Context: an optimization exercise on an open-source flow, tuned for small area. The choices shown serve that exercise and are no tape-out recipe.
RTL that was checked went through simulation tests only; none was proved equivalent to the original.
The series may have gaps, and a smaller design here may also do less where the tests do not look.
Function not checked in runs 2 and 3: the RTL went through the layout flow alone.
The clock cells of run 13 come from the design's own scripts or RTL, not from TritonCTS.
No driver is modelled on the clock port, so clock power and skew are understated where the tree is cut down; a real chip needs a root buffer or a tree.

**flow/constraint.sdc**
```tcl
create_clock -name core_clock -period 36.0 [get_ports {CLOCK_50}]
set_input_delay 7.2000 -clock core_clock [delete_from_list [all_inputs] [get_ports {CLOCK_50}]]
set_output_delay 7.2000 -clock core_clock [all_outputs]
set_load 0.01 [all_outputs]
```
**flow/design.v**
```verilog
module decoder(
	input clk,
	input rst,
	input isCounting,
	input [3:0] digit,
	output reg [6:0] outsegment
);
always @(posedge clk)
begin
	if(rst)
		outsegment <= 7'b1111111;
	else
	if(isCounting)
	begin
		case(digit)
			0: outsegment <= 7'b1000000;
			1: outsegment <= 7'b1111001;	
			2: outsegment <= 7'b0100100;	
			3: outsegment <= 7'b0110000;
			4: outsegment <= 7'b0011001;
			5: outsegment <= 7'b0010010;	
			6: outsegment <= 7'b0000010;	
			7: outsegment <= 7'b1111000;	
			8: outsegment <= 7'b0000000;
			9: outsegment <= 7'b0010000;	
		endcase
	end
	else outsegment <= 7'b1000000;
end
endmodule
module digitPositionDecoder(
	input clk,
	input rst,
	input [13:0] in,
	output reg [3:0] digitAtPosition, 
	output reg [3:0] position	
);
localparam CLK_HZ = 4000; 
integer clk_counter;
integer count;
always @(posedge clk)
begin
	if(rst)
	begin
		clk_counter <= 0;
		count <= 0;
		digitAtPosition <= 0;
		position <= 0;
	end
	else
	if(clk_counter == CLK_HZ / 1000) 
	begin
		case(count)
			0: 
			begin
				digitAtPosition <= in % 10; 
				position <= 4'b0001;
			end
			1: 
			begin
				digitAtPosition <= ((in % 100) - (in % 10)) / 10;
				position <= 4'b0010;
			end
			2: 
			begin
				digitAtPosition <= ((in % 1000) - (in % 100)) / 100;
				position <= 4'b0100;
			end
			3: 
			begin
				digitAtPosition <= ((in % 10000) - (in % 1000)) / 1000;
				position <= 4'b1000;
			end
		endcase	
		count <= count == 4 ? 0 : count + 1;
		clk_counter <= 0;
	end
	else clk_counter <= clk_counter + 1;
end
endmodule
module timer_top(
	input CLOCK_50,
	input rst,
	input [1:0] KEY, 
	output [6:0] SEG,
	output [3:0] POS
);
reg [1:0] prevKey;
localparam CLK_HZ = 200; 
integer clock_counter;
reg isTimerCounting;
integer counter;
wire [3:0] digitAtPosition;
wire [6:0] outsegment;
wire [3:0] position;
digitPositionDecoder d2(CLOCK_50, rst, counter, digitAtPosition, position);
decoder d1(CLOCK_50, rst, isTimerCounting, digitAtPosition, outsegment);
assign SEG[6:0] = outsegment[6:0];
assign POS = position;
always @(posedge CLOCK_50)
begin
	if(rst)
	begin
		prevKey <= 2'b11;
		clock_counter <= 0;
		isTimerCounting <= 0;
		counter <= 0;
	end
	else
	begin
	if((clock_counter == CLK_HZ) && isTimerCounting)
	begin
		counter <= counter + 1;
		clock_counter <= 0;
	end
	else if(isTimerCounting) clock_counter <= clock_counter + 1;
	if(KEY[0] && prevKey[0] == 0) 
	begin
		isTimerCounting <= 0;
		counter <= 0;		
	end
	if(KEY[1] && ~prevKey[1]) isTimerCounting <= ~isTimerCounting;
	prevKey <= KEY;
	end
end
endmodule
```
**flow/run.sh**
```bash
#!/bin/bash
# synth_recipe.tcl (not shown) runs the flow's synth.tcl, then flattens the netlist and writes it again
# the make line also repeats each setting of config.mk as NAME=value (left out here)
make -C /OpenROAD-flow-scripts/flow DESIGN_CONFIG=/design/flow/config.mk WORK_HOME=/design/flow/orfs CLKGATE_MAP_FILE= SYNTH_SCRIPT=/design/flow/synth_recipe.tcl finish
```
**flow/config.mk**
```make
export PLATFORM = sky130hd
export DESIGN_NAME = timer_top
export DESIGN_NICKNAME = timer_top
export VERILOG_FILES = /design/flow/design.v
export SDC_FILE = /design/flow/constraint.sdc
export NUM_CORES = 4
export LEC_CHECK = 0
export CAP_MARGIN = 20
export CORE_MARGIN = 2
export CORE_UTILIZATION = 40
export SLEW_MARGIN = 20
```
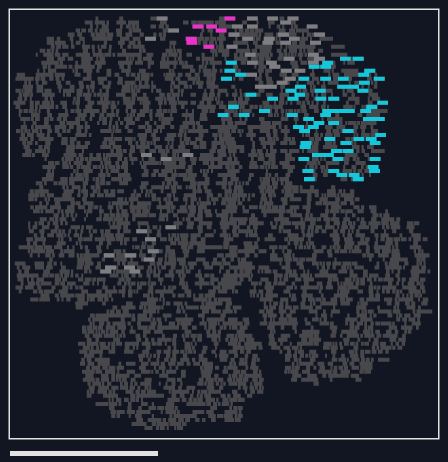
*Hierarchy map of the flops, run 1*
Scale bar: 100 um.
legend:
  `d2`:
    color: cyan
    flops: 72
    where: north-east
  `d1`:
    color: magenta
    flops: 7
    where: north
not colored: 49
Layout Utilization: 42.40%
Die Area: 84,130 um^2
non-filler cells, final: 5,834

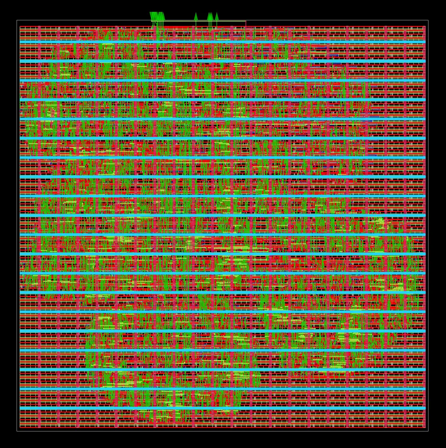
*Full-chip view from the flow's report step, run 1*
# IOs: 15
Die W: 290.1 um

==> results.json, run 1 <==
{
  "yosys_warnings": 4,
  "critical_path_arrival_ps": 32920,
  "synthDistinctLibCells": 142,
  "cts_root_buf": "clkbuf_16",
  "htreeDepth": 4,
  "cts_buffers": 17,
  "ys_seq_elements": 128,
  "cts_setup_buffers": 0,
  "layout_setup_ws_ps": 3349,
  "grtUsageTotal_pct": 21.00,
  "fin_tns_setup_ps": 0,
  "rows": 104,
  "gr-total-overflow": 0,
  "synth_area_leaders": "dfxtp_1 7.8%, nor2_1 6.4%, xnor2_1 6.3%",
  "cts_tree": "yes",
  "grt_start_max_net_pins": 54,
  "fmax_mhz": 30.63,
  "avgRoutedWirePerCell_um": 16.10,
  "wl_um": 93950,
  "maxCapViolCount": 0,
  "endpoint_kind": "flip-flop",
  "cpMaxStageDelayCell": "nor3_2",
  "clk_latency_ps": 440,
  "hold_violations": 0,
  "critical_path_buf_inv_count": 6,
  "viasPerCell": 6.258,
  "yosysTopAreaCell": "dfxtp_1",
  "start_util_pct": 40.50,
  "multi_input_area_um2": 28760,
  "critPathMaxStageDelay_ps": 980,
  "fin_skew_ps": 19.25,
  "synth.most_common_cell": "nor2_1",
  "setup_viol": 0,
  "clk_pin_slew_ps": 70,
  "grt_pass1_vias": 32120,
  "drive_above_1_share_pct": 6.850,
  "drtIter0Drc": 2997,
  "maxSlewHeadroom_pct": 25.12,
  "critPathLaunchType": "flip-flop",
  "max-clock-path-buffers": 2,
  "firstDrtPassIters": 8,
  "slew_violations": 0,
  "synth_top_area_share_pct": 7.829,
  "synth_ff_type": "dfxtp_1",
  "drc": 0,
  "diodes": 0,
  "cp.required_ps": 36260,
  "via_count": 36510,
  "hpwlAfterDp_um": 71510,
  "final.period_utilization_pct": 90.70,
  "rsz0062_at_grt": "false",
  "synth-edff-count": 0,
  "place_congestion": 0.9063,
  "areaGrowthSynthToFinish_pct": 4.675,
  "cpMostUsedCell": "nor2_1",
  "async_flop_share_pct": 0,
  "synthTopCellsByCount": "561 x nor2_1, 413 x nand2_1, 319 x a21oi_1",
  "syn_avg_cell_area_um2": 6.692,
  "cts_sinks": 128,
  "io_buffers": 14,
  "synth-seq-area-share_pct": 7.829,
  "crit_family": "compound AO/OA/AOI/OAI gates",
  "cts_hold_buf": 0,
  "path_class": "reg2reg",
  "final.min_clock_period_ps": 32650,
  "fillers": 8421,
  "preCtsSetupSlack_ps": 3978,
  "status": "timing/DRC/antenna clean",
  "worst_pin_slew_ps": 1115,
  "antenna_found_initial": 0,
  "grt_pass1_wl_um": 157400,
  "fp.coreArea_um2": 80810,
  "min_path_type": "reg2reg",
  "cts_resized": 0,
  "crit_fanout": 20,
  "netlist_instances": 4891,
  "drtAntennaViolNets": 0,
  "syn_area_um2": 32730,
  "fin_nets": 4871
}
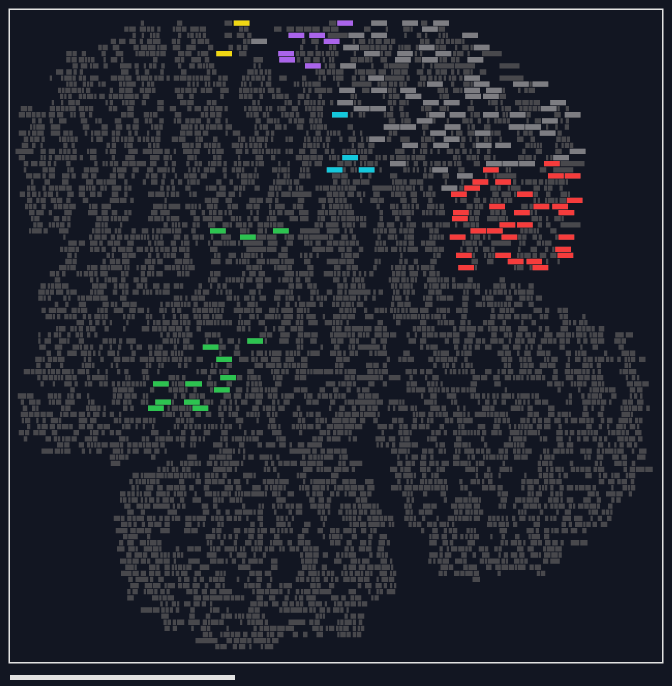
*Sequential cells colored by netlist name, run 1*
Scale bar: 100 um.
legend:
  `counter`:
    color: green
    flops: 14
  `prevKey`:
    color: yellow
    flops: 2
  `d2.digitAtPosition`:
    color: cyan
    flops: 4
    where: north
  `d2.clk_counter`:
    color: red
    flops: 32
  `d1.outsegment`:
    color: purple
    flops: 7
    where: north
not colored: 69
FF+latch area: 2564 um^2

==> run 1: placed cells by master, fill, tap and decap left out, types with 41 or more instances in the layout <==
cell type,n
a211oi_1,88
a21o_1,95
a21oi_1,319
a31oi_1,58
and2_1,61
and3_1,62
dfxtp_1,127
ha_1,106
inv_1,158
mux2i_1,73
nand2_1,413
nand2b_1,58
nand3_1,229
nand4_1,59
nor2_1,560
nor3_1,197
nor4_1,59
o211ai_1,90
o21a_1,61
o21ai_0,297
o21ai_1,42
o22ai_1,46
o31ai_1,41
or2_2,68
or3_1,59
xnor2_1,233
xor2_1,157
==> run 1: worst min-delay path, stage by stage, from the launching register on <==
cell	delay [ps]
dfxtp_1	310
nand2_1	50
a21oi_1	50
==> run 1: cell families (layout without fill, tap and decap cells) <==
kind of cell / count (synthesis) / in the layout / synth area share (%)
AO/OA/AOI/OAI: 1731 / 1731 / 38.06
XOR/XNOR: 395 / 395 / 10.68
adder cells (fa/ha/maj): 120 / 120 / 4.480
buffers and inverters: 387 / 244 / 4.717
flip-flops: 128 / 128 / 7.829
multiplexers: 104 / 104 / 3.330
other: 2 / 28 / 0.02295
AND/OR/NAND/NOR: 2024 / 2024 / 30.88
==> run 1: worst paths after layout <==
check                               from                                 end  slack (ps)  cells after the start
max reg2reg     counter[10]$_SDFFE_PP0P_  d2.digitAtPosition[1]$_SDFFE_PP0P_        3350                    119
min          d2.position[3]$_SDFFE_PP0P_         d2.position[3]$_SDFFE_PP0P_         460                      2
max             counter[10]$_SDFFE_PP0P_  d2.digitAtPosition[1]$_SDFFE_PP0P_        3350                    119
min reg2reg  d2.position[3]$_SDFFE_PP0P_         d2.position[3]$_SDFFE_PP0P_         460                      2
==> run 1: per-layer routing <==
metal | wire [um] | share of wire [%] | vias up | track usage, %
met5 | 0 | 0 | - | 0
met4 | 1173 | 1.2 | 0 | 3.481
met3 | 3911 | 4.2 | 82 | 1.547
met2 | 43160 | 46 | 951 | 35.27
met1 | 45700 | 49 | 17100 | 29.65
li1 | - | - | 18380 | -
==> run 1: flip-flops by register name, summed over array words and instances (netlist names) <==
signal / count
d2.digitAtPosition: 4
isTimerCounting: 1
counter: 14
prevKey: 2
d2.clk_counter: 32
d2.count: 32
d1.outsegment: 7
clock_counter: 32
d2.position: 4
==> run 1: stage by stage <==
stage | cells | hold slack [ps] | cell area [um^2]
3_5_place_dp | 5800 | 452.0 | 33620
2_1_floorplan | 4917 | 465.2 | 32830
4_1_cts | 5832 | 462.8 | 34220
3_3_place_gp | 5800 | 451.4 | 33610
6_report | 5834 | 457.6 | 34260
5_1_grt | 5834 | 482.9 | 34260
==> run 1: final cells by class <==
class | count | share of cell area [%]
well taps | 1060 | 3.871
repair buffers | 46 | 1.110
flip-flops and latches | 128 | 7.483
inverters | 166 | 1.819
multi-input cells | 4402 | 83.95
clock buffers | 18 | 1.282
clock inverters | 14 | 0.4857
### A small window of the routed layout, run 1

Region (125, 183) to (165, 223) um. Cells in gray, sequential cells in the stronger gray; small squares are vias.
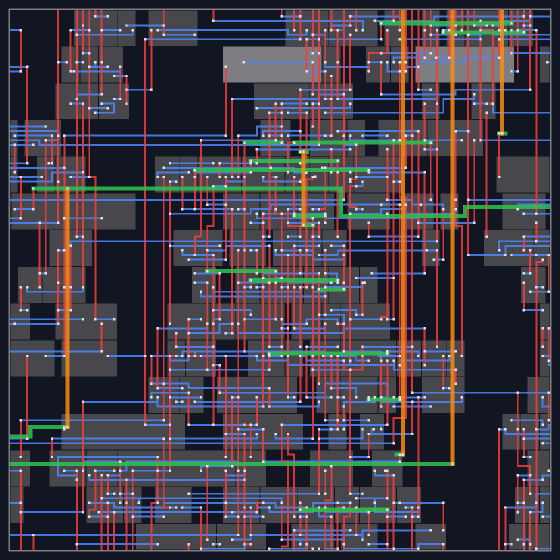

==> inputs of run 2 (changes only) <==
==> flow/design.v (replaced) <==
module timer_top(
	input CLOCK_50,
	input rst,
	input [1:0] KEY,
	output [6:0] SEG,
	output [3:0] POS
);
reg [1:0] prevKey;
reg run;
reg [7:0] tc;
reg [3:0] d0, d1, d2, d3;    
reg hi;                       
reg [2:0] sc;
reg [2:0] slot;               
reg [3:0] dig;
reg [3:0] segCode;            
wire clr = KEY[0] & ~prevKey[0];
wire tog = KEY[1] & ~prevKey[1];
wire tick = run & tc[7] & tc[6] & tc[3];
wire c1 = tick & (d0[3] & d0[0]);
wire c2 = c1 & (d1[3] & d1[0]);
wire c3 = c2 & (d2[3] & d2[0]);
wire c4 = c3 & (d3[3] & d3[0]);
wire wrap = tick & hi & d3[2] & d3[1] & d2[1] & d2[0] & d1[3] & d0[1] & d0[0];
wire zero = clr | wrap;
always @(posedge CLOCK_50)
begin
	if(rst)
	begin
		prevKey <= 2'b11;
		run <= 0;
		tc <= 0;
		d0 <= 0; d1 <= 0; d2 <= 0; d3 <= 0;
		hi <= 0;
		sc <= 0;
		slot <= 0;
		dig <= 0;
		segCode <= 4'd15;
	end
	else
	begin
		prevKey <= KEY;
		if(tog) run <= ~run;
		else if(clr) run <= 0;
		if(tick) tc <= 0;
		else tc <= tc ^ {&tc[6:0] & run, &tc[5:0] & run, &tc[4:0] & run, &tc[3:0] & run,
		                 &tc[2:0] & run, &tc[1:0] & run, tc[0] & run, run};
		if(zero)
		begin
			d0 <= 0; d1 <= 0; d2 <= 0; d3 <= 0;
			hi <= 0;
		end
		else
		begin
			if(tick) d0 <= (d0[3] & d0[0]) ? 4'd0 : d0 ^ {&d0[2:0], &d0[1:0], d0[0], 1'b1};
			if(c1) d1 <= (d1[3] & d1[0]) ? 4'd0 : d1 ^ {&d1[2:0], &d1[1:0], d1[0], 1'b1};
			if(c2) d2 <= (d2[3] & d2[0]) ? 4'd0 : d2 ^ {&d2[2:0], &d2[1:0], d2[0], 1'b1};
			if(c3) d3 <= (d3[3] & d3[0]) ? 4'd0 : d3 ^ {&d3[2:0], &d3[1:0], d3[0], 1'b1};
			if(c4) hi <= 1'b1;
		end
		if(sc == 3'd4)
		begin
			sc <= 0;
			case(slot)
				3'd1: dig <= d1;
				3'd2: dig <= d2;
				3'd3: dig <= d3;
				3'd4: ;
				default: dig <= d0;
			endcase
			slot <= (slot == 3'd4) ? 3'd5 : (slot == 3'd5) ? 3'd1 : slot + 1'b1;
		end
		else sc <= {sc[1] & sc[0], sc[1] ^ sc[0], ~sc[0]};
		segCode <= run ? dig : 4'd0;
	end
end
wire [6:0] seg = (segCode == 4'd0) ? 7'b1000000 :
                 (segCode == 4'd1) ? 7'b1111001 :
                 (segCode == 4'd2) ? 7'b0100100 :
                 (segCode == 4'd3) ? 7'b0110000 :
                 (segCode == 4'd4) ? 7'b0011001 :
                 (segCode == 4'd5) ? 7'b0010010 :
                 (segCode == 4'd6) ? 7'b0000010 :
                 (segCode == 4'd7) ? 7'b1111000 :
                 (segCode == 4'd8) ? 7'b0000000 :
                 (segCode == 4'd9) ? 7'b0010000 : 7'b1111111;
assign SEG = seg;
assign POS = (slot == 3'd1) ? 4'b0001 :
             (slot == 3'd2) ? 4'b0010 :
             (slot == 3'd3) ? 4'b0100 :
             (slot == 3'd0) ? 4'b0000 : 4'b1000;
endmodule
==> flow/flow/run.sh (new file) <==
#!/bin/bash
# Standard ORFS layout, with two changes:
#  - synthesis maps the logic with an area-oriented ABC script (flow/area.abc);
#    everything else in synthesis (and so every register) is as standard.sh synth makes it
#  - ports are buffered with the smallest buffer
set -euo pipefail
W=$PWD
rm -rf "$W/myscripts"
cp -r "$FLOW_HOME/scripts" "$W/myscripts"
cp "$W/flow/area.abc" "$W/myscripts/abc_area.script"
bash "$W/standard.sh" "SCRIPTS_DIR=$W/myscripts" synth > "$W/synth.log" 2>&1
bash "$W/standard.sh" "BUFFER_PORTS_ARGS=-buffer_cell sky130_fd_sc_hd__buf_1" finish > "$W/layout.log" 2>&1
==> flow/flow/area.abc (new file) <==
strash
dc2
dch -f
amap
==> flow/standard.sh (new file) <==
#!/bin/bash
# synth_recipe.tcl (not shown) runs the flow's synth.tcl, then flattens the netlist and writes it again
# the make line also repeats each setting of config.mk as NAME=value (left out here)
make -C /OpenROAD-flow-scripts/flow DESIGN_CONFIG=/design/flow/config.mk WORK_HOME=/design/flow/orfs CLKGATE_MAP_FILE= SYNTH_SCRIPT=/design/flow/synth_recipe.tcl "${@:-finish}"
--- a/flow/config.mk
+++ b/flow/config.mk
@@ -5,6 +5,7 @@
 export SDC_FILE = /design/flow/constraint.sdc
 export NUM_CORES = 4
 export LEC_CHECK = 0
+export ABC_AREA = 1
 export CAP_MARGIN = 20
 export CORE_MARGIN = 2
 export CORE_UTILIZATION = 40
removed: flow/run.sh
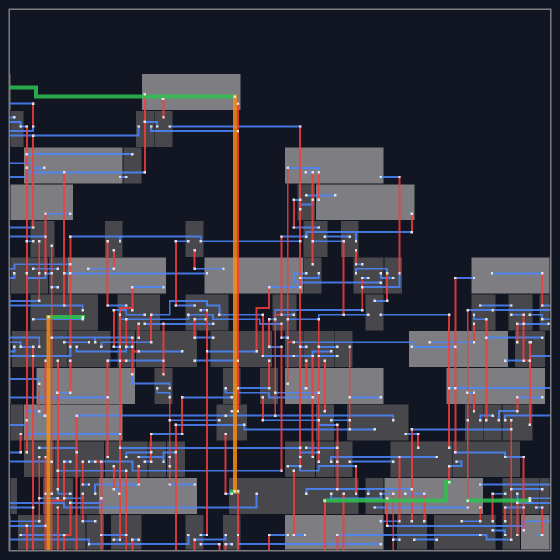
*A small window of the routed layout, run 2*
Region (16, 30) to (56, 70) um. Cells in gray, sequential cells in the stronger gray; small squares are vias.
legend:
  metal 1:
    color: blue
  metal 2:
    color: red
  metal 4:
    color: orange
  metal 3:
    color: green
netlist names of flops here include: `d0` (4), `d1` (4), `tc` (4)
most frequent: nor2_1 (19), dfxtp_1 (16), clkinv_1 (7)
cells with their middle in the window: 80
sequential cells in the window: 16

==> results.json, run 2 <==
{
  "firstDrtPassIters": 4,
  "cts_setup_buffers": 0,
  "synthAdderAreaFrac_pct": 8.092,
  "fin_cells": 296,
  "dieArea_um2": 5200,
  "drive_above_1_share_pct": 2.869,
  "synthDistinctLibCells": 26,
  "clk_latency_ps": 290,
  "synth_area_leaders": "dfxtp_1 45%, nor2_1 8.7%, ha_1 8.1%",
  "clk_pin_slew_ps": 70,
  "final.period_utilization_pct": 24.70,
  "yosys_warnings": 1,
  "areaGrowthSynthToFinish_pct": 11.73,
  "maxCapViolCount": 0,
  "grt_start_max_net_pins": 18,
  "hpwlAfterDp_um": 2691,
  "rows": 24,
  "max-clock-path-buffers": 2,
  "antenna_found_initial": 0,
  "grt_pass1_wl_um": 6251,
  "synthSimpleGateAreaFrac_pct": 23.33,
  "dp_cells": 290,
  "slew_violations": 0,
  "synth_top_area_share_pct": 45.31,
  "crit_cells": 6,
  "syn_area_um2": 1856,
  "drc": 0,
  "synth.most_common_cell": "nor2_1",
  "utilization_pct": 46.97,
  "critical_path_arrival_ps": 1690,
  "fmax_mhz": 112.4,
  "async_flop_share_pct": 0,
  "synth_xor_area_share_pct": 0,
  "fin_tns_setup_ps": 0,
  "largest_register_ff_count": 8,
  "yosysTopAreaCell": "dfxtp_1",
  "path_class": "reg2out",
  "netlist_instances": 224,
  "diodes": 0,
  "maxSlewHeadroom_pct": 51.37,
  "cts_root_buf": "clkbuf_8",
  "fillers": 435,
  "drtAntennaViolNets": 0,
  "cpMaxStageDelayCell": "dfxtp_1",
  "die_x_um": 72.11,
  "cts_hold_buf": 0,
  "cpMostUsedCell": "clkinv_1",
  "layout_commonest_cell": "nor2_1",
  "cts_buffers": 5,
  "fin_nets": 261,
  "synth_top_family_by_area": "simple AND/OR/NAND/NOR gates",
  "min_path_type": "reg2reg",
  "regArea_um2": 840.8,
  "pin_count": 15,
  "place_congestion": 0.7817,
  "synth-edff-count": 0,
  "status": "timing/DRC/antenna clean",
  "ys_seq_elements": 42,
  "io_buffers": 14,
  "syn_avg_cell_area_um2": 8.284,
  "cts_sinks": 42,
  "cp.required_ps": 28800,
  "layout_setup_ws_ps": 27110,
  "regMostFlops": "tc",
  "hold_path_depth": 2,
  "cp_cell_sequence": "clkinv_1 -> nor2_1 -> ha_1 -> clkinv_1 -> nor3_1 -> buf_1",
  "chipHeight_um": 72.11,
  "synth_compound_area_share_pct": 17.80,
  "critPathLaunchType": "flip-flop",
  "worst_pin_slew_ps": 727.7,
  "grt_pass1_vias": 1418,
  "synth-seq-area-share_pct": 45.31,
  "gr-total-overflow": 0,
  "viasPerCell": 5.179,
  "hold_violations": 0,
  "cts_tree": "yes",
  "crit_family": "buffers and inverters",
  "setup_viol": 0,
  "critical_path_buf_inv_count": 3,
  "crit_fanout": 6,
  "cts_resized": 0,
  "synthTopCellsByCount": "43 x nor2_1, 42 x dfxtp_1, 27 x clkinv_1",
  "synth_ff_type": "dfxtp_1",
  "mostFrequentLayoutCells": "43 x nor2_1, 42 x dfxtp_1, 27 x clkinv_1",
  "drtIter0Drc": 58,
  "synthMuxAreaShare_pct": 0,
  "fin_skew_ps": 6.253,
  "rsz0062_at_grt": "false",
  "start_util_pct": 42.04,
  "endpoint_kind": "output pin",
  "fp.coreArea_um2": 4414,
  "final.min_clock_period_ps": 8893,
  "critPathMaxStageDelay_ps": 350,
  "ff2ff_path_depth": 10,
  "htreeDepth": 2,
  "preCtsSetupSlack_ps": 27340,
  "multi_input_area_um2": 930.9,
  "r2r_slack_ps": 33180
}
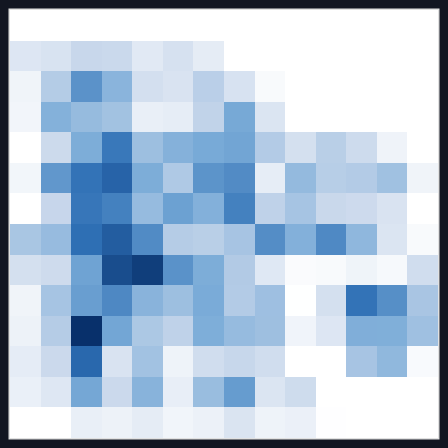
*Wiring heat map, run 2*
The die is cut into 14 by 14 equal tiles; white is low, dark blue is high, scaled to the fullest tile. Values are wire area over tile area, all layers added.
fullest tile: 0.42
densest ninth of the die: west
nearly empty tiles: 25%
mean over tiles: 0.11
tiles over half the peak: 16%
Wirelength per Cell: 11.97 um
Via Count: 1,533
Routed WL: 3542 um
Tot GR Track Use: 15.29%

## run 2: changes by cell type in the layout (fill, tap and decap cells not counted), sizes merged, moves of 86 or more
cell | previous run | this run
nand2 | 414 | 21
xnor2 | 237 | 0
a211oi | 101 | 6
a21o | 95 | 0
xor2 | 157 | 0
o211ai | 94 | 0
o21ai | 345 | 7
inv | 171 | 0
nor2 | 566 | 43
dfxtp | 128 | 42
a21oi | 332 | 6
ha | 106 | 12
nor3 | 214 | 15
nand3 | 231 | 1
## run 2: final timing paths
check | startpoint | endpoint
setup / recovery | slot[0]$_SDFFE_PP0N_ | POS[2]
hold / removal | dig[1]$_SDFFE_PP0P_ | segCode[1]$_SDFF_PP1_
setup reg to reg | run$_SDFFE_PP0P_ | d3[3]$_SDFFE_PP0P_
hold reg to reg | dig[1]$_SDFFE_PP0P_ | segCode[1]$_SDFF_PP1_
## run 2: cell type report
type                            instances  area share, %
Tap cell                               52          3.138
Clock buffer                            6          3.983
Timing Repair Buffer                   14          2.535
Inverter                               27          4.888
Sequential cell                        42          40.56
Multi-Input combinational cell        155          44.90
## run 2: worst register-to-register path, stage by stage (launching register included)
cell       delay, ps
dfxtp_1          500
nand4_1          330
clkinv_1         210
nand3_1          190
nor2_1           330
clkinv_1         200
nor2_1           170
nand2_1          140
clkinv_1         160
nand2_1           90
a2111oi_0        390
## run 2: logic make-up after synthesis
family | after synthesis
AO/OA/AOI/OAI | 45
flip-flops | 42
buffers and inverters | 27
adder cells (fa/ha/maj) | 12
AND/OR/NAND/NOR | 98
## run 2: layer usage
metal	vias up	part of all wire [%]	global-route usage, %
met2	27	43	23.45
met5	-	0	0
met1	657	52	20.61
li1	844	-	-
met4	0	1.6	6.289
met3	5	3.9	3.750
## run 2: per-stage QoR
| stage | instance area, um^2 | hold WS (ps) |
|---|---|---|
| 2_1_floorplan | 1856 | 422.7 |
| 3_3_place_gp | 1981 | 439.7 |
| 3_5_place_dp | 1981 | 439.0 |
| 4_1_cts | 2063 | 449.6 |
| 5_1_grt | 2073 | 471.6 |
| 6_report | 2073 | 448.0 |
### Sequential cells colored by netlist name, run 2

Scale bar: 20 um.
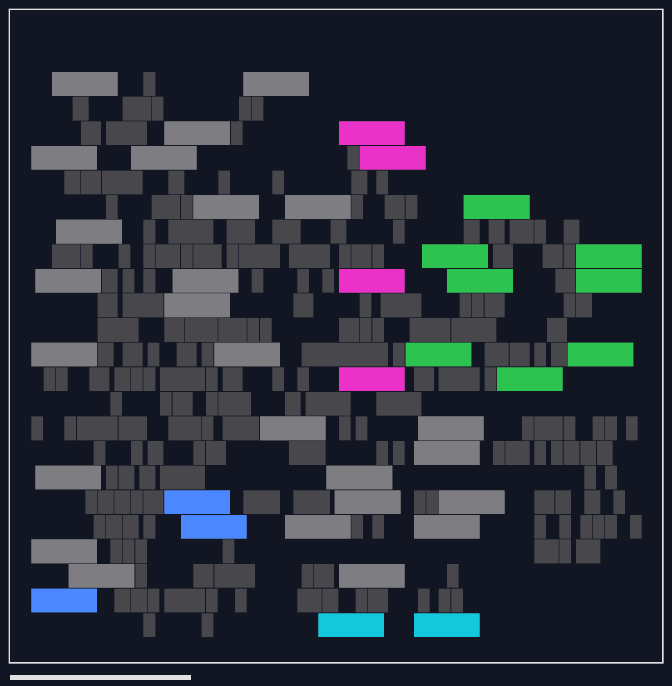

==> inputs of run 3 (changes only) <==
--- a/flow/config.mk
+++ b/flow/config.mk
@@ -9,4 +9,7 @@
 export CAP_MARGIN = 20
 export CORE_MARGIN = 2
 export CORE_UTILIZATION = 40
+export CTS_BUF_LIST = sky130_fd_sc_hd__clkbuf_4
+export CTS_CLUSTER_DIAMETER = 100
+export CTS_CLUSTER_SIZE = 30
 export SLEW_MARGIN = 20
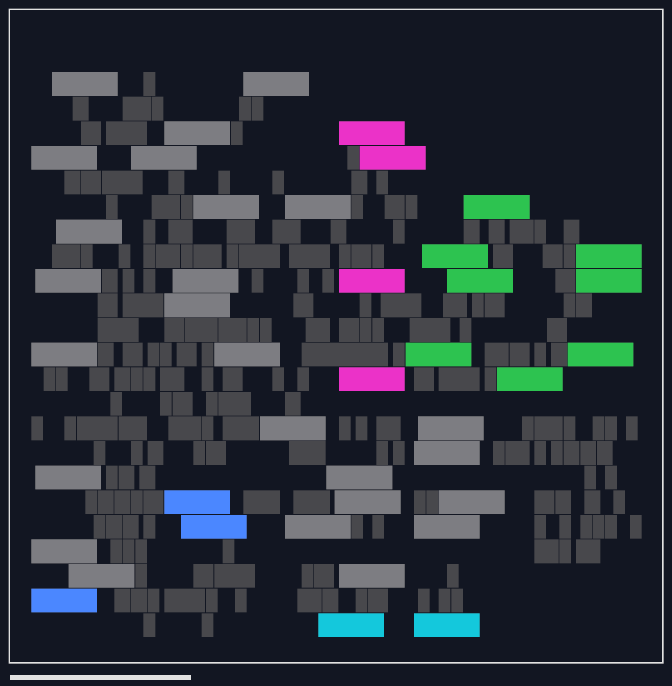
*Sequential cells colored by netlist name, run 3*
Scale bar: 20 um.
legend:
  `prevKey`:
    color: cyan
    flops: 2
  `tc`:
    color: green
    flops: 8
    where: east
  `sc`:
    color: blue
    flops: 3
  `d0`:
    color: magenta
    flops: 4
not colored: 25
sequential share of cell area: 41.38%
FF+latch area: 840.8 um^2

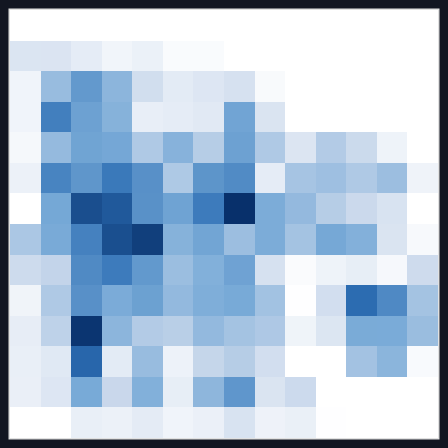
*Wiring heat map, run 3*
The die is cut into 14 by 14 equal tiles; white is low, dark blue is high, scaled to the fullest tile. Values are wire area over tile area, all layers added.
nearly empty tiles: 24%
mean over tiles: 0.11
fullest tile: 0.40
tiles over half the peak: 19%
emptiest ninth of the die: north-east
Wirelength per Cell: 11.94 um
Via Count: 1,546
Routed WL: 3533 um

==> results.json, run 3 <==
{
  "status": "timing/DRC/antenna clean",
  "viasPerCell": 5.223,
  "fmax_mhz": 111.6,
  "min_path_type": "reg2reg",
  "yosys_warnings": 1,
  "synth_xor_area_share_pct": 0,
  "critPathLaunchType": "flip-flop",
  "synth_compound_area_share_pct": 17.80,
  "rsz0062_at_grt": "false",
  "async_flop_share_pct": 0,
  "path_class": "reg2out",
  "regMostFlops": "tc",
  "synthTopCellsByCount": "43 x nor2_1, 42 x dfxtp_1, 27 x clkinv_1",
  "setup_viol": 0,
  "grt-busiest-layer": "met2",
  "hold_slack_ps": 454.8,
  "gr-total-overflow": 0,
  "grt_start_max_net_pins": 18,
  "synth_area_leaders": "dfxtp_1 45%, nor2_1 8.7%, ha_1 8.1%",
  "final.min_clock_period_ps": 8961,
  "mostFrequentLayoutCells": "43 x nor2_1, 42 x dfxtp_1, 28 x clkinv_1",
  "fin_tns_setup_ps": 0,
  "grtUsageMet1_pct": 20.26,
  "cts_setup_buffers": 0,
  "drtIter0Drc": 47,
  "fin_skew_ps": 7.569,
  "maxSlewHeadroom_pct": 52.19,
  "hold_end": "segCode[1]$_SDFF_PP1_",
  "diodes": 0,
  "drive_above_1_share_pct": 2.459,
  "rr_endpoint": "d3[3]$_SDFFE_PP0P_",
  "largest_register_ff_count": 8,
  "synthSimpleGateAreaFrac_pct": 23.33,
  "synth-edff-count": 0,
  "cts_root_buf": "clkbuf_4",
  "endpoint_kind": "output pin",
  "cts_sinks": 42,
  "clk_pin_slew_ps": 100,
  "crit_family": "buffers and inverters",
  "synth_ff_type": "dfxtp_1",
  "cts_buffers": 5,
  "yosysTopAreaCell": "dfxtp_1",
  "cts_hold_buf": 0,
  "fp.coreArea_um2": 4414,
  "layout_commonest_cell": "nor2_1",
  "chipHeight_um": 72.11,
  "dp_cells": 290,
  "fin_cells": 296,
  "met3_usage_pct": 3.750,
  "syn_area_um2": 1856,
  "areaGrowthSynthToFinish_pct": 9.508,
  "clk_latency_ps": 340,
  "htreeDepth": 2,
  "cts_resized": 0,
  "slew_violations": 0,
  "synthDistinctLibCells": 26,
  "ff2ff_path_depth": 10,
  "dieArea_um2": 5200,
  "r2r_slack_ps": 33170,
  "max-clock-path-buffers": 2,
  "cpMaxStageDelayCell": "dfxtp_1",
  "io_buffers": 14,
  "synth-seq-area-share_pct": 45.31,
  "timing.rr.start": "run$_SDFFE_PP0P_",
  "synth_top_family_by_area": "simple AND/OR/NAND/NOR gates",
  "synthAdderAreaFrac_pct": 8.092,
  "grtUsageTotal_pct": 15.09,
  "final.period_utilization_pct": 24.89,
  "fin_nets": 261,
  "synth_top_area_share_pct": 45.31,
  "cts_tree": "yes",
  "ys_seq_elements": 42,
  "grt_pass1_vias": 1418,
  "maxCapViolCount": 0
}
## run 3: cell types whose count changed in the layout (fill, tap and decap cells not counted)
cell	previous run	this run
clkbuf_8	6	0
clkbuf_4	0	5
clkinv_1	27	28
## run 3: worst min-delay path: stages, from the launching register on
cell	delay [ps]
dfxtp_1	330
nand2_1	50
nand2_1	40
## run 3: cell families after synthesis
logic type / after synthesis
AO/OA/AOI/OAI: 45
adder cells (fa/ha/maj): 12
buffers and inverters: 27
flip-flops: 42
AND/OR/NAND/NOR: 98
## run 3: worst max-delay path by stage
stage | slack [ps] | depth (start not counted) | end | from
finish | 27040 | 6 | POS[2] | slot[0]$_SDFFE_PP0N_
global route | 26910 | 6 | POS[2] | slot[0]$_SDFFE_PP0N_
CTS | 27030 | 6 | POS[2] | slot[0]$_SDFFE_PP0N_
detailed placement | 27340 | 4 | d3[3]$_SDFFE_PP0P_ | rst
global placement | 27420 | 4 | d3[3]$_SDFFE_PP0P_ | rst
floorplan | 27460 | 3 | d1[3]$_SDFFE_PP0P_ | rst
## run 3: cell type report
class	count	area [um^2]	share of cell area (%)
multi-input cells	155	930.9	45.81
flip-flops and latches	42	840.8	41.38
inverters	27	101.3	4.988
well taps	52	65.06	3.202
repair buffers	14	52.55	2.586
clock buffers	5	37.54	1.847
clock inverters	1	3.754	0.1847
## run 3: routing by layer
metal	routed length, um	vias up
met3	120	7
met2	1510	20
met1	1846	665
met5	0	-
met4	56	0
li1	-	854
## run 3: metrics by stage
stage          instance area, um^2  utilization [%]  setup WS [ps]
6_report                      2032            46.03          27040
4_1_cts                       2022            45.81          27030
5_1_grt                       2032            46.03          26910
2_1_floorplan                 1856                -          27460
3_3_place_gp                  1981            44.87          27420
3_5_place_dp                  1981            44.87          27340
### A small window of the routed layout, run 3

Region (16, 30) to (56, 70) um. Cells in gray, sequential cells in the stronger gray; small squares are vias.
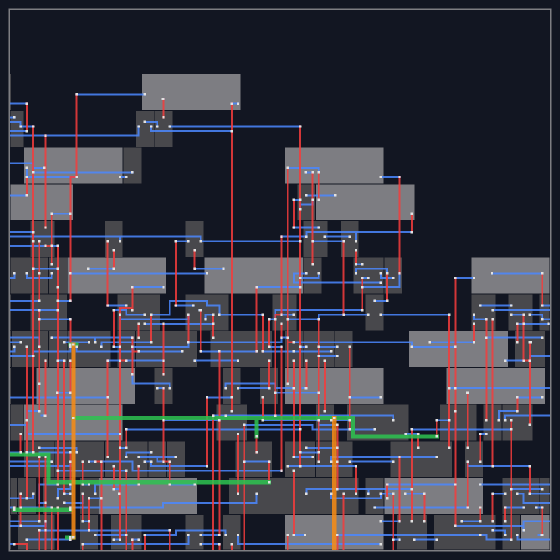

==> inputs of run 4 (changes only) <==
--- a/flow/design.v
+++ b/flow/design.v
@@ -16,12 +16,12 @@
 reg [3:0] segCode;            
 wire clr = KEY[0] & ~prevKey[0];
 wire tog = KEY[1] & ~prevKey[1];
-wire tick = run & tc[7] & tc[6] & tc[3];
-wire c1 = tick & (d0[3] & d0[0]);
-wire c2 = c1 & (d1[3] & d1[0]);
-wire c3 = c2 & (d2[3] & d2[0]);
-wire c4 = c3 & (d3[3] & d3[0]);
-wire wrap = tick & hi & d3[2] & d3[1] & d2[1] & d2[0] & d1[3] & d0[1] & d0[0];
+wire tick = run & (tc == 8'd200);
+wire c1 = tick & (d0 == 4'd9);
+wire c2 = c1 & (d1 == 4'd9);
+wire c3 = c2 & (d2 == 4'd9);
+wire c4 = c3 & (d3 == 4'd9);
+wire wrap = tick & hi & (d3 == 4'd6) & (d2 == 4'd3) & (d1 == 4'd8) & (d0 == 4'd3);
 wire zero = clr | wrap;
 always @(posedge CLOCK_50)
 begin
@@ -43,8 +43,7 @@
 		if(tog) run <= ~run;
 		else if(clr) run <= 0;
 		if(tick) tc <= 0;
-		else tc <= tc ^ {&tc[6:0] & run, &tc[5:0] & run, &tc[4:0] & run, &tc[3:0] & run,
-		                 &tc[2:0] & run, &tc[1:0] & run, tc[0] & run, run};
+		else if(run) tc <= tc + 1'b1;
 		if(zero)
 		begin
 			d0 <= 0; d1 <= 0; d2 <= 0; d3 <= 0;
@@ -52,10 +51,10 @@
 		end
 		else
 		begin
-			if(tick) d0 <= (d0[3] & d0[0]) ? 4'd0 : d0 ^ {&d0[2:0], &d0[1:0], d0[0], 1'b1};
-			if(c1) d1 <= (d1[3] & d1[0]) ? 4'd0 : d1 ^ {&d1[2:0], &d1[1:0], d1[0], 1'b1};
-			if(c2) d2 <= (d2[3] & d2[0]) ? 4'd0 : d2 ^ {&d2[2:0], &d2[1:0], d2[0], 1'b1};
-			if(c3) d3 <= (d3[3] & d3[0]) ? 4'd0 : d3 ^ {&d3[2:0], &d3[1:0], d3[0], 1'b1};
+			if(tick) d0 <= (d0 == 4'd9) ? 4'd0 : d0 + 1'b1;
+			if(c1) d1 <= (d1 == 4'd9) ? 4'd0 : d1 + 1'b1;
+			if(c2) d2 <= (d2 == 4'd9) ? 4'd0 : d2 + 1'b1;
+			if(c3) d3 <= (d3 == 4'd9) ? 4'd0 : d3 + 1'b1;
 			if(c4) hi <= 1'b1;
 		end
 		if(sc == 3'd4)
@@ -70,7 +69,7 @@
 			endcase
 			slot <= (slot == 3'd4) ? 3'd5 : (slot == 3'd5) ? 3'd1 : slot + 1'b1;
 		end
-		else sc <= {sc[1] & sc[0], sc[1] ^ sc[0], ~sc[0]};
+		else sc <= sc + 1'b1;
 		segCode <= run ? dig : 4'd0;
 	end
 end
==> flow/run.sh (new file) <==
#!/bin/bash
# synth_recipe.tcl (not shown) runs the flow's synth.tcl, then flattens the netlist and writes it again
# the make line also repeats each setting of config.mk as NAME=value (left out here)
make -C /OpenROAD-flow-scripts/flow DESIGN_CONFIG=/design/flow/config.mk WORK_HOME=/design/flow/orfs CLKGATE_MAP_FILE= SYNTH_SCRIPT=/design/flow/synth_recipe.tcl finish
--- a/flow/config.mk
+++ b/flow/config.mk
@@ -9,7 +9,4 @@
 export CAP_MARGIN = 20
 export CORE_MARGIN = 2
 export CORE_UTILIZATION = 40
-export CTS_BUF_LIST = sky130_fd_sc_hd__clkbuf_4
-export CTS_CLUSTER_DIAMETER = 100
-export CTS_CLUSTER_SIZE = 30
 export SLEW_MARGIN = 20
removed: flow/flow/run.sh
removed: flow/flow/area.abc
removed: flow/standard.sh
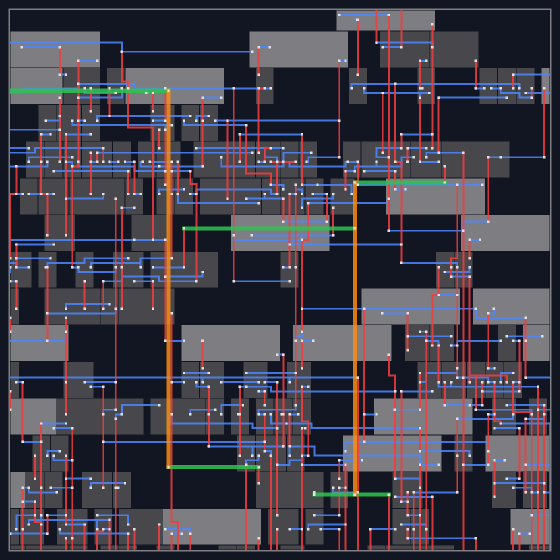
*A small window of the routed layout, run 4*
Region (20, 35) to (60, 75) um. Cells in gray, sequential cells in the stronger gray; small squares are vias.
legend:
  metal 2:
    color: red
  metal 3:
    color: green
  metal 4:
    color: orange
  metal 1:
    color: blue
most frequent: nand2_1 (27), dfxtp_1 (17)
sequential cells in the window: 17
cells with their middle in the window: 118
netlist names of flops here include: `tc` (6), `d0` (3), `dig` (3)

==> results.json, run 4 <==
{
  "cts_hold_buf": 0,
  "endpoint_kind": "output pin",
  "path_class": "reg2out",
  "die_x_um": 79.18,
  "critPathLaunchType": "flip-flop",
  "r2r_slack_ps": 34230,
  "mostFrequentLayoutCells": "85 x nand2_1, 52 x nor2_1, 45 x inv_1",
  "place_congestion": 0.8076,
  "drtAntennaViolNets": 0,
  "hpwlAfterDp_um": 3438,
  "rr_endpoint": "d3[3]$_SDFFE_PP0P_",
  "regArea_um2": 840.8,
  "cpMaxStageDelayCell": "clkdlybuf4s50_1",
  "cp-startpoint": "segCode[3]$_SDFF_PP1_",
  "cts_buffers": 5,
  "chipHeight_um": 79.18,
  "cts_sinks": 42,
  "grt_pass1_vias": 1875,
  "firstDrtPassIters": 4,
  "grt_start_max_net_pins": 16,
  "dp_cells": 415,
  "grtUsageTotal_pct": 15.71,
  "fin_cells": 423,
  "rsz0062_at_grt": "false",
  "worst_pin_slew_ps": 564.8,
  "dieArea_um2": 6269,
  "pin_count": 15,
  "synthSimpleGateAreaFrac_pct": 37.69,
  "synth_top_family_by_area": "simple AND/OR/NAND/NOR gates",
  "endpoint": "SEG[6]",
  "drc": 0,
  "yosys_warnings": 1,
  "fmax_mhz": 108.1,
  "viasPerCell": 4.806,
  "final.period_utilization_pct": 25.70,
  "critical_path_buf_inv_count": 2,
  "clk_latency_ps": 300,
  "fillers": 583,
  "synthMuxAreaShare_pct": 0,
  "antenna_found_initial": 0,
  "fin_tns_setup_ps": 0,
  "syn_area_um2": 2261,
  "drtIter0Drc": 106,
  "crit_cells": 7,
  "synth.most_common_cell": "nand2_1",
  "gr-total-overflow": 0,
  "synth-seq-area-share_pct": 37.19,
  "ys_seq_elements": 42,
  "critPathMaxStageDelay_ps": 540,
  "status": "timing/DRC/antenna clean",
  "cts_tree": "yes",
  "async_flop_share_pct": 0,
  "ff2ff_path_depth": 9,
  "slew_violations": 0,
  "synth_top_area_share_pct": 37.19,
  "areaGrowthSynthToFinish_pct": 12.17,
  "synth-edff-count": 0,
  "regMostFlops": "tc",
  "cp.required_ps": 28800,
  "clk_pin_slew_ps": 90,
  "synthDistinctLibCells": 28,
  "start_util_pct": 41.31,
  "hold_violations": 0,
  "grt_pass1_wl_um": 7893,
  "timing.rr.start": "tc[0]$_SDFFE_PP0P_",
  "diodes": 0,
  "setup_viol": 0,
  "maxSlewHeadroom_pct": 62.34,
  "maxCapViolCount": 0,
  "largest_register_ff_count": 8,
  "htreeDepth": 2,
  "final.min_clock_period_ps": 9252,
  "synthTopCellsByCount": "85 x nand2_1, 52 x nor2_1, 45 x inv_1",
  "fp.coreArea_um2": 5473,
  "cp_cell_sequence": "inv_1 -> nand2_1 -> nor2_1 -> nor3_1 -> o21ai_0 -> nor2_1 -> clkdlybuf4s50_1"
}
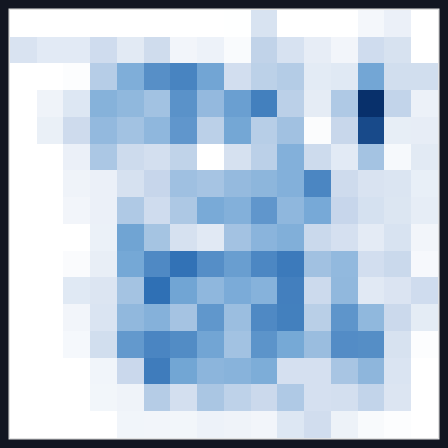
*Wiring heat map, run 4*
The die is cut into 16 by 16 equal tiles; white is low, dark blue is high, scaled to the fullest tile. Values are wire area over tile area, all layers added.
tiles over half the peak: 15%
emptiest ninth of the die: south-west
densest ninth of the die: center
mean over tiles: 0.11
fullest tile: 0.46
nearly empty tiles: 21%
Wirelength per Cell: 10.76 um
Via Count: 2,033
Routed WL: 4551 um

-- run 4: cell count changes in the layout (fill, tap and decap cells not counted), moves of 6 or more --
cell	change
a21oi_1	+14
clkinv_1	-28
inv_1	+45
buf_1	-14
o21ai_0	+9
nand3_1	+13
and3_1	-6
clkdlybuf4s50_1	+14
nand2_1	+64
a211oi_1	-6
ha_1	-7
nor2_1	+9
-- run 4: logic make-up (layout without fill, tap and decap cells) --
logic type      count (synthesis)  in the layout
buf+inv                        51             68
simple gates                  187            187
flops                          42             42
xor+xnor                        5              5
fa+ha+maj                       5              5
compound gates                 44             44
-- run 4: how the worst min path moves through the flow --
stage	endpoint	depth (start not counted)
final	segCode[0]$_SDFF_PP1_	2
after global routing	sc[0]$_SDFF_PP0_	1
after CTS	segCode[1]$_SDFF_PP1_	2
after detailed placement	segCode[1]$_SDFF_PP1_	2
after global placement	segCode[1]$_SDFF_PP1_	2
after floorplan	segCode[0]$_SDFF_PP1_	2
-- run 4: metal layers --
metal	vias to the layer above	global-route usage, %	wire length (um)
li1	1085	-	-
met3	5	3.750	142
met1	918	19.51	2212
met2	25	26.69	2144
met4	0	5.172	51
met5	-	0	0
-- run 4: worst reg2reg max path, stage by stage, from the launching register on --
cell	delay, ps
dfxtp_1	330
inv_1	80
ha_1	170
nand2_2	80
inv_1	60
nand2_1	80
nor2_4	150
nand2_1	100
o21ai_2	480
nor2_1	110
-- run 4: area by class of cell --
| type | count | area share, % |
|---|---|---|
| clock inverters | 3 | 0.9867 |
| repair buffers | 14 | 5.525 |
| multi-input cells | 241 | 47.26 |
| inverters | 46 | 6.808 |
| clock buffers | 5 | 2.713 |
| well taps | 72 | 3.552 |
| flip-flops and latches | 42 | 33.15 |
-- run 4: stage by stage --
stage                     hold slack (ps)  setup slack (ps)  utilization (%)
after global placement              426.4             27130            44.63
final                               447.0             26750            46.34
after global routing                467.9             26600            46.34
after floorplan                     409.8             27670                -
after detailed placement            424.8             27120            44.63
after CTS                           445.0             26780            46.34
### Placed cells, one color a class, run 4

Scale bar: 20 um.
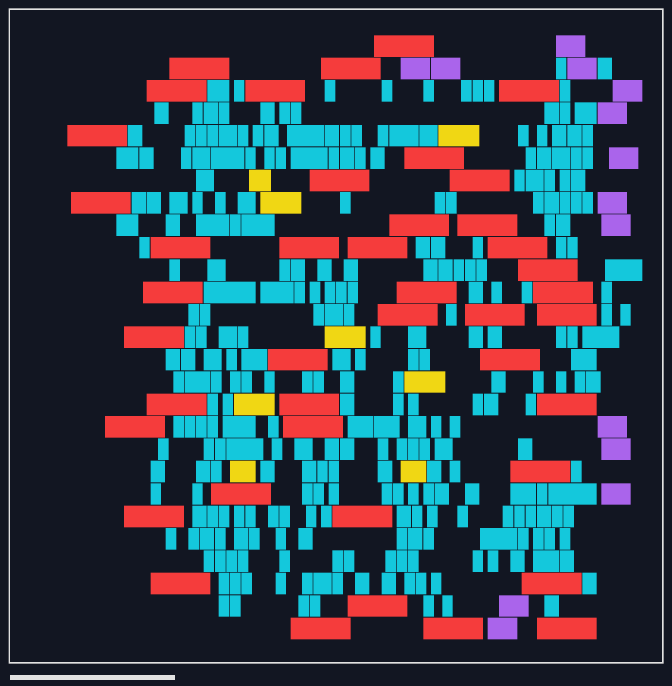

==> inputs of run 5 (changes only) <==
==> flow/design.v (replaced) <==
module timer_top(
	input CLOCK_50,
	input rst,
	input [1:0] KEY,
	output [6:0] SEG,
	output [3:0] POS
);
reg [1:0] prevKey;
reg run;
reg [7:0] tc;                 
reg [3:0] d0, d1, d2, d3;     
reg hi;                       
reg pc;                       
reg pt;                       
reg [2:0] sc;                 
reg [2:0] slot;               
reg [3:0] segCode;            
wire clr = KEY[0] & ~prevKey[0];
wire tog = KEY[1] & ~prevKey[1];
wire tick = run & tc[7] & tc[6] & tc[3];
wire [7:0] tcT = {&tc[6:0], &tc[5:0], &tc[4:0], &tc[3:0], &tc[2:0], &tc[1:0], tc[0], 1'b1} & {8{run}};
wire tcZ = rst | tick;
wire term = sc[2] & ~sc[1];
wire load = term & (slot[2] | slot[1] | ~slot[0]);
wire [3:0] pos = {~slot[2] & slot[0], ~slot[2] & ~slot[0], slot[2] & ~slot[1], slot[1] & ~slot[0]};
wire [3:0] dig = ({4{pos[0]}} & d0) | ({4{pos[1]}} & d1) | ({4{pos[2]}} & d2) | ({4{pos[3]}} & d3);
wire lc = load & pc;
wire e0 = load & pt & ~pc;
wire e1 = e0 & d0[3] & d0[0];
wire e2 = e1 & d1[3] & d1[0];
wire e3 = e2 & d2[3] & d2[0];
wire e4 = e3 & d3[3] & d3[0];
wire wrap = e0 & hi & d3[2] & d3[1] & d2[1] & d2[0] & d1[3] & d0[1] & d0[0];
wire z = rst | lc | wrap;
function [3:0] bcdNext(input [3:0] d, input en);
	bcdNext = {(en & d[0]) ? (d[1] & d[2]) : d[3],
	           d[2] ^ (en & d[0] & d[1]),
	           d[1] ^ (en & d[0] & ~d[3]),
	           d[0] ^ en};
endfunction
always @(posedge CLOCK_50)
begin
	prevKey <= rst ? 2'b11 : KEY;
	run <= ~rst & (tog ? ~run : (run & ~clr));
	tc <= tcZ ? 8'd0 : tc ^ tcT;
	d0 <= z ? {3'd0, ~rst & lc & pt} : bcdNext(d0, e0);
	d1 <= z ? 4'd0 : bcdNext(d1, e1);
	d2 <= z ? 4'd0 : bcdNext(d2, e2);
	d3 <= z ? 4'd0 : bcdNext(d3, e3);
	hi <= ~z & (hi | e4);
	pc <= ~rst & (clr | (pc & ~load));
	pt <= ~rst & ~clr & (tick | (pt & ~load));
	sc <= rst ? 3'b000 : {sc[1], sc[0], ~(sc[2] | sc[1])};
	slot <= rst ? 3'b111 : term ? {slot[1], slot[0], ~(slot[2] | slot[1])} : slot;
	segCode <= {4{rst}} | ({4{run}} & dig);
end
wire [3:0] c = segCode;
assign SEG[0] = (~c[3] & ~c[2] & ~c[1] & c[0]) | (c[3] & c[2]) | (c[2] & ~c[1] & ~c[0]);
assign SEG[1] = ~((~c[3] & c[1] & c[0]) | ~c[2] | (~c[1] & ~c[0]));
assign SEG[2] = (c[3] & c[2]) | (~c[2] & c[1] & ~c[0]);
assign SEG[3] = (~c[3] & ~c[2] & ~c[1] & c[0]) | (c[2] & ~c[1] & ~c[0]) | (c[2] & c[1] & c[0]);
assign SEG[4] = (c[2] & ~c[1]) | c[0];
assign SEG[5] = (~c[3] & ~c[2] & c[0]) | (~c[2] & c[1]) | (c[1] & c[0]);
assign SEG[6] = (~c[3] & ~c[2] & ~c[1]) | (c[2] & c[1] & c[0]);
assign POS = pos;
endmodule
==> flow/flow/run.sh (new file) <==
#!/bin/bash
# Standard ORFS layout, with these changes:
#  - synthesis maps the logic with an area-oriented ABC script (flow/area.abc) and
#    without the adder extraction step; everything else in synthesis (and so every
#    register) is as standard.sh synth makes it
#  - ports are buffered with the smallest buffer
set -euo pipefail
W=$PWD
rm -rf "$W/myscripts"
cp -r "$FLOW_HOME/scripts" "$W/myscripts"
cp "$W/flow/area.abc" "$W/myscripts/abc_area.script"
bash "$W/standard.sh" "SCRIPTS_DIR=$W/myscripts" "ADDER_MAP_FILE=" synth > "$W/synth.log" 2>&1
bash "$W/standard.sh" "BUFFER_PORTS_ARGS=-buffer_cell sky130_fd_sc_hd__buf_1" finish > "$W/layout.log" 2>&1
==> flow/flow/area.abc (new file) <==
strash
dc2
dch -f
amap
strash
dc2
dch -f
amap
==> flow/standard.sh (new file) <==
#!/bin/bash
# synth_recipe.tcl (not shown) runs the flow's synth.tcl, then flattens the netlist and writes it again
# the make line also repeats each setting of config.mk as NAME=value (left out here)
make -C /OpenROAD-flow-scripts/flow DESIGN_CONFIG=/design/flow/config.mk WORK_HOME=/design/flow/orfs CLKGATE_MAP_FILE= SYNTH_SCRIPT=/design/flow/synth_recipe.tcl "${@:-finish}"
--- a/flow/config.mk
+++ b/flow/config.mk
@@ -9,4 +9,7 @@
 export CAP_MARGIN = 20
 export CORE_MARGIN = 2
 export CORE_UTILIZATION = 40
+export CTS_BUF_LIST = sky130_fd_sc_hd__clkbuf_4
+export CTS_CLUSTER_DIAMETER = 100
+export CTS_CLUSTER_SIZE = 30
 export SLEW_MARGIN = 20
removed: flow/run.sh
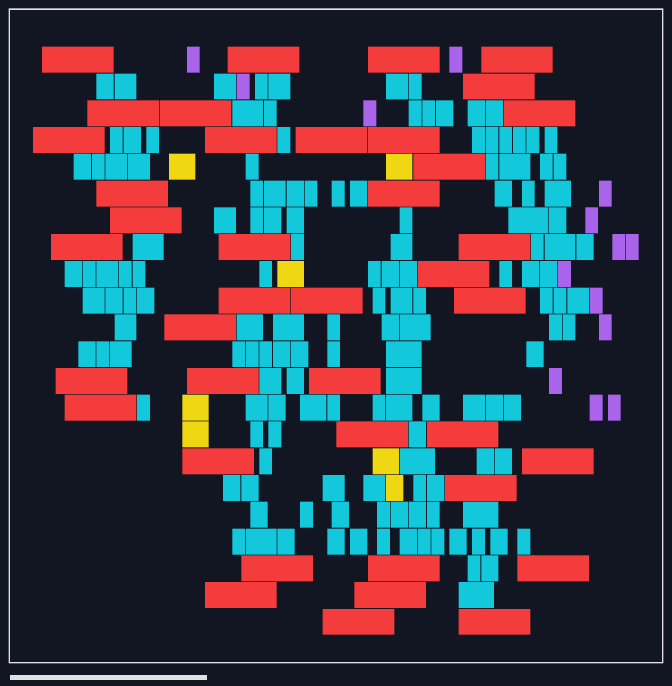
*Placed cells, one color a class, run 5*
Scale bar: 20 um.
legend:
  sequential cells:
    color: red
    cells: 40
    share_of_their_area: 48%
  clock drivers and dummy loads:
    color: yellow
    cells: 7
    share_of_their_area: 3.0%
  combinational and other logic:
    color: cyan
    cells: 147
    share_of_their_area: 45%
  remaining buffers and delay cells:
    color: purple
    cells: 14
    share_of_their_area: 3.2%
sequential share of cell area: 46.75%
Row Count: 22

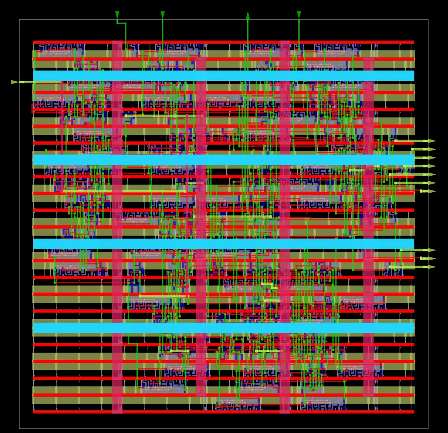
*Full-chip view from the flow's report step, run 5*
Layout Utilization: 46.44%
non-filler cells, final: 256

==> results.json, run 5 <==
{
  "max-clock-path-buffers": 2,
  "synth_area_leaders": "dfxtp_1 52%, nor2_1 8.0%, a21oi_1 5.5%",
  "diodes": 0,
  "cts_setup_buffers": 0,
  "critPathLaunchType": "flip-flop",
  "gr-total-overflow": 0,
  "drc": 0,
  "synth_ff_type": "dfxtp_1",
  "largest_register_ff_count": 8,
  "dieArea_um2": 4390,
  "regMostFlops": "tc",
  "io_buffers": 14,
  "start_util_pct": 42.03,
  "grtUsageTotal_pct": 17.26,
  "fillers": 385,
  "chipHeight_um": 66.26,
  "async_flop_share_pct": 0,
  "syn_area_um2": 1550,
  "clk_pin_slew_ps": 110,
  "min_from": "sc[2]$_SDFF_PP0_",
  "fin_nets": 212,
  "htreeDepth": 2,
  "yosys_warnings": 1,
  "die_x_um": 66.26,
  "path_class": "reg2out",
  "viasPerCell": 5.406,
  "antenna_found_initial": 0,
  "setup_viol": 0,
  "maxSlewHeadroom_pct": 63.70,
  "layout_commonest_cell": "dfxtp_1",
  "timing.rr.start": "slot[1]$_SDFFE_PP1P_",
  "min_path_type": "reg2reg",
  "crit_fanout": 6,
  "areaGrowthSynthToFinish_pct": 10.49,
  "endpoint_kind": "output pin",
  "ys_seq_elements": 40,
  "synth_top_area_share_pct": 51.65,
  "synthDistinctLibCells": 30,
  "fin_tns_setup_ps": 0,
  "cts_hold_buf": 0,
  "drtAntennaViolNets": 0,
  "fin_skew_ps": 10.01,
  "fp.coreArea_um2": 3689,
  "cts_tree": "yes",
  "synth.most_common_cell": "dfxtp_1",
  "regArea_um2": 800.8,
  "pin_count": 15,
  "avgRoutedWirePerCell_um": 12.73,
  "grt_pass1_vias": 1347,
  "drive_above_1_share_pct": 3.365,
  "via_count": 1384,
  "multi_input_area_um2": 674.4,
  "slew_violations": 0,
  "place_congestion": 0.8432,
  "hpwlAfterDp_um": 2480,
  "rsz0062_at_grt": "false",
  "firstDrtPassIters": 4,
  "clk_latency_ps": 340,
  "fmax_mhz": 113.0,
  "syn_avg_cell_area_um2": 8.290,
  "status": "timing/DRC/antenna clean",
  "synth-seq-area-share_pct": 51.65
}
run 5: worst max-delay path, stage by stage (launching register included):
cell	delay (ps)
dfxtp_1	390
clkinv_1	170
o21ai_0	270
o21ai_0	180
o21ai_0	120
buf_1	180
run 5: path summary, 6_finish.rpt:
path                              to  slack [ps]  depth (start not counted)
hold / removal      sc[0]$_SDFF_PP0_         430                          1
setup / recovery              SEG[0]       27150                          5
setup reg to reg  d3[3]$_SDFFE_PP0N_       33350                         13
hold reg to reg     sc[0]$_SDFF_PP0_         430                          1
run 5: cells by family after synthesis:
logic type | synth area share (%)
flops | 51.65
compound gates | 19.21
simple gates | 24.29
buf+inv | 4.842
run 5: cell type report:
type | count | area share [%]
clock buffers | 5 | 2.191
clock inverters | 2 | 0.7305
inverters | 20 | 4.383
multi-input cells | 127 | 39.37
flip-flops and latches | 40 | 46.75
well taps | 48 | 3.506
repair buffers | 14 | 3.068
run 5: metal layers:
layer,vias to the layer above,track usage (%),wire length (um)
li1,708,-,-
met1,640,19.32,1479
met2,31,30.00,1617
met3,5,5.281,116
met4,0,7.398,46
met5,-,0,0
run 5: per-stage QoR:
stage	std cells	hold WS (ps)	instance area (um^2)	setup slack, ps
after detailed placement	249	409.7	1663	27360
after CTS	256	431.1	1713	27190
after global placement	249	403.0	1663	27460
after global routing	256	448.7	1713	27010
final	256	428.7	1713	27150
after floorplan	187	391.1	1550	27670
### Wiring heat map, run 5

The die is cut into 13 by 13 equal tiles; white is low, dark blue is high, scaled to the fullest tile. Values are wire area over tile area, all layers added.
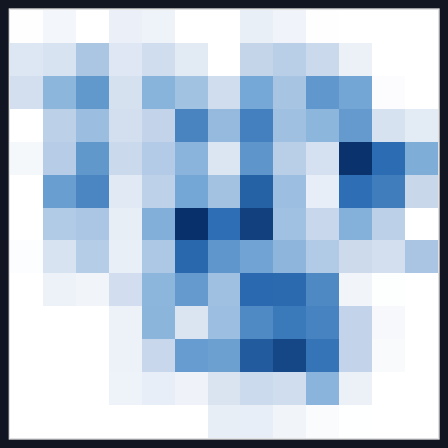

==> inputs of run 6 (changes only) <==
--- a/flow/config.mk
+++ b/flow/config.mk
@@ -9,7 +9,7 @@
 export CAP_MARGIN = 20
 export CORE_MARGIN = 2
 export CORE_UTILIZATION = 40
-export CTS_BUF_LIST = sky130_fd_sc_hd__clkbuf_4
-export CTS_CLUSTER_DIAMETER = 100
-export CTS_CLUSTER_SIZE = 30
+export CTS_BUF_LIST = sky130_fd_sc_hd__clkbuf_8
+export CTS_CLUSTER_DIAMETER = 500
+export CTS_CLUSTER_SIZE = 50
 export SLEW_MARGIN = 20
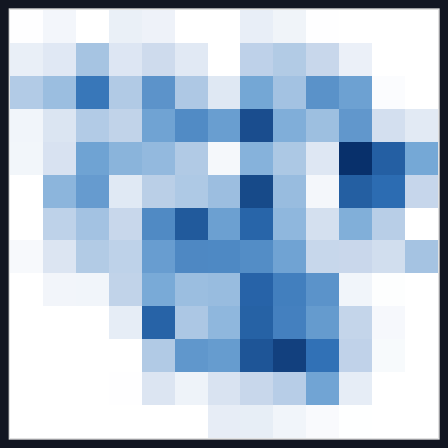
*Wiring heat map, run 6*
The die is cut into 13 by 13 equal tiles; white is low, dark blue is high, scaled to the fullest tile. Values are wire area over tile area, all layers added.
mean over tiles: 0.12
densest ninth of the die: center
nearly empty tiles: 25%
emptiest ninth of the die: south-west
Tot GR Track Use: 17.65%
Via Count: 1,377
Wirelength per Cell: 12.75 um
Routed WL: 3264 um

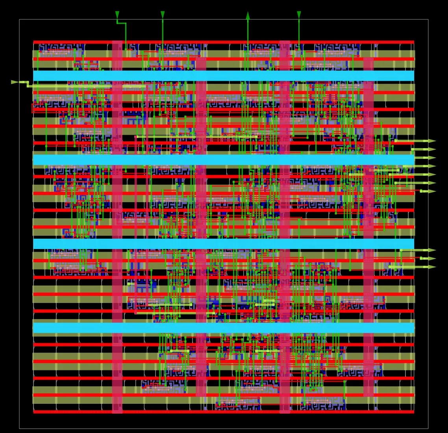
*Full-chip view from the flow's report step, run 6*
Die Y: 66.26 um
Die Area: 4390 um^2
Die W: 66.26 um
final std cell area, no fill: 1744 um^2

==> results.json, run 6 <==
{
  "fin_skew_ps": 4.491,
  "antenna_found_initial": 0,
  "regMostFlops": "tc",
  "fmax_mhz": 113.9,
  "synthTopCellsByCount": "40 x dfxtp_1, 33 x nor2_1, 20 x clkinv_1",
  "setup_viol": 0,
  "critPathLaunchType": "flip-flop",
  "drive_above_1_share_pct": 3.365,
  "rsz0062_at_grt": "false",
  "critical_path_arrival_ps": 1580,
  "cts_setup_buffers": 0,
  "clk_pin_slew_ps": 80,
  "synth-edff-count": 0,
  "drtAntennaViolNets": 0,
  "layout_setup_ws_ps": 27220,
  "diodes": 0,
  "gr-total-overflow": 0,
  "multi_input_area_um2": 674.4,
  "slew_violations": 0,
  "final.period_utilization_pct": 24.38,
  "maxSlewHeadroom_pct": 64.41,
  "fillers": 381,
  "hold_end": "sc[0]$_SDFF_PP0_",
  "fin_tns_setup_ps": 0,
  "worst_pin_slew_ps": 533.8,
  "cp.required_ps": 28800,
  "grt_pass1_wl_um": 5802,
  "synth_area_leaders": "dfxtp_1 52%, nor2_1 8.0%, a21oi_1 5.5%",
  "timing.rr.start": "slot[1]$_SDFFE_PP1P_",
  "drc": 0,
  "cts_sinks": 40,
  "ff2ff_path_depth": 13,
  "yosysTopAreaCell": "dfxtp_1",
  "start_util_pct": 42.03,
  "firstDrtPassIters": 5,
  "areaGrowthSynthToFinish_pct": 12.51,
  "min_path_type": "reg2reg",
  "clk_latency_ps": 280,
  "endpoint_kind": "output pin",
  "pin_count": 15,
  "async_flop_share_pct": 0,
  "r2r_slack_ps": 33360,
  "cts_buffers": 5,
  "mostFrequentLayoutCells": "40 x dfxtp_1, 33 x nor2_1, 20 x clkinv_1",
  "netlist_instances": 187,
  "drtIter0Drc": 74,
  "synth.most_common_cell": "dfxtp_1",
  "grt_start_max_net_pins": 17,
  "cts_root_buf": "clkbuf_8",
  "rows": 22,
  "preCtsSetupSlack_ps": 27360,
  "cts_resized": 0,
  "maxCapViolCount": 0,
  "syn_avg_cell_area_um2": 8.290,
  "grt_pass1_vias": 1356,
  "regArea_um2": 800.8,
  "largest_register_ff_count": 8,
  "viasPerCell": 5.379,
  "io_buffers": 14,
  "crit_fanout": 6,
  "status": "timing/DRC/antenna clean",
  "synth_ff_type": "dfxtp_1",
  "fin_nets": 212,
  "path_class": "reg2out",
  "fp.coreArea_um2": 3689,
  "hpwlAfterDp_um": 2480,
  "max-clock-path-buffers": 2,
  "synthDistinctLibCells": 30,
  "ys_seq_elements": 40,
  "min_from": "sc[2]$_SDFF_PP0_",
  "yosys_warnings": 1,
  "synth-seq-area-share_pct": 51.65,
  "hold_violations": 0,
  "htreeDepth": 2,
  "place_congestion": 0.8432,
  "hold_path_depth": 1,
  "synth_top_area_share_pct": 51.65,
  "layout_commonest_cell": "dfxtp_1",
  "cts_hold_buf": 0,
  "cts_tree": "yes",
  "final.min_clock_period_ps": 8776,
  "syn_area_um2": 1550,
  "rr_endpoint": "d3[3]$_SDFFE_PP0N_"
}
run 6: cell families (layout without fill, tap and decap cells):
kind of cell | Yosys count | in the layout | share of synthesized area (%)
AND/OR/NAND/NOR | 81 | 81 | 24.29
AO/OA/AOI/OAI | 46 | 46 | 19.21
buffers and inverters | 20 | 41 | 4.842
flip-flops | 40 | 40 | 51.65
run 6: worst max path at each step:
stage | startpoint | to | slack, ps | depth (start not counted)
floorplan | segCode[2]$_DFF_P_ | SEG[0] | 27670 | 4
global route | segCode[2]$_DFF_P_ | SEG[3] | 27090 | 5
CTS | segCode[2]$_DFF_P_ | SEG[0] | 27260 | 5
global placement | rst | d2[1]$_SDFF_PP0_ | 27460 | 5
finish | segCode[2]$_DFF_P_ | SEG[0] | 27220 | 5
detailed placement | rst | d3[1]$_SDFF_PP0_ | 27360 | 5
run 6: layout make-up:
cell class / count / area share (%)
flip-flops and latches: 40 / 45.91
multi-input cells: 127 / 38.67
inverters: 20 / 4.304
clock buffers: 5 / 3.945
well taps: 48 / 3.443
repair buffers: 14 / 3.013
clock inverters: 2 / 0.7174
run 6: critical path, cell delays in order, from the launching register on:
cell and delay (ps):
dfxtp_1 380, clkinv_1 160, o21ai_0 270, o21ai_0 170, o21ai_0 120, buf_1 180
run 6: stage by stage:
step | instance area [um^2] | utilization [%] | std cells | hold slack [ps]
floorplan | 1550 | - | 187 | 391.1
global placement | 1663 | 45.08 | 249 | 403.0
detailed placement | 1663 | 45.08 | 249 | 409.7
CTS | 1744 | 47.29 | 256 | 424.8
global route | 1744 | 47.29 | 256 | 442.6
finish | 1744 | 47.29 | 256 | 421.7
run 6: per-layer routing:
| layer | wire length, um | up-vias | track usage [%] | part of all wire, % |
|---|---|---|---|---|
| li1 | - | 709 | - | - |
| met1 | 1485 | 635 | 19.11 | 45 |
| met2 | 1597 | 28 | 30.50 | 49 |
| met3 | 117 | 5 | 5.281 | 3.6 |
| met4 | 63 | 0 | 9.694 | 1.9 |
| met5 | 0 | - | 0 | 0 |
### A small window of the routed layout, run 6

Region (13, 26) to (53, 66) um. Cells in gray, sequential cells in the stronger gray; small squares are vias.
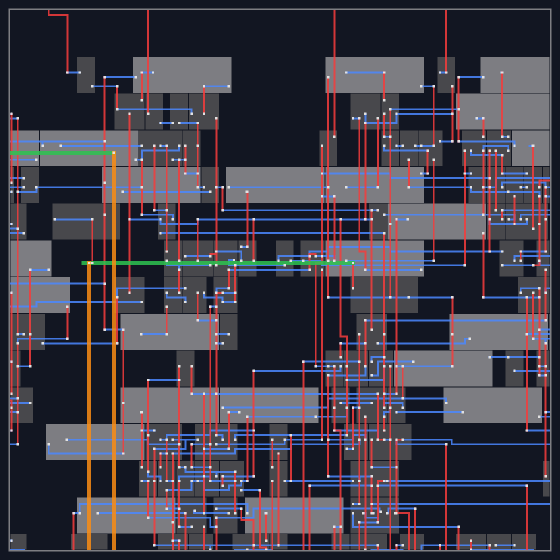

==> inputs of run 7 (changes only) <==
--- a/flow/flow/run.sh
+++ b/flow/flow/run.sh
@@ -10,4 +10,4 @@
 cp -r "$FLOW_HOME/scripts" "$W/myscripts"
 cp "$W/flow/area.abc" "$W/myscripts/abc_area.script"
 bash "$W/standard.sh" "SCRIPTS_DIR=$W/myscripts" "ADDER_MAP_FILE=" synth > "$W/synth.log" 2>&1
-bash "$W/standard.sh" "BUFFER_PORTS_ARGS=-buffer_cell sky130_fd_sc_hd__buf_1" finish > "$W/layout.log" 2>&1
+bash "$W/standard.sh" "BUFFER_PORTS_ARGS=-buffer_cell sky130_fd_sc_hd__buf_1" "CTS_ARGS=-sink_clustering_enable -repair_clock_nets -root_buf sky130_fd_sc_hd__clkbuf_8 -buf_list sky130_fd_sc_hd__clkbuf_8 -sink_clustering_size 50 -sink_clustering_max_diameter 500 -dont_use_dummy_load" finish > "$W/layout.log" 2>&1
--- a/flow/config.mk
+++ b/flow/config.mk
@@ -9,7 +9,4 @@
 export CAP_MARGIN = 20
 export CORE_MARGIN = 2
 export CORE_UTILIZATION = 40
-export CTS_BUF_LIST = sky130_fd_sc_hd__clkbuf_8
-export CTS_CLUSTER_DIAMETER = 500
-export CTS_CLUSTER_SIZE = 50
 export SLEW_MARGIN = 20
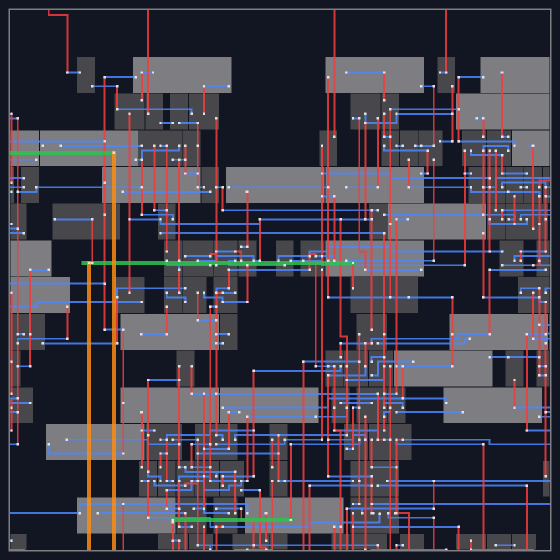
*A small window of the routed layout, run 7*
Region (13, 26) to (53, 66) um. Cells in gray, sequential cells in the stronger gray; small squares are vias.
legend:
  metal 3:
    color: green
  metal 1:
    color: blue
  metal 4:
    color: orange
  metal 2:
    color: red
cells with their middle in the window: 91
netlist names of flops here include: `d0` (4), `segCode` (4), `sc` (3)
most frequent: dfxtp_1 (20), nor2_1 (19), a21oi_1 (7)
sequential cells in the window: 20

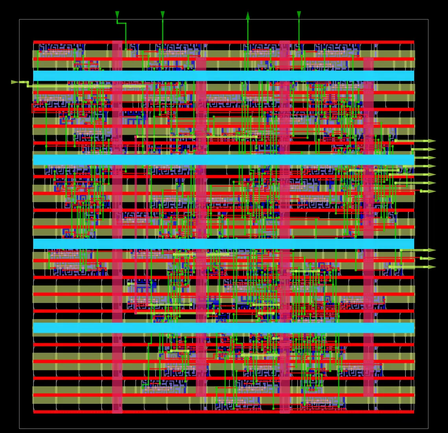
*Full-chip view from the flow's report step, run 7*
Layout Utilization: 46.95%
final std cell area, no fill: 1732 um^2
Routed WL: 3254 um
non-filler cells, final: 254

==> results.json, run 7 <==
{
  "status": "timing/DRC/antenna clean",
  "yosysTopAreaCell": "dfxtp_1",
  "drc": 0,
  "place_congestion": 0.8432,
  "timing.rr.start": "slot[1]$_SDFFE_PP1P_",
  "layout_commonest_cell": "dfxtp_1",
  "clk_latency_ps": 280,
  "ys_seq_elements": 40,
  "clk_pin_slew_ps": 80,
  "cts_resized": 0,
  "io_buffers": 14,
  "diodes": 0,
  "grt_start_max_net_pins": 17,
  "cp-startpoint": "segCode[2]$_DFF_P_",
  "synth_area_leaders": "dfxtp_1 52%, nor2_1 8.0%, a21oi_1 5.5%",
  "synthDistinctLibCells": 30,
  "synth_top_area_share_pct": 51.65,
  "maxCapViolCount": 0,
  "start_util_pct": 42.03,
  "cts_root_buf": "clkbuf_8",
  "grt_pass1_vias": 1350,
  "final.period_utilization_pct": 24.37,
  "critPathLaunchType": "flip-flop",
  "synth-seq-area-share_pct": 51.65,
  "rsz0062_at_grt": "false",
  "fin_skew_ps": 18.30,
  "grtUsageTotal_pct": 17.62,
  "fmax_mhz": 114.0,
  "drive_above_1_share_pct": 2.427,
  "cts_tree": "yes",
  "regMostFlops": "tc",
  "cp.required_ps": 28800,
  "ff2ff_path_depth": 13,
  "synth_ff_type": "dfxtp_1",
  "regArea_um2": 800.8,
  "min_from": "sc[2]$_SDFF_PP0_",
  "final.min_clock_period_ps": 8772,
  "synthTopCellsByCount": "40 x dfxtp_1, 33 x nor2_1, 20 x clkinv_1",
  "preCtsSetupSlack_ps": 27360,
  "cts_setup_buffers": 0,
  "htreeDepth": 2,
  "drt-met1-wl_um": 1450,
  "critical_path_arrival_ps": 1570,
  "critical_path_buf_inv_count": 2,
  "maxSlewHeadroom_pct": 63.91,
  "dr_wl_met2_um": 1602,
  "endpoint_kind": "output pin",
  "synth-edff-count": 0,
  "syn_area_um2": 1550,
  "async_flop_share_pct": 0,
  "hold_violations": 0,
  "worst_pin_slew_ps": 541.3,
  "cpMaxStageDelayCell": "dfxtp_1",
  "max-clock-path-buffers": 2,
  "routed-wl-met3_um": 137,
  "firstDrtPassIters": 4,
  "hpwlAfterDp_um": 2480,
  "synth.most_common_cell": "dfxtp_1",
  "dieArea_um2": 4390,
  "via_count": 1383,
  "slew_violations": 0,
  "largest_register_ff_count": 8,
  "layout_setup_ws_ps": 27230,
  "min_path_type": "reg2reg",
  "multi_input_area_um2": 674.4,
  "rows": 22,
  "gr-total-overflow": 0,
  "antenna_found_initial": 0,
  "fin_nets": 212,
  "cp_cell_sequence": "clkinv_1 -> o21ai_0 -> o21ai_0 -> o21ai_0 -> buf_1",
  "setup_viol": 0,
  "fp.coreArea_um2": 3689,
  "mostFrequentLayoutCells": "40 x dfxtp_1, 33 x nor2_1, 20 x clkinv_1",
  "cts_hold_buf": 0,
  "viasPerCell": 5.445,
  "grt_pass1_wl_um": 5789,
  "cpMostUsedCell": "o21ai_0",
  "drtAntennaViolNets": 0,
  "netlist_instances": 187,
  "cts_buffers": 5,
  "pin_count": 15,
  "areaGrowthSynthToFinish_pct": 11.70,
  "die_x_um": 66.26,
  "cts_sinks": 40,
  "top_layer_used": "met4",
  "critPathMaxStageDelay_ps": 380,
  "fin_tns_setup_ps": 0,
  "crit_fanout": 6,
  "yosys_warnings": 1,
  "rr_endpoint": "d3[3]$_SDFFE_PP0N_",
  "r2r_slack_ps": 33370,
  "drtIter0Drc": 77,
  "crit_family": "compound AO/OA/AOI/OAI gates",
  "hold_slack_ps": 421.7,
  "path_class": "reg2out",
  "hold_end": "sc[0]$_SDFF_PP0_",
  "syn_avg_cell_area_um2": 8.290,
  "avgRoutedWirePerCell_um": 12.81,
  "fillers": 381,
  "hold_path_depth": 1,
  "chipHeight_um": 66.26
}
-- run 7: cell counts after synthesis --
No cell type changed its count.
-- run 7: final cells by class --
| type | count | area share [%] |
|---|---|---|
| clock buffers | 5 | 3.974 |
| inverters | 20 | 4.335 |
| multi-input cells | 127 | 38.95 |
| flip-flops and latches | 40 | 46.24 |
| well taps | 48 | 3.468 |
| repair buffers | 14 | 3.035 |
-- run 7: per-stage QoR --
stage	cell area [um^2]	instances	util [%]
floorplan	1550	187	-
global placement	1663	249	45.08
detailed placement	1663	249	45.08
CTS	1732	254	46.95
global route	1732	254	46.95
finish	1732	254	46.95
-- run 7: how the worst max path moves through the flow --
stage | end | slack (ps) | depth (start not counted)
after floorplan | SEG[0] | 27670 | 4
after global placement | d2[1]$_SDFF_PP0_ | 27460 | 5
after detailed placement | d3[1]$_SDFF_PP0_ | 27360 | 5
after CTS | SEG[0] | 27260 | 5
after global routing | SEG[3] | 27090 | 5
final | SEG[0] | 27230 | 5
-- run 7: cells by family after synthesis --
kind of cell / count (synthesis) / synth area share, %
flip-flops: 40 / 51.65
AO/OA/AOI/OAI: 46 / 19.21
buffers and inverters: 20 / 4.842
AND/OR/NAND/NOR: 81 / 24.29
-- run 7: per-layer routing --
layer	GRT usage (%)	up-vias
met4	9.694	0
met1	19.11	638
met2	30.38	34
met5	0	-
li1	-	706
met3	5.281	5
==> inputs of run 8 (changes only) <==
==> flow/flow/run.sh (replaced) <==
#!/bin/bash
# Standard ORFS layout, with these changes:
#  - synthesis maps the logic with an area-oriented ABC script (flow/area.abc) and
#    without the adder extraction step; everything else in synthesis (and so every
#    register) is as standard.sh synth makes it
#  - ports are buffered with the smallest buffer
set -euo pipefail
W=$PWD
rm -rf "$W/myscripts"
cp -r "$FLOW_HOME/scripts" "$W/myscripts"
cp "$W/flow/area.abc" "$W/myscripts/abc_area.script"
bash "$W/standard.sh" "SCRIPTS_DIR=$W/myscripts" "ADDER_MAP_FILE=" synth > "$W/synth.log" 2>&1
bash "$W/standard.sh" "BUFFER_PORTS_ARGS=-buffer_cell sky130_fd_sc_hd__buf_1" "CTS_ARGS=-repair_clock_nets -root_buf sky130_fd_sc_hd__clkbuf_8 -tree_buf sky130_fd_sc_hd__clkbuf_8 -buf_list sky130_fd_sc_hd__clkbuf_8 -distance_between_buffers 500 -dont_use_dummy_load" finish > "$W/layout.log" 2>&1
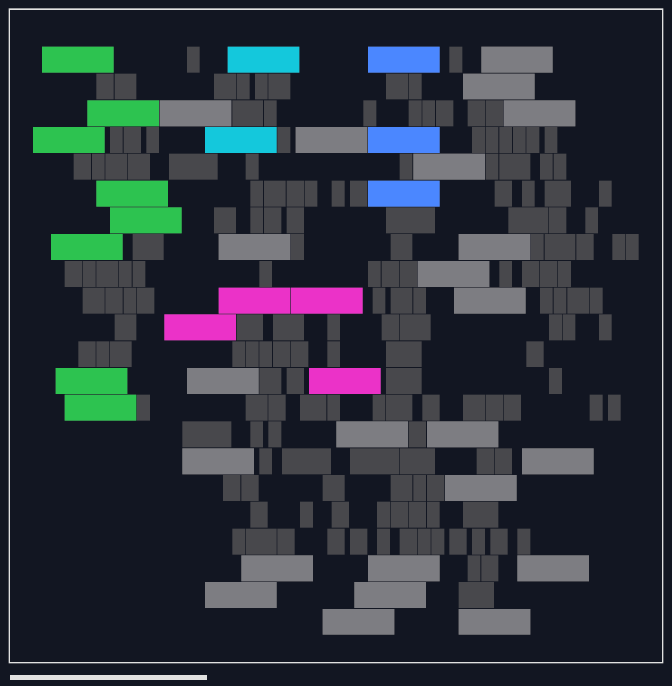
*Sequential cells colored by netlist name, run 8*
Scale bar: 20 um.
legend:
  `prevKey`:
    color: cyan
    flops: 2
  `sc`:
    color: blue
    flops: 3
  `d0`:
    color: magenta
    flops: 4
    where: center
  `tc`:
    color: green
    flops: 8
not colored: 23
FF+latch area: 800.8 um^2
sequential share of cell area: 46.24%

==> results.json, run 8 <==
{
  "status": "timing/DRC/antenna clean",
  "slew_violations": 0,
  "synth_ff_type": "dfxtp_1",
  "crit_fanout": 6,
  "hold_end": "sc[0]$_SDFF_PP0_",
  "rr_endpoint": "d3[3]$_SDFFE_PP0N_",
  "drive_above_1_share_pct": 2.427,
  "netlist_instances": 187,
  "antenna_found_initial": 0,
  "grt_pass1_vias": 1350,
  "syn_area_um2": 1550,
  "gr-usage-met2_pct": 30.38,
  "rsz0062_at_grt": "false",
  "clk_latency_ps": 280,
  "regMostFlops": "tc",
  "final.min_clock_period_ps": 8772,
  "gr-total-overflow": 0,
  "min_path_type": "reg2reg",
  "mostFrequentLayoutCells": "40 x dfxtp_1, 33 x nor2_1, 20 x clkinv_1",
  "place_congestion": 0.8432,
  "min_from": "sc[2]$_SDFF_PP0_",
  "hold_path_depth": 1,
  "cts_root_buf": "clkbuf_8",
  "firstDrtPassIters": 4,
  "areaGrowthSynthToFinish_pct": 11.70,
  "async_flop_share_pct": 0,
  "drtAntennaViolNets": 0,
  "cp-startpoint": "segCode[2]$_DFF_P_",
  "synth.most_common_cell": "dfxtp_1",
  "worst_pin_slew_ps": 541.3,
  "viasPerCell": 5.445,
  "critPathLaunchType": "flip-flop",
  "maxCapViolCount": 0,
  "fin_cells": 254,
  "cts_hold_buf": 0,
  "path_class": "reg2out",
  "fin_tns_setup_ps": 0,
  "start_util_pct": 42.03,
  "grt-busiest-layer": "met2",
  "fin_nets": 212,
  "ys_seq_elements": 40,
  "htreeDepth": 2,
  "ff2ff_path_depth": 13,
  "grt_pass1_wl_um": 5789,
  "clk_pin_slew_ps": 80,
  "fin_skew_ps": 18.30,
  "cts_setup_buffers": 0,
  "cts_tree": "yes",
  "fp.coreArea_um2": 3689,
  "synthTopCellsByCount": "40 x dfxtp_1, 33 x nor2_1, 20 x clkinv_1",
  "diodes": 0,
  "syn_avg_cell_area_um2": 8.290,
  "preCtsSetupSlack_ps": 27360,
  "synth-edff-count": 0,
  "cts_resized": 0,
  "largest_register_ff_count": 8,
  "cts_sinks": 40,
  "final.period_utilization_pct": 24.37,
  "grtUsageMet1_pct": 19.11,
  "synthDistinctLibCells": 30,
  "yosysTopAreaCell": "dfxtp_1",
  "timing.rr.start": "slot[1]$_SDFFE_PP1P_",
  "cp.required_ps": 28800,
  "hpwlAfterDp_um": 2480,
  "met3_usage_pct": 5.281,
  "synth_area_leaders": "dfxtp_1 52%, nor2_1 8.0%, a21oi_1 5.5%",
  "cts_buffers": 5,
  "die_x_um": 66.26,
  "dieArea_um2": 4390,
  "grt_start_max_net_pins": 17,
  "fmax_mhz": 114.0,
  "pin_count": 15,
  "synth_top_area_share_pct": 51.65,
  "layout_commonest_cell": "dfxtp_1",
  "rows": 22,
  "yosys_warnings": 1,
  "r2r_slack_ps": 33370,
  "drtIter0Drc": 77,
  "io_buffers": 14,
  "setup_viol": 0,
  "drc": 0,
  "fillers": 381,
  "layout_setup_ws_ps": 27230,
  "critical_path_arrival_ps": 1570,
  "synth-seq-area-share_pct": 51.65,
  "wl_um": 3254,
  "endpoint_kind": "output pin",
  "dp_cells": 249,
  "chipHeight_um": 66.26,
  "maxSlewHeadroom_pct": 63.91,
  "max-clock-path-buffers": 2,
  "hold_violations": 0
}
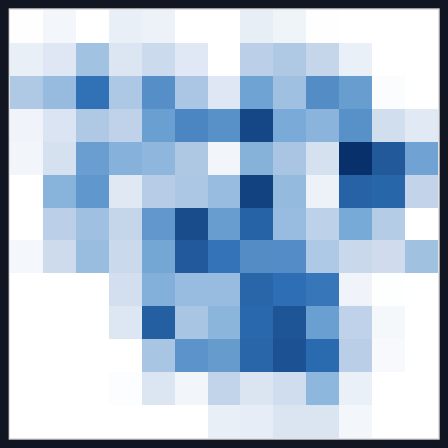
*Wiring heat map, run 8*
The die is cut into 13 by 13 equal tiles; white is low, dark blue is high, scaled to the fullest tile. Values are wire area over tile area, all layers added.
tiles over half the peak: 23%
emptiest ninth of the die: south-west
mean over tiles: 0.12
densest ninth of the die: center
nearly empty tiles: 26%
Wirelength per Cell: 12.81 um
Tot GR Track Use: 17.62%
Via Count: 1,383

[run 8: kinds of logic after synthesis]
logic type             count (synthesis)  synth area share (%)
AO/OA/AOI/OAI                         46                 19.21
buffers and inverters                 20                 4.842
flip-flops                            40                 51.65
AND/OR/NAND/NOR                       81                 24.29
[run 8: layout make-up]
type / instances / area (um^2) / area share [%]
sequential: 40 / 800.8 / 46.24
timing repair buffer: 14 / 52.55 / 3.035
clock buffer: 5 / 68.82 / 3.974
tap: 48 / 60.06 / 3.468
multi-input combinational: 127 / 674.4 / 38.95
inverter: 20 / 75.07 / 4.335
[run 8: worst max-delay path: stages, from the launching register on]
cell and delay (ps):
dfxtp_1 380, clkinv_1 160, o21ai_0 270, o21ai_0 170, o21ai_0 120, buf_1 180
[run 8: worst max-delay path by stage]
stage / end / slack (ps) / cells past startpoint
2_1_floorplan: SEG[0] / 27670 / 4
3_3_place_gp: d2[1]$_SDFF_PP0_ / 27460 / 5
3_5_place_dp: d3[1]$_SDFF_PP0_ / 27360 / 5
4_1_cts: SEG[0] / 27260 / 5
5_1_grt: SEG[3] / 27090 / 5
6_report: SEG[0] / 27230 / 5
[run 8: through the flow]
| step | utilization [%] | area, um^2 | hold slack (ps) |
|---|---|---|---|
| final | 46.95 | 1732 | 421.7 |
| after global placement | 45.08 | 1663 | 403.0 |
| after CTS | 46.95 | 1732 | 424.8 |
| after floorplan | - | 1550 | 391.1 |
| after global routing | 46.95 | 1732 | 442.6 |
| after detailed placement | 45.08 | 1663 | 409.7 |
[run 8: metal layers]
layer  wire [um]  up-vias  share of wire, %
li1            -      706                 -
met1        1450      638                45
met2        1602       34                49
met3         137        5               4.2
met4          63        0               1.9
met5           0        -                 0
### Placed cells, one color a class, run 8

Scale bar: 20 um.
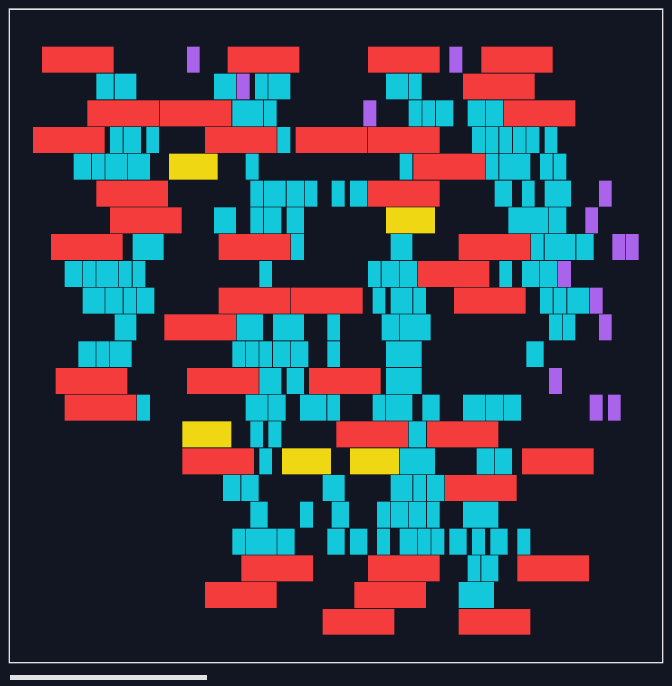

==> inputs of run 9 (changes only) <==
==> flow/flow/run.sh (replaced) <==
#!/bin/bash
# Standard ORFS layout, with these changes:
#  - synthesis maps the logic with an area-oriented ABC script (flow/area.abc) and
#    without the adder extraction step; everything else in synthesis (and so every
#    register) is as standard.sh synth makes it
#  - ports are buffered with the smallest buffer
set -euo pipefail
W=$PWD
rm -rf "$W/myscripts"
cp -r "$FLOW_HOME/scripts" "$W/myscripts"
cp "$W/flow/area.abc" "$W/myscripts/abc_area.script"
bash "$W/standard.sh" "SCRIPTS_DIR=$W/myscripts" "ADDER_MAP_FILE=" synth > "$W/synth.log" 2>&1
bash "$W/standard.sh" "BUFFER_PORTS_ARGS=-buffer_cell sky130_fd_sc_hd__buf_1" "CTS_ARGS=-repair_clock_nets -root_buf sky130_fd_sc_hd__clkbuf_4 -buf_list sky130_fd_sc_hd__clkbuf_8 -dont_use_dummy_load" finish > "$W/layout.log" 2>&1
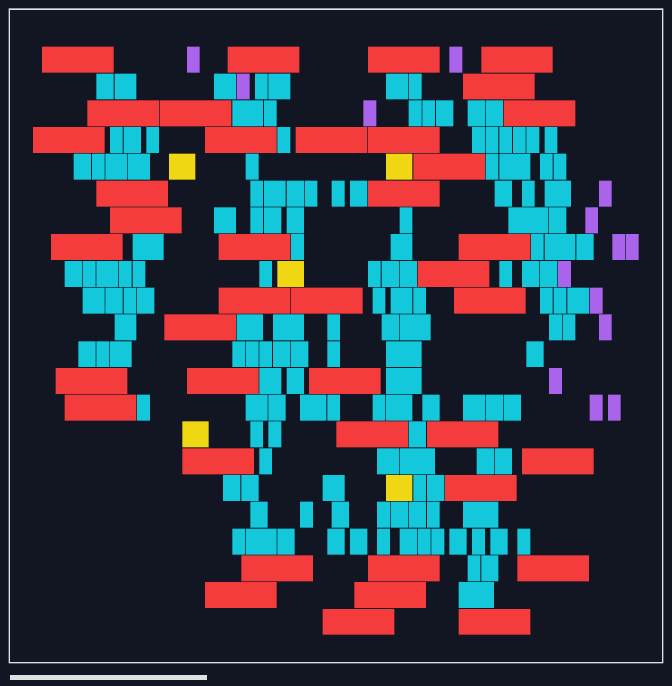
*Placed cells, one color a class, run 9*
Scale bar: 20 um.
legend:
  clock drivers:
    color: yellow
    cells: 5
    share_of_their_area: 2.3%
  remaining buffers and delay cells:
    color: purple
    cells: 14
    share_of_their_area: 3.2%
  sequential cells:
    color: red
    cells: 40
    share_of_their_area: 49%
  combinational and other logic:
    color: cyan
    cells: 147
    share_of_their_area: 46%
core area: 3689 um^2
sequential share of cell area: 47.09%
final std cell area, no fill: 1700 um^2
Layout Utilization: 46.10%

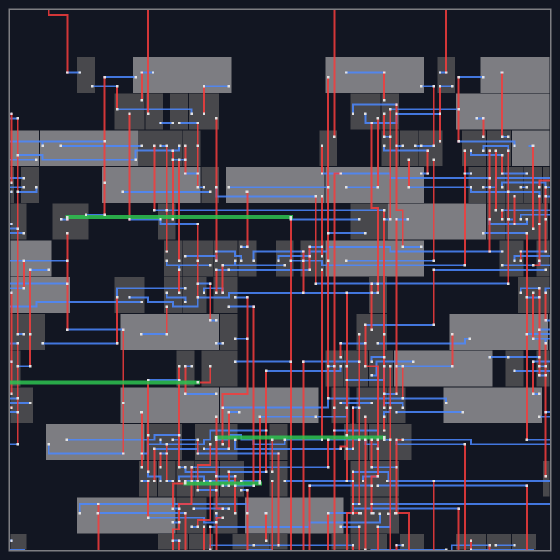
*A small window of the routed layout, run 9*
Region (13, 26) to (53, 66) um. Cells in gray, sequential cells in the stronger gray; small squares are vias.
legend:
  metal 1:
    color: blue
  metal 3:
    color: green
  metal 2:
    color: red
netlist names of flops here include: `d0` (4), `segCode` (4), `sc` (3)
cells with their middle in the window: 92
sequential cells in the window: 20
most frequent: dfxtp_1 (20), nor2_1 (19), a21oi_1 (7)

==> results.json, run 9 <==
{
  "syn_avg_cell_area_um2": 8.290,
  "drc": 0,
  "hold_violations": 0,
  "largest_register_ff_count": 8,
  "critPathLaunchType": "flip-flop",
  "htreeDepth": 2,
  "fin_tns_setup_ps": 0,
  "maxCapViolCount": 0,
  "max-clock-path-buffers": 2,
  "layout_commonest_cell": "dfxtp_1",
  "grtUsageTotal_pct": 17.26,
  "r2r_slack_ps": 33330,
  "avgRoutedWirePerCell_um": 12.84,
  "maxSlewHeadroom_pct": 63.59,
  "clk_pin_slew_ps": 120,
  "diodes": 0,
  "critical_path_arrival_ps": 1640,
  "start_util_pct": 42.03,
  "synth_area_leaders": "dfxtp_1 52%, nor2_1 8.0%, a21oi_1 5.5%",
  "min_path_type": "reg2reg",
  "slew_violations": 0,
  "regMostFlops": "tc",
  "synthDistinctLibCells": 30,
  "cp.required_ps": 28800,
  "io_buffers": 14,
  "synth.most_common_cell": "dfxtp_1",
  "cts_hold_buf": 0,
  "final.period_utilization_pct": 24.57,
  "rows": 22,
  "syn_area_um2": 1550,
  "drtAntennaViolNets": 0,
  "status": "timing/DRC/antenna clean",
  "cts_resized": 0,
  "hold_end": "sc[0]$_SDFF_PP0_",
  "areaGrowthSynthToFinish_pct": 9.685,
  "yosys_warnings": 1,
  "via_count": 1369,
  "synth-seq-area-share_pct": 51.65,
  "antenna_found_initial": 0,
  "fin_skew_ps": 29.12,
  "cts_sinks": 40,
  "clk_latency_ps": 340,
  "synthTopCellsByCount": "40 x dfxtp_1, 33 x nor2_1, 20 x clkinv_1",
  "timing.rr.start": "slot[1]$_SDFFE_PP1P_",
  "path_class": "reg2out",
  "cts_buffers": 5,
  "hpwlAfterDp_um": 2480,
  "gr-total-overflow": 0,
  "mostFrequentLayoutCells": "40 x dfxtp_1, 33 x nor2_1, 20 x clkinv_1",
  "async_flop_share_pct": 0,
  "rsz0062_at_grt": "false",
  "min_from": "sc[2]$_SDFF_PP0_",
  "fmax_mhz": 113.1,
  "place_congestion": 0.8432,
  "grt_start_max_net_pins": 17,
  "synth_top_area_share_pct": 51.65,
  "ys_seq_elements": 40,
  "drtIter0Drc": 95,
  "synth-edff-count": 0,
  "yosysTopAreaCell": "dfxtp_1",
  "die_x_um": 66.26,
  "chipHeight_um": 66.26,
  "dieArea_um2": 4390,
  "ff2ff_path_depth": 13,
  "hold_path_depth": 1,
  "viasPerCell": 5.390,
  "worst_pin_slew_ps": 546.2,
  "synth_ff_type": "dfxtp_1",
  "fin_nets": 212,
  "cts_root_buf": "clkbuf_4",
  "hold_slack_ps": 429.0,
  "grt_pass1_wl_um": 5747,
  "drive_above_1_share_pct": 2.427,
  "grt_pass1_vias": 1347,
  "crit_fanout": 6,
  "firstDrtPassIters": 4,
  "cts_setup_buffers": 0,
  "rr_endpoint": "d3[3]$_SDFFE_PP0N_",
  "pin_count": 15,
  "wl_um": 3261,
  "setup_viol": 0,
  "endpoint_kind": "output pin",
  "netlist_instances": 187,
  "cts_tree": "yes",
  "final.min_clock_period_ps": 8845
}
==> run 9: changes by cell type in the layout (fill, tap and decap cells not counted) <==
cell | before | now
clkbuf_8 | 5 | 0
clkbuf_4 | 0 | 5
==> run 9: cell type report <==
type,instances,area [um^2]
Clock buffer,5,37.54
Inverter,20,75.07
Sequential cell,40,800.8
Tap cell,48,60.06
Fill cell,386,1988
Multi-Input combinational cell,127,674.4
Timing Repair Buffer,14,52.55
==> run 9: cell families after synthesis <==
group	Yosys count	synth area share [%]
AO/OA/AOI/OAI	46	19.21
buffers and inverters	20	4.842
flip-flops	40	51.65
AND/OR/NAND/NOR	81	24.29
==> run 9: worst max-delay path by stage <==
| stage | start | to | slack [ps] |
|---|---|---|---|
| 2_1_floorplan | segCode[2]$_DFF_P_ | SEG[0] | 27670 |
| 3_3_place_gp | rst | d2[1]$_SDFF_PP0_ | 27460 |
| 3_5_place_dp | rst | d3[1]$_SDFF_PP0_ | 27360 |
| 4_1_cts | segCode[2]$_DFF_P_ | SEG[0] | 27180 |
| 5_1_grt | segCode[2]$_DFF_P_ | SEG[3] | 27010 |
| 6_report | segCode[2]$_DFF_P_ | SEG[0] | 27160 |
==> run 9: through the flow <==
step	instance area [um^2]	std cells	setup WS (ps)
final	1700	254	27160
after floorplan	1550	187	27670
after detailed placement	1663	249	27360
after global placement	1663	249	27460
after global routing	1700	254	27010
after CTS	1700	254	27180
==> run 9: worst max-delay path, cell delays in order (launching register included) <==
cell,delay (ps)
dfxtp_1,390
clkinv_1,170
o21ai_0,270
o21ai_0,170
o21ai_0,120
buf_1,180
==> run 9: per-layer routing <==
metal	vias to the layer above	GRT usage, %	part of all wire, %
met4	0	7.398	0.52
met2	27	30.00	51
met3	2	5.281	4.1
li1	706	-	-
met1	634	19.32	44
met5	-	0	0
==> inputs of run 10 (changes only) <==
--- a/flow/flow/run.sh
+++ b/flow/flow/run.sh
@@ -10,4 +10,4 @@
 cp -r "$FLOW_HOME/scripts" "$W/myscripts"
 cp "$W/flow/area.abc" "$W/myscripts/abc_area.script"
 bash "$W/standard.sh" "SCRIPTS_DIR=$W/myscripts" "ADDER_MAP_FILE=" synth > "$W/synth.log" 2>&1
-bash "$W/standard.sh" "BUFFER_PORTS_ARGS=-buffer_cell sky130_fd_sc_hd__buf_1" "CTS_ARGS=-repair_clock_nets -root_buf sky130_fd_sc_hd__clkbuf_4 -buf_list sky130_fd_sc_hd__clkbuf_8 -dont_use_dummy_load" finish > "$W/layout.log" 2>&1
+bash "$W/standard.sh" "BUFFER_PORTS_ARGS=-buffer_cell sky130_fd_sc_hd__buf_1" "CTS_ARGS=-repair_clock_nets -sink_clustering_enable -sink_clustering_size 40 -sink_clustering_max_diameter 1000 -sink_clustering_levels 1 -root_buf sky130_fd_sc_hd__clkbuf_8 -buf_list sky130_fd_sc_hd__clkbuf_8 -dont_use_dummy_load" finish > "$W/layout.log" 2>&1
==> results.json, run 10 <==
{
  "status": "timing/DRC/antenna clean",
  "cts_resized": 0,
  "areaGrowthSynthToFinish_pct": 11.70,
  "ys_seq_elements": 40,
  "fin_nets": 212,
  "synthAdderAreaFrac_pct": 0,
  "drtAntennaViolNets": 0,
  "synth_compound_area_share_pct": 19.21,
  "gr-total-overflow": 0,
  "hold_violations": 0,
  "grtUsageTotal_pct": 17.62,
  "syn_avg_cell_area_um2": 8.290,
  "via_count": 1383,
  "grt_pass1_wl_um": 5789,
  "synth-seq-area-share_pct": 51.65,
  "synth_top_family_by_area": "simple AND/OR/NAND/NOR gates",
  "cts_sinks": 40,
  "synth_top_area_share_pct": 51.65,
  "yosysTopAreaCell": "dfxtp_1",
  "chipHeight_um": 66.26,
  "rsz0062_at_grt": "false",
  "slew_violations": 0,
  "start_util_pct": 42.03,
  "drive_above_1_share_pct": 2.427,
  "synthDistinctLibCells": 30,
  "endpoint": "SEG[0]",
  "synth_ff_type": "dfxtp_1",
  "clk_latency_ps": 280,
  "clk_pin_slew_ps": 80,
  "layout_setup_ws_ps": 27230,
  "firstDrtPassIters": 4,
  "synthTopCellsByCount": "40 x dfxtp_1, 33 x nor2_1, 20 x clkinv_1",
  "max-clock-path-buffers": 2,
  "final.period_utilization_pct": 24.37,
  "netlist_instances": 187,
  "timing.rr.start": "slot[1]$_SDFFE_PP1P_",
  "pin_count": 15,
  "fmax_mhz": 114.0,
  "antenna_found_initial": 0,
  "io_buffers": 14,
  "synth.most_common_cell": "dfxtp_1",
  "synth-edff-count": 0,
  "synthSimpleGateAreaFrac_pct": 24.29,
  "synth_area_leaders": "dfxtp_1 52%, nor2_1 8.0%, a21oi_1 5.5%",
  "avgRoutedWirePerCell_um": 12.81,
  "utilization_pct": 46.95,
  "fin_skew_ps": 18.30,
  "maxSlewHeadroom_pct": 63.91,
  "cts_tree": "yes",
  "synth_xor_area_share_pct": 0,
  "async_flop_share_pct": 0,
  "drc": 0,
  "place_congestion": 0.8432,
  "crit_fanout": 6,
  "rows": 22,
  "yosys_warnings": 1,
  "final.min_clock_period_ps": 8772,
  "layout_commonest_cell": "dfxtp_1",
  "htreeDepth": 2,
  "setup_viol": 0,
  "cp-startpoint": "segCode[2]$_DFF_P_",
  "syn_area_um2": 1550,
  "rr_endpoint": "d3[3]$_SDFFE_PP0N_",
  "preCtsSetupSlack_ps": 27360,
  "cts_setup_buffers": 0,
  "regMostFlops": "tc",
  "ff2ff_path_depth": 13,
  "critical_path_arrival_ps": 1570,
  "min_from": "sc[2]$_SDFF_PP0_",
  "path_class": "reg2out",
  "endpoint_kind": "output pin",
  "synthMuxAreaShare_pct": 0,
  "diodes": 0,
  "cts_hold_buf": 0,
  "hold_slack_ps": 421.7,
  "mostFrequentLayoutCells": "40 x dfxtp_1, 33 x nor2_1, 20 x clkinv_1",
  "viasPerCell": 5.445,
  "drtIter0Drc": 77,
  "grt_start_max_net_pins": 17,
  "grt_pass1_vias": 1350,
  "fin_tns_setup_ps": 0
}
run 10: worst min-delay path by stage:
stage / slack (ps) / end / depth (start not counted)
floorplan: 390 / sc[0]$_SDFF_PP0_ / 1
global placement: 400 / sc[0]$_SDFF_PP0_ / 1
detailed placement: 410 / sc[0]$_SDFF_PP0_ / 1
CTS: 420 / sc[0]$_SDFF_PP0_ / 1
global route: 440 / sc[0]$_SDFF_PP0_ / 1
finish: 420 / sc[0]$_SDFF_PP0_ / 1
run 10: through the flow:
step | cell area [um^2] | instances
global placement | 1663 | 249
detailed placement | 1663 | 249
finish | 1732 | 254
global route | 1732 | 254
CTS | 1732 | 254
floorplan | 1550 | 187
run 10: routing by layer:
metal,GRT usage (%),up-vias,part of all wire (%)
met4,9.694,0,1.9
met1,19.11,638,45
li1,-,706,-
met2,30.38,34,49
met3,5.281,5,4.2
met5,0,-,0
run 10: cell type report:
class	count	area, um^2
Tap cell	48	60.06
Clock buffer	5	68.82
Timing Repair Buffer	14	52.55
Sequential cell	40	800.8
Multi-Input combinational cell	127	674.4
Fill cell	381	1957
Inverter	20	75.07
run 10: cell families after synthesis:
family / Yosys count
flops: 40
simple gates: 81
compound gates: 46
buf+inv: 20
run 10: worst max-delay path, cell delays in order, from the launching register on:
cell,delay [ps]
dfxtp_1,380
clkinv_1,160
o21ai_0,270
o21ai_0,170
o21ai_0,120
buf_1,180
==> inputs of run 11 (changes only) <==
==> flow/flow/run.sh (replaced) <==
#!/bin/bash
# Standard ORFS layout, with these changes:
#  - synthesis maps the logic with an area-oriented ABC script (flow/area.abc) and
#    without the adder extraction step; everything else in synthesis (and so every
#    register) is as standard.sh synth makes it
#  - ports are buffered with the smallest buffer
#  - the clock tree is a single clock buffer that drives every register (flow/cts.tcl)
set -euo pipefail
W=$PWD
rm -rf "$W/myscripts"
cp -r "$FLOW_HOME/scripts" "$W/myscripts"
cp "$W/flow/area.abc" "$W/myscripts/abc_area.script"
cp "$W/flow/cts.tcl" "$W/myscripts/cts.tcl"
bash "$W/standard.sh" "SCRIPTS_DIR=$W/myscripts" "ADDER_MAP_FILE=" synth > "$W/synth.log" 2>&1
bash "$W/standard.sh" "SCRIPTS_DIR=$W/myscripts" "BUFFER_PORTS_ARGS=-buffer_cell sky130_fd_sc_hd__buf_1" \
  "CLOCK_BUFFER_CELL=sky130_fd_sc_hd__clkbuf_8" finish > "$W/layout.log" 2>&1
==> flow/flow/cts.tcl (new file) <==
utl::set_metrics_stage "cts__{}"
source $::env(SCRIPTS_DIR)/load.tcl
source $::env(SCRIPTS_DIR)/lec_check.tcl
erase_non_stage_variables cts
load_design 3_place.odb 3_place.sdc
source_step_tcl PRE CTS

# Clone clock tree inverters next to register loads
# so cts does not try to buffer the inverted clocks.
repair_clock_inverters

proc save_progress { stage } {
  puts "Run 'make gui_$stage.odb' to load progress snapshot"
  orfs_write_db $::env(RESULTS_DIR)/$stage.odb
  orfs_write_sdc $::env(RESULTS_DIR)/$stage.sdc
}

# Run CTS
set cts_args [list \
  -sink_clustering_enable \
  -repair_clock_nets]

append_env_var cts_args CTS_BUF_DISTANCE -distance_between_buffers 1
append_env_var cts_args CTS_CLUSTER_SIZE -sink_clustering_size 1
append_env_var cts_args CTS_CLUSTER_DIAMETER -sink_clustering_max_diameter 1
append_env_var cts_args CTS_BUF_LIST -buf_list 1
append_env_var cts_args CTS_LIB_NAME -library 1


if { [env_var_exists_and_non_empty CTS_ARGS] } {
  set cts_args $::env(CTS_ARGS)
}

set_dont_use $::env(DONT_USE_CELLS)

# The clock tree: one clock buffer, placed at the centre of the registers,
# drives every register's clock pin (in place of clock_tree_synthesis).
set block [ord::get_db_block]
set dbu [$block getDbUnitsPerMicron]
set clk_port [lindex [get_ports -of_objects [get_clocks]] 0]
set clk_net_name [get_full_name [get_nets -of_objects $clk_port]]
set sx 0.0
set sy 0.0
set n 0
foreach inst [$block getInsts] {
  if {[[$inst getMaster] isSequential]} {
    set bb [$inst getBBox]
    set sx [expr {$sx + ([$bb xMin] + [$bb xMax]) / 2.0}]
    set sy [expr {$sy + ([$bb yMin] + [$bb yMax]) / 2.0}]
    incr n
  }
}
set cx [expr {$sx / $n / $dbu}]
set cy [expr {$sy / $n / $dbu}]
log_cmd insert_buffer -buffer_cell $::env(CLOCK_BUFFER_CELL) -net $clk_net_name \
  -location [list $cx $cy] -buffer_name clkbuf_root -net_name clknet_root
set_propagated_clock [all_clocks]

utl::push_metrics_stage "cts__{}__pre_repair_timing"
log_cmd estimate_parasitics -placement
if { $::env(DETAILED_METRICS) } {
  report_metrics 4 "cts pre-repair-timing"
}
utl::pop_metrics_stage

set_placement_padding -global \
  -left $::env(CELL_PAD_IN_SITES_DETAIL_PLACEMENT) \
  -right $::env(CELL_PAD_IN_SITES_DETAIL_PLACEMENT)

set result [catch { detailed_placement } msg]
if { $result != 0 } {
  save_progress 4_1_error
  error "Detailed placement failed in CTS: $msg"
}

log_cmd estimate_parasitics -placement

if { $::env(CTS_SNAPSHOTS) } {
  save_progress 4_1_pre_repair_hold_setup
}

if { !$::env(SKIP_CTS_REPAIR_TIMING) } {
  if { $::env(EQUIVALENCE_CHECK) } {
    write_eqy_verilog 4_before_rsz.v
  }
  if { $::env(LEC_CHECK) } {
    write_lec_verilog 4_before_rsz_lec.v
  }

  repair_timing_helper

  if { $::env(EQUIVALENCE_CHECK) } {
    run_equivalence_test
  }
  if { $::env(LEC_CHECK) } {
    write_lec_verilog 4_after_rsz_lec.v
    run_lec_test 4_rsz 4_before_rsz_lec.v 4_after_rsz_lec.v
  }

  set result [catch { detailed_placement } msg]
  if { $result != 0 } {
    save_progress 4_1_error
    error "Detailed placement failed in CTS: $msg"
  }

  check_placement -verbose
}

report_metrics 4 "cts final"

source_step_tcl POST CTS

orfs_write_db $::env(RESULTS_DIR)/4_1_cts.odb
orfs_write_sdc $::env(RESULTS_DIR)/4_cts.sdc
==> results.json, run 11 <==
{
  "status": "did not finish",
  "lastStage": "clock tree synthesis (4_1_cts)",
  "error": "[ERROR STA-2204] get_property  is not an object.",
  "place_congestion": 0.8432,
  "synth-edff-count": 0,
  "yosys_warnings": 1,
  "synth_top_family_by_area": "simple AND/OR/NAND/NOR gates",
  "syn_area_um2": 1550,
  "synth-seq-area-share_pct": 51.65,
  "synthMuxAreaShare_pct": 0,
  "synthDistinctLibCells": 30,
  "yosysTopAreaCell": "dfxtp_1",
  "async_flop_share_pct": 0,
  "synthAdderAreaFrac_pct": 0,
  "start_util_pct": 42.03,
  "synth_compound_area_share_pct": 19.21,
  "chipHeight_um": 66.26,
  "dp_cells": 249,
  "netlist_instances": 187,
  "synthTopCellsByCount": "40 x dfxtp_1, 33 x nor2_1, 20 x clkinv_1",
  "synthSimpleGateAreaFrac_pct": 24.29,
  "syn_avg_cell_area_um2": 8.290,
  "synth_top_area_share_pct": 51.65,
  "rows": 22,
  "die_x_um": 66.26,
  "synth.most_common_cell": "dfxtp_1",
  "ys_seq_elements": 40,
  "io_buffers": 14,
  "pin_count": 15,
  "hpwlAfterDp_um": 2480,
  "synth_xor_area_share_pct": 0,
  "synth_ff_type": "dfxtp_1",
  "synth_area_leaders": "dfxtp_1 52%, nor2_1 8.0%, a21oi_1 5.5%"
}
==> run 11: worst max-delay path by stage <==
stage	endpoint	depth (start not counted)
after floorplan	SEG[0]	4
after global placement	d2[1]$_SDFF_PP0_	5
after detailed placement	d3[1]$_SDFF_PP0_	5
==> run 11: cells by family after synthesis <==
group / Yosys count
AND/OR/NAND/NOR: 81
buffers and inverters: 20
flip-flops: 40
AO/OA/AOI/OAI: 46
==> run 11: stage by stage <==
| step | setup slack, ps | area (um^2) |
|---|---|---|
| 3_5_place_dp | 27360 | 1663 |
| 3_3_place_gp | 27460 | 1663 |
| 2_1_floorplan | 27670 | 1550 |
==> inputs of run 12 (changes only) <==
--- a/flow/flow/run.sh
+++ b/flow/flow/run.sh
@@ -13,4 +13,4 @@
 cp "$W/flow/cts.tcl" "$W/myscripts/cts.tcl"
 bash "$W/standard.sh" "SCRIPTS_DIR=$W/myscripts" "ADDER_MAP_FILE=" synth > "$W/synth.log" 2>&1
 bash "$W/standard.sh" "SCRIPTS_DIR=$W/myscripts" "BUFFER_PORTS_ARGS=-buffer_cell sky130_fd_sc_hd__buf_1" \
-  "CLOCK_BUFFER_CELL=sky130_fd_sc_hd__clkbuf_8" finish > "$W/layout.log" 2>&1
+  "CLOCK_BUFFER_CELL=sky130_fd_sc_hd__clkbuf_16" finish > "$W/layout.log" 2>&1
==> results.json, run 12 <==
{
  "pin_count": 15,
  "chipHeight_um": 66.26,
  "syn_avg_cell_area_um2": 8.290,
  "start_util_pct": 42.03,
  "synthTopCellsByCount": "40 x dfxtp_1, 33 x nor2_1, 20 x clkinv_1",
  "synth_top_area_share_pct": 51.65,
  "error": "[ERROR STA-2204] get_property  is not an object.",
  "lastStage": "clock tree synthesis (4_1_cts)",
  "syn_area_um2": 1550,
  "status": "did not finish",
  "io_buffers": 14,
  "synth.most_common_cell": "dfxtp_1",
  "synthDistinctLibCells": 30,
  "async_flop_share_pct": 0,
  "rows": 22,
  "yosys_warnings": 1,
  "netlist_instances": 187,
  "yosysTopAreaCell": "dfxtp_1",
  "hpwlAfterDp_um": 2480,
  "synth_ff_type": "dfxtp_1",
  "die_x_um": 66.26,
  "place_congestion": 0.8432,
  "synth-seq-area-share_pct": 51.65,
  "synth-edff-count": 0,
  "synth_area_leaders": "dfxtp_1 52%, nor2_1 8.0%, a21oi_1 5.5%",
  "ys_seq_elements": 40
}
==> run 12: cell counts after synthesis <==
Identical to the previous run, type by type.
==> run 12: kinds of logic after synthesis <==
family / Yosys count / synth area share [%]
AOI/OAI and AO/OA: 46 / 19.21
buffers and inverters: 20 / 4.842
DFF: 40 / 51.65
and+or+nand+nor: 81 / 24.29
==> run 12: how the worst min path moves through the flow <==
| stage | start | to | slack (ps) | depth (start not counted) |
|---|---|---|---|---|
| 3_5_place_dp | sc[2]$_SDFF_PP0_ | sc[0]$_SDFF_PP0_ | 410 | 1 |
| 3_3_place_gp | sc[2]$_SDFF_PP0_ | sc[0]$_SDFF_PP0_ | 400 | 1 |
| 2_1_floorplan | sc[2]$_SDFF_PP0_ | sc[0]$_SDFF_PP0_ | 390 | 1 |
==> run 12: through the flow <==
step	instance area, um^2	setup slack (ps)	hold slack (ps)	instances
after detailed placement	1663	27360	409.7	249
after floorplan	1550	27670	391.1	187
after global placement	1663	27460	403.0	249
==> inputs of run 13 (changes only) <==
--- a/flow/flow/run.sh
+++ b/flow/flow/run.sh
@@ -13,4 +13,4 @@
 cp "$W/flow/cts.tcl" "$W/myscripts/cts.tcl"
 bash "$W/standard.sh" "SCRIPTS_DIR=$W/myscripts" "ADDER_MAP_FILE=" synth > "$W/synth.log" 2>&1
 bash "$W/standard.sh" "SCRIPTS_DIR=$W/myscripts" "BUFFER_PORTS_ARGS=-buffer_cell sky130_fd_sc_hd__buf_1" \
-  "CLOCK_BUFFER_CELL=sky130_fd_sc_hd__clkbuf_16" finish > "$W/layout.log" 2>&1
+  "CLOCK_BUFFER_CELL=sky130_fd_sc_hd__clkbuf_8" "CLOCK_BUFFER_COUNT=2" finish > "$W/layout.log" 2>&1
--- a/flow/flow/cts.tcl
+++ b/flow/flow/cts.tcl
@@ -33,27 +33,41 @@
 
 set_dont_use $::env(DONT_USE_CELLS)
 
-# The clock tree: one clock buffer, placed at the centre of the registers,
-# drives every register's clock pin (in place of clock_tree_synthesis).
+# The clock tree: CLOCK_BUFFER_COUNT clock buffers, each placed at the centre
+# of its share of the registers (split by position), drive every register's
+# clock pin (in place of clock_tree_synthesis).
 set block [ord::get_db_block]
 set dbu [$block getDbUnitsPerMicron]
-set clk_port [lindex [get_ports -of_objects [get_clocks]] 0]
-set clk_net_name [get_full_name [get_nets -of_objects $clk_port]]
-set sx 0.0
-set sy 0.0
-set n 0
+set clk_src [get_full_name [lindex [get_property [lindex [all_clocks] 0] sources] 0]]
+set clk_net_name [[[$block findBTerm $clk_src] getNet] getName]
+set sinks {}
 foreach inst [$block getInsts] {
   if {[[$inst getMaster] isSequential]} {
     set bb [$inst getBBox]
-    set sx [expr {$sx + ([$bb xMin] + [$bb xMax]) / 2.0}]
-    set sy [expr {$sy + ([$bb yMin] + [$bb yMax]) / 2.0}]
-    incr n
+    lappend sinks [list [expr {([$bb xMin] + [$bb xMax]) / 2.0}] [expr {([$bb yMin] + [$bb yMax]) / 2.0}] [$inst getName]]
   }
 }
-set cx [expr {$sx / $n / $dbu}]
-set cy [expr {$sy / $n / $dbu}]
-log_cmd insert_buffer -buffer_cell $::env(CLOCK_BUFFER_CELL) -net $clk_net_name \
-  -location [list $cx $cy] -buffer_name clkbuf_root -net_name clknet_root
+set nbuf $::env(CLOCK_BUFFER_COUNT)
+set sinks [lsort -real -index 0 $sinks]
+set per [expr {int(ceil(double([llength $sinks]) / $nbuf))}]
+for {set g 0} {$g < $nbuf} {incr g} {
+  set group [lrange $sinks [expr {$g * $per}] [expr {($g + 1) * $per - 1}]]
+  if {[llength $group] == 0} continue
+  set sx 0.0
+  set sy 0.0
+  set pins {}
+  foreach s $group {
+    set sx [expr {$sx + [lindex $s 0]}]
+    set sy [expr {$sy + [lindex $s 1]}]
+    foreach p [get_pins -of_objects [get_cells [lindex $s 2]]] {
+      if {[get_property $p is_clock]} { lappend pins $p }
+    }
+  }
+  set cx [expr {$sx / [llength $group] / $dbu}]
+  set cy [expr {$sy / [llength $group] / $dbu}]
+  log_cmd insert_buffer -buffer_cell $::env(CLOCK_BUFFER_CELL) -net $clk_net_name \
+    -load_pins $pins -location [list $cx $cy] -buffer_name clkbuf_$g -net_name clknet_$g
+}
 set_propagated_clock [all_clocks]
 
 utl::push_metrics_stage "cts__{}__pre_repair_timing"
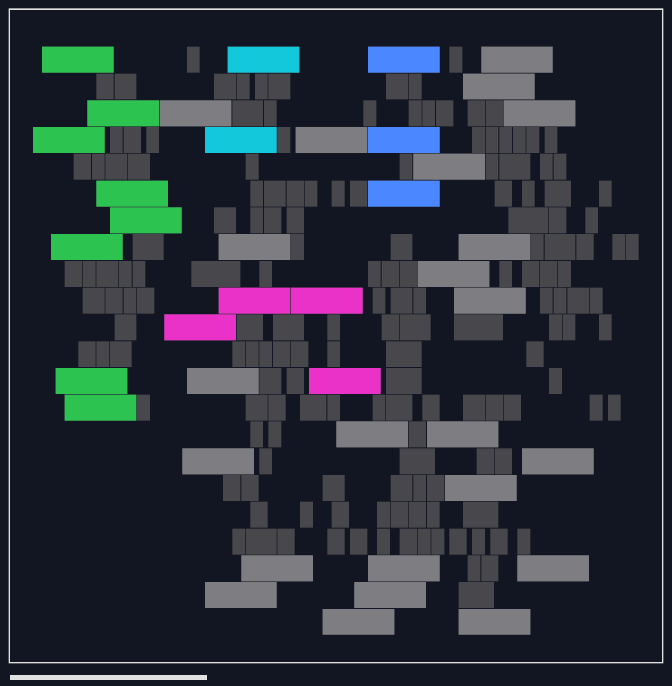
*Sequential cells colored by netlist name, run 13*
Scale bar: 20 um.
legend:
  `d0`:
    color: magenta
    flops: 4
    where: center
  `sc`:
    color: blue
    flops: 3
  `tc`:
    color: green
    flops: 8
  `prevKey`:
    color: cyan
    flops: 2
not colored: 23
sequential share of cell area: 47.37%
Layout Utilization: 45.83%

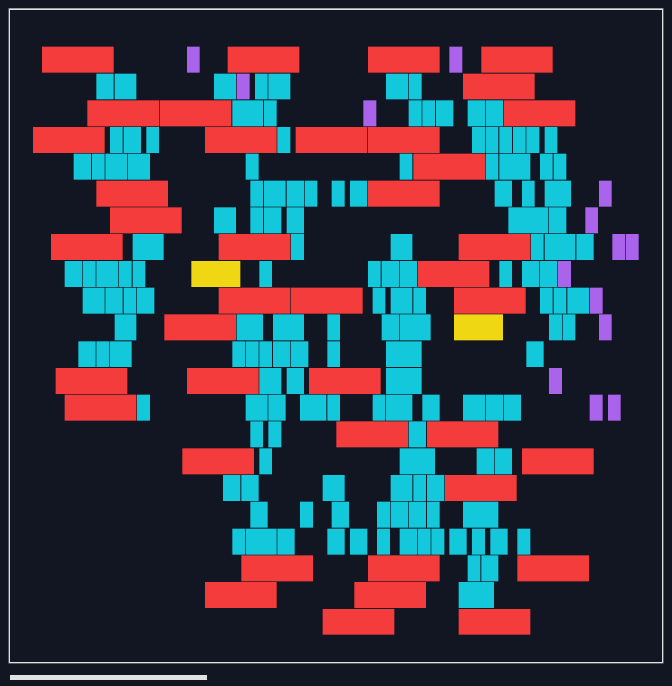
*Placed cells, one color a class, run 13*
Scale bar: 20 um.
legend:
  sequential cells:
    color: red
    cells: 40
    share_of_their_area: 49%
  remaining buffers and delay cells:
    color: purple
    cells: 14
    share_of_their_area: 3.2%
  clock drivers:
    color: yellow
    cells: 2
    share_of_their_area: 1.7%
  combinational and other logic:
    color: cyan
    cells: 147
    share_of_their_area: 46%
final std cell area, no fill: 1690 um^2

==> results.json, run 13 <==
{
  "status": "timing/DRC/antenna clean",
  "place_congestion": 0.8432,
  "grt_pass1_vias": 1338,
  "nMultiInputCombCells": 127,
  "worst_pin_slew_ps": 525.6,
  "timing.rr.start": "slot[1]$_SDFFE_PP1P_",
  "layout.area.top_class": "flip-flops and latches",
  "hold_end": "sc[0]$_SDFF_PP0_",
  "antenna_found_initial": 0,
  "n_tap_cell": 48,
  "die_x_um": 66.26,
  "final.period_utilization_pct": 24.10,
  "io_buffers": 14,
  "largest_register_ff_count": 8,
  "synth_top_area_share_pct": 51.65,
  "syn_area_um2": 1550,
  "fin_skew_ps": 6.563,
  "layout_setup_ws_ps": 27330,
  "yosys_warnings": 1,
  "fmax_mhz": 115.3,
  "r2r_slack_ps": 33350,
  "layout_commonest_cell": "dfxtp_1"
}
run 13: per-stage QoR:
step           utilization, %  instance area [um^2]
5_1_grt                 45.83                  1690
2_1_floorplan               -                  1550
6_report                45.83                  1690
4_1_cts                 45.83                  1690
3_5_place_dp            45.08                  1663
3_3_place_gp            45.08                  1663
run 13: logic make-up (layout without fill, tap and decap cells):
group	after synthesis	count (layout)	share of synthesized area (%)
DFF	40	40	51.65
buffers and inverters	20	36	4.842
and+or+nand+nor	81	81	24.29
AOI/OAI and AO/OA	46	46	19.21
run 13: per-layer routing:
metal,routed length [um],vias to the layer above
met5,0,-
met4,16,0
met3,102,2
met2,1604,23
met1,1473,622
li1,-,699

==> layout pictures side by side <==
Sequential cells colored by netlist name.
Scale bar: 20 um.
picture 1
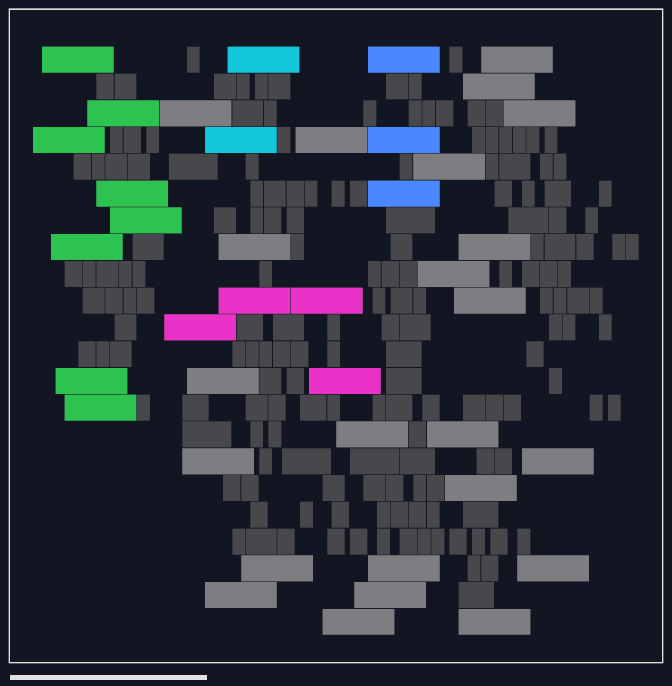
picture 2
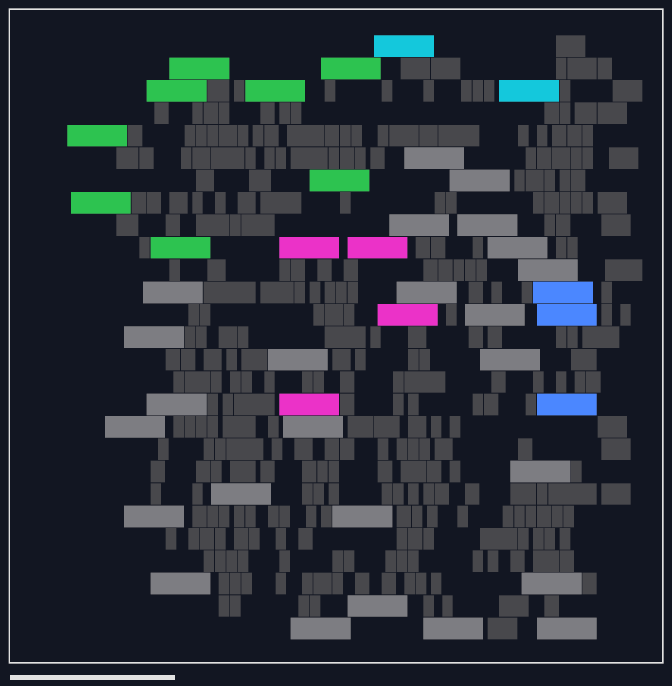
run 6: picture 1
run 4: picture 2

Key to picture 1:
legend:
  `tc`:
    color: green
    flops: 8
  `prevKey`:
    color: cyan
    flops: 2
  `d0`:
    color: magenta
    flops: 4
    where: center
  `sc`:
    color: blue
    flops: 3


==> notes/layouts.md <==
Pictures saved along the way, in no particular order.

Placed cells, one color a class.
shot_01.png
Scale bar: 20 um.
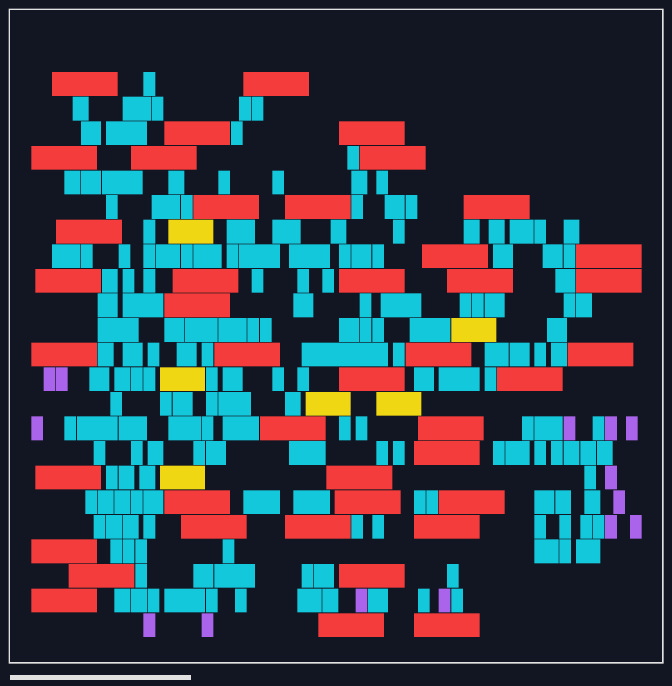
shot_02.png
Scale bar: 100 um.
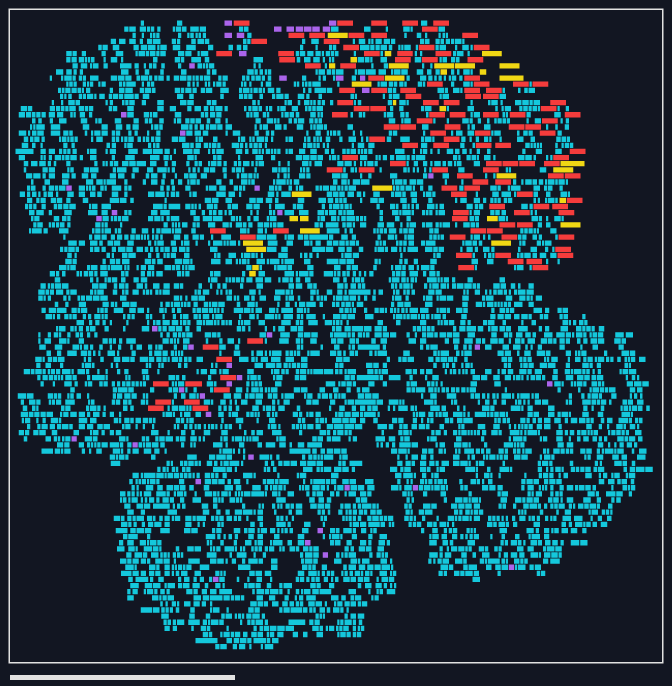
shot_03.png
Scale bar: 20 um.
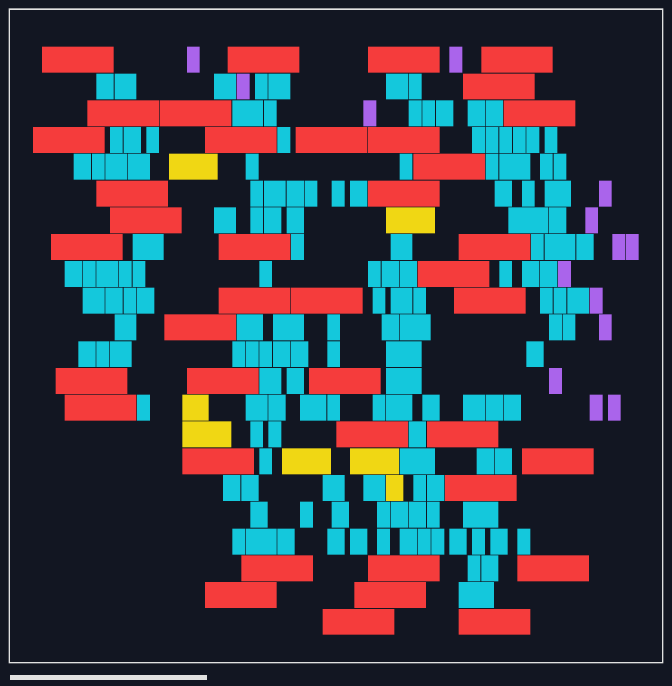
| from | picture |
|---|---|
| run 1 | shot_02.png |
| run 2 | shot_01.png |
| run 6 | shot_03.png |
- fewest cells: shot_03.png
- smallest die: shot_03.png

Key to shot_01.png:
legend:
  combinational and other logic:
    color: cyan
    cells: 182
    share_of_their_area: 51%
  sequential cells:
    color: red
    cells: 42
    share_of_their_area: 42%
  remaining buffers and delay cells:
    color: purple
    cells: 14
    share_of_their_area: 2.6%
  clock drivers and dummy loads:
    color: yellow
    cells: 6
    share_of_their_area: 4.1%

-- static timing again, ports no longer ideal --
The results above use ideal ports. As a check the final layouts listed here were re-extracted and re-timed, cells and wires unchanged.
Step 1, drivers: a clkbuf_16 drives CLOCK_50 and a buf_2 each remaining input, both assumed.
Step 2 adds t to the input delays and takes it off the output delays; t is the mean of the earliest and latest rising clock arrival at the registers after step 1. Input paths then give back, and output paths get back, about the clock's delay inside the block.
Three values: no drivers, after step 1, after step 2; two values: the first two.
run	shift t [ns]	setup WS [ns]	hold WS [ns]
run 1	0.475	3.349 / 3.349 / 3.349	0.458 / 0.458 / 0.458
run 2	0.311	27.107 / 27.080 / 27.391	0.448 / 0.448 / 0.448
run 3	0.360	27.039 / 27.012 / 27.372	0.455 / 0.455 / 0.455
run 4	0.327	26.748 / 26.719 / 27.046	0.447 / 0.447 / 0.447
run 5	0.354	27.154 / 27.132 / 27.395	0.429 / 0.429 / 0.429
run 6	0.310	27.224 / 27.196 / 27.395	0.422 / 0.422 / 0.422
run 7	0.303	27.228 / 27.200 / 27.383	0.422 / 0.422 / 0.422
run 8	0.303	27.228 / 27.200 / 27.383	0.422 / 0.422 / 0.422
run 9	0.345	27.155 / 27.133 / 27.386	0.429 / 0.429 / 0.429
run 10	0.303	27.228 / 27.200 / 27.383	0.422 / 0.422 / 0.422
run 13	0.201	27.325 / 27.290 / 27.411	0.430 / 0.430 / 0.430
After both steps setup and hold are still met in every run listed.
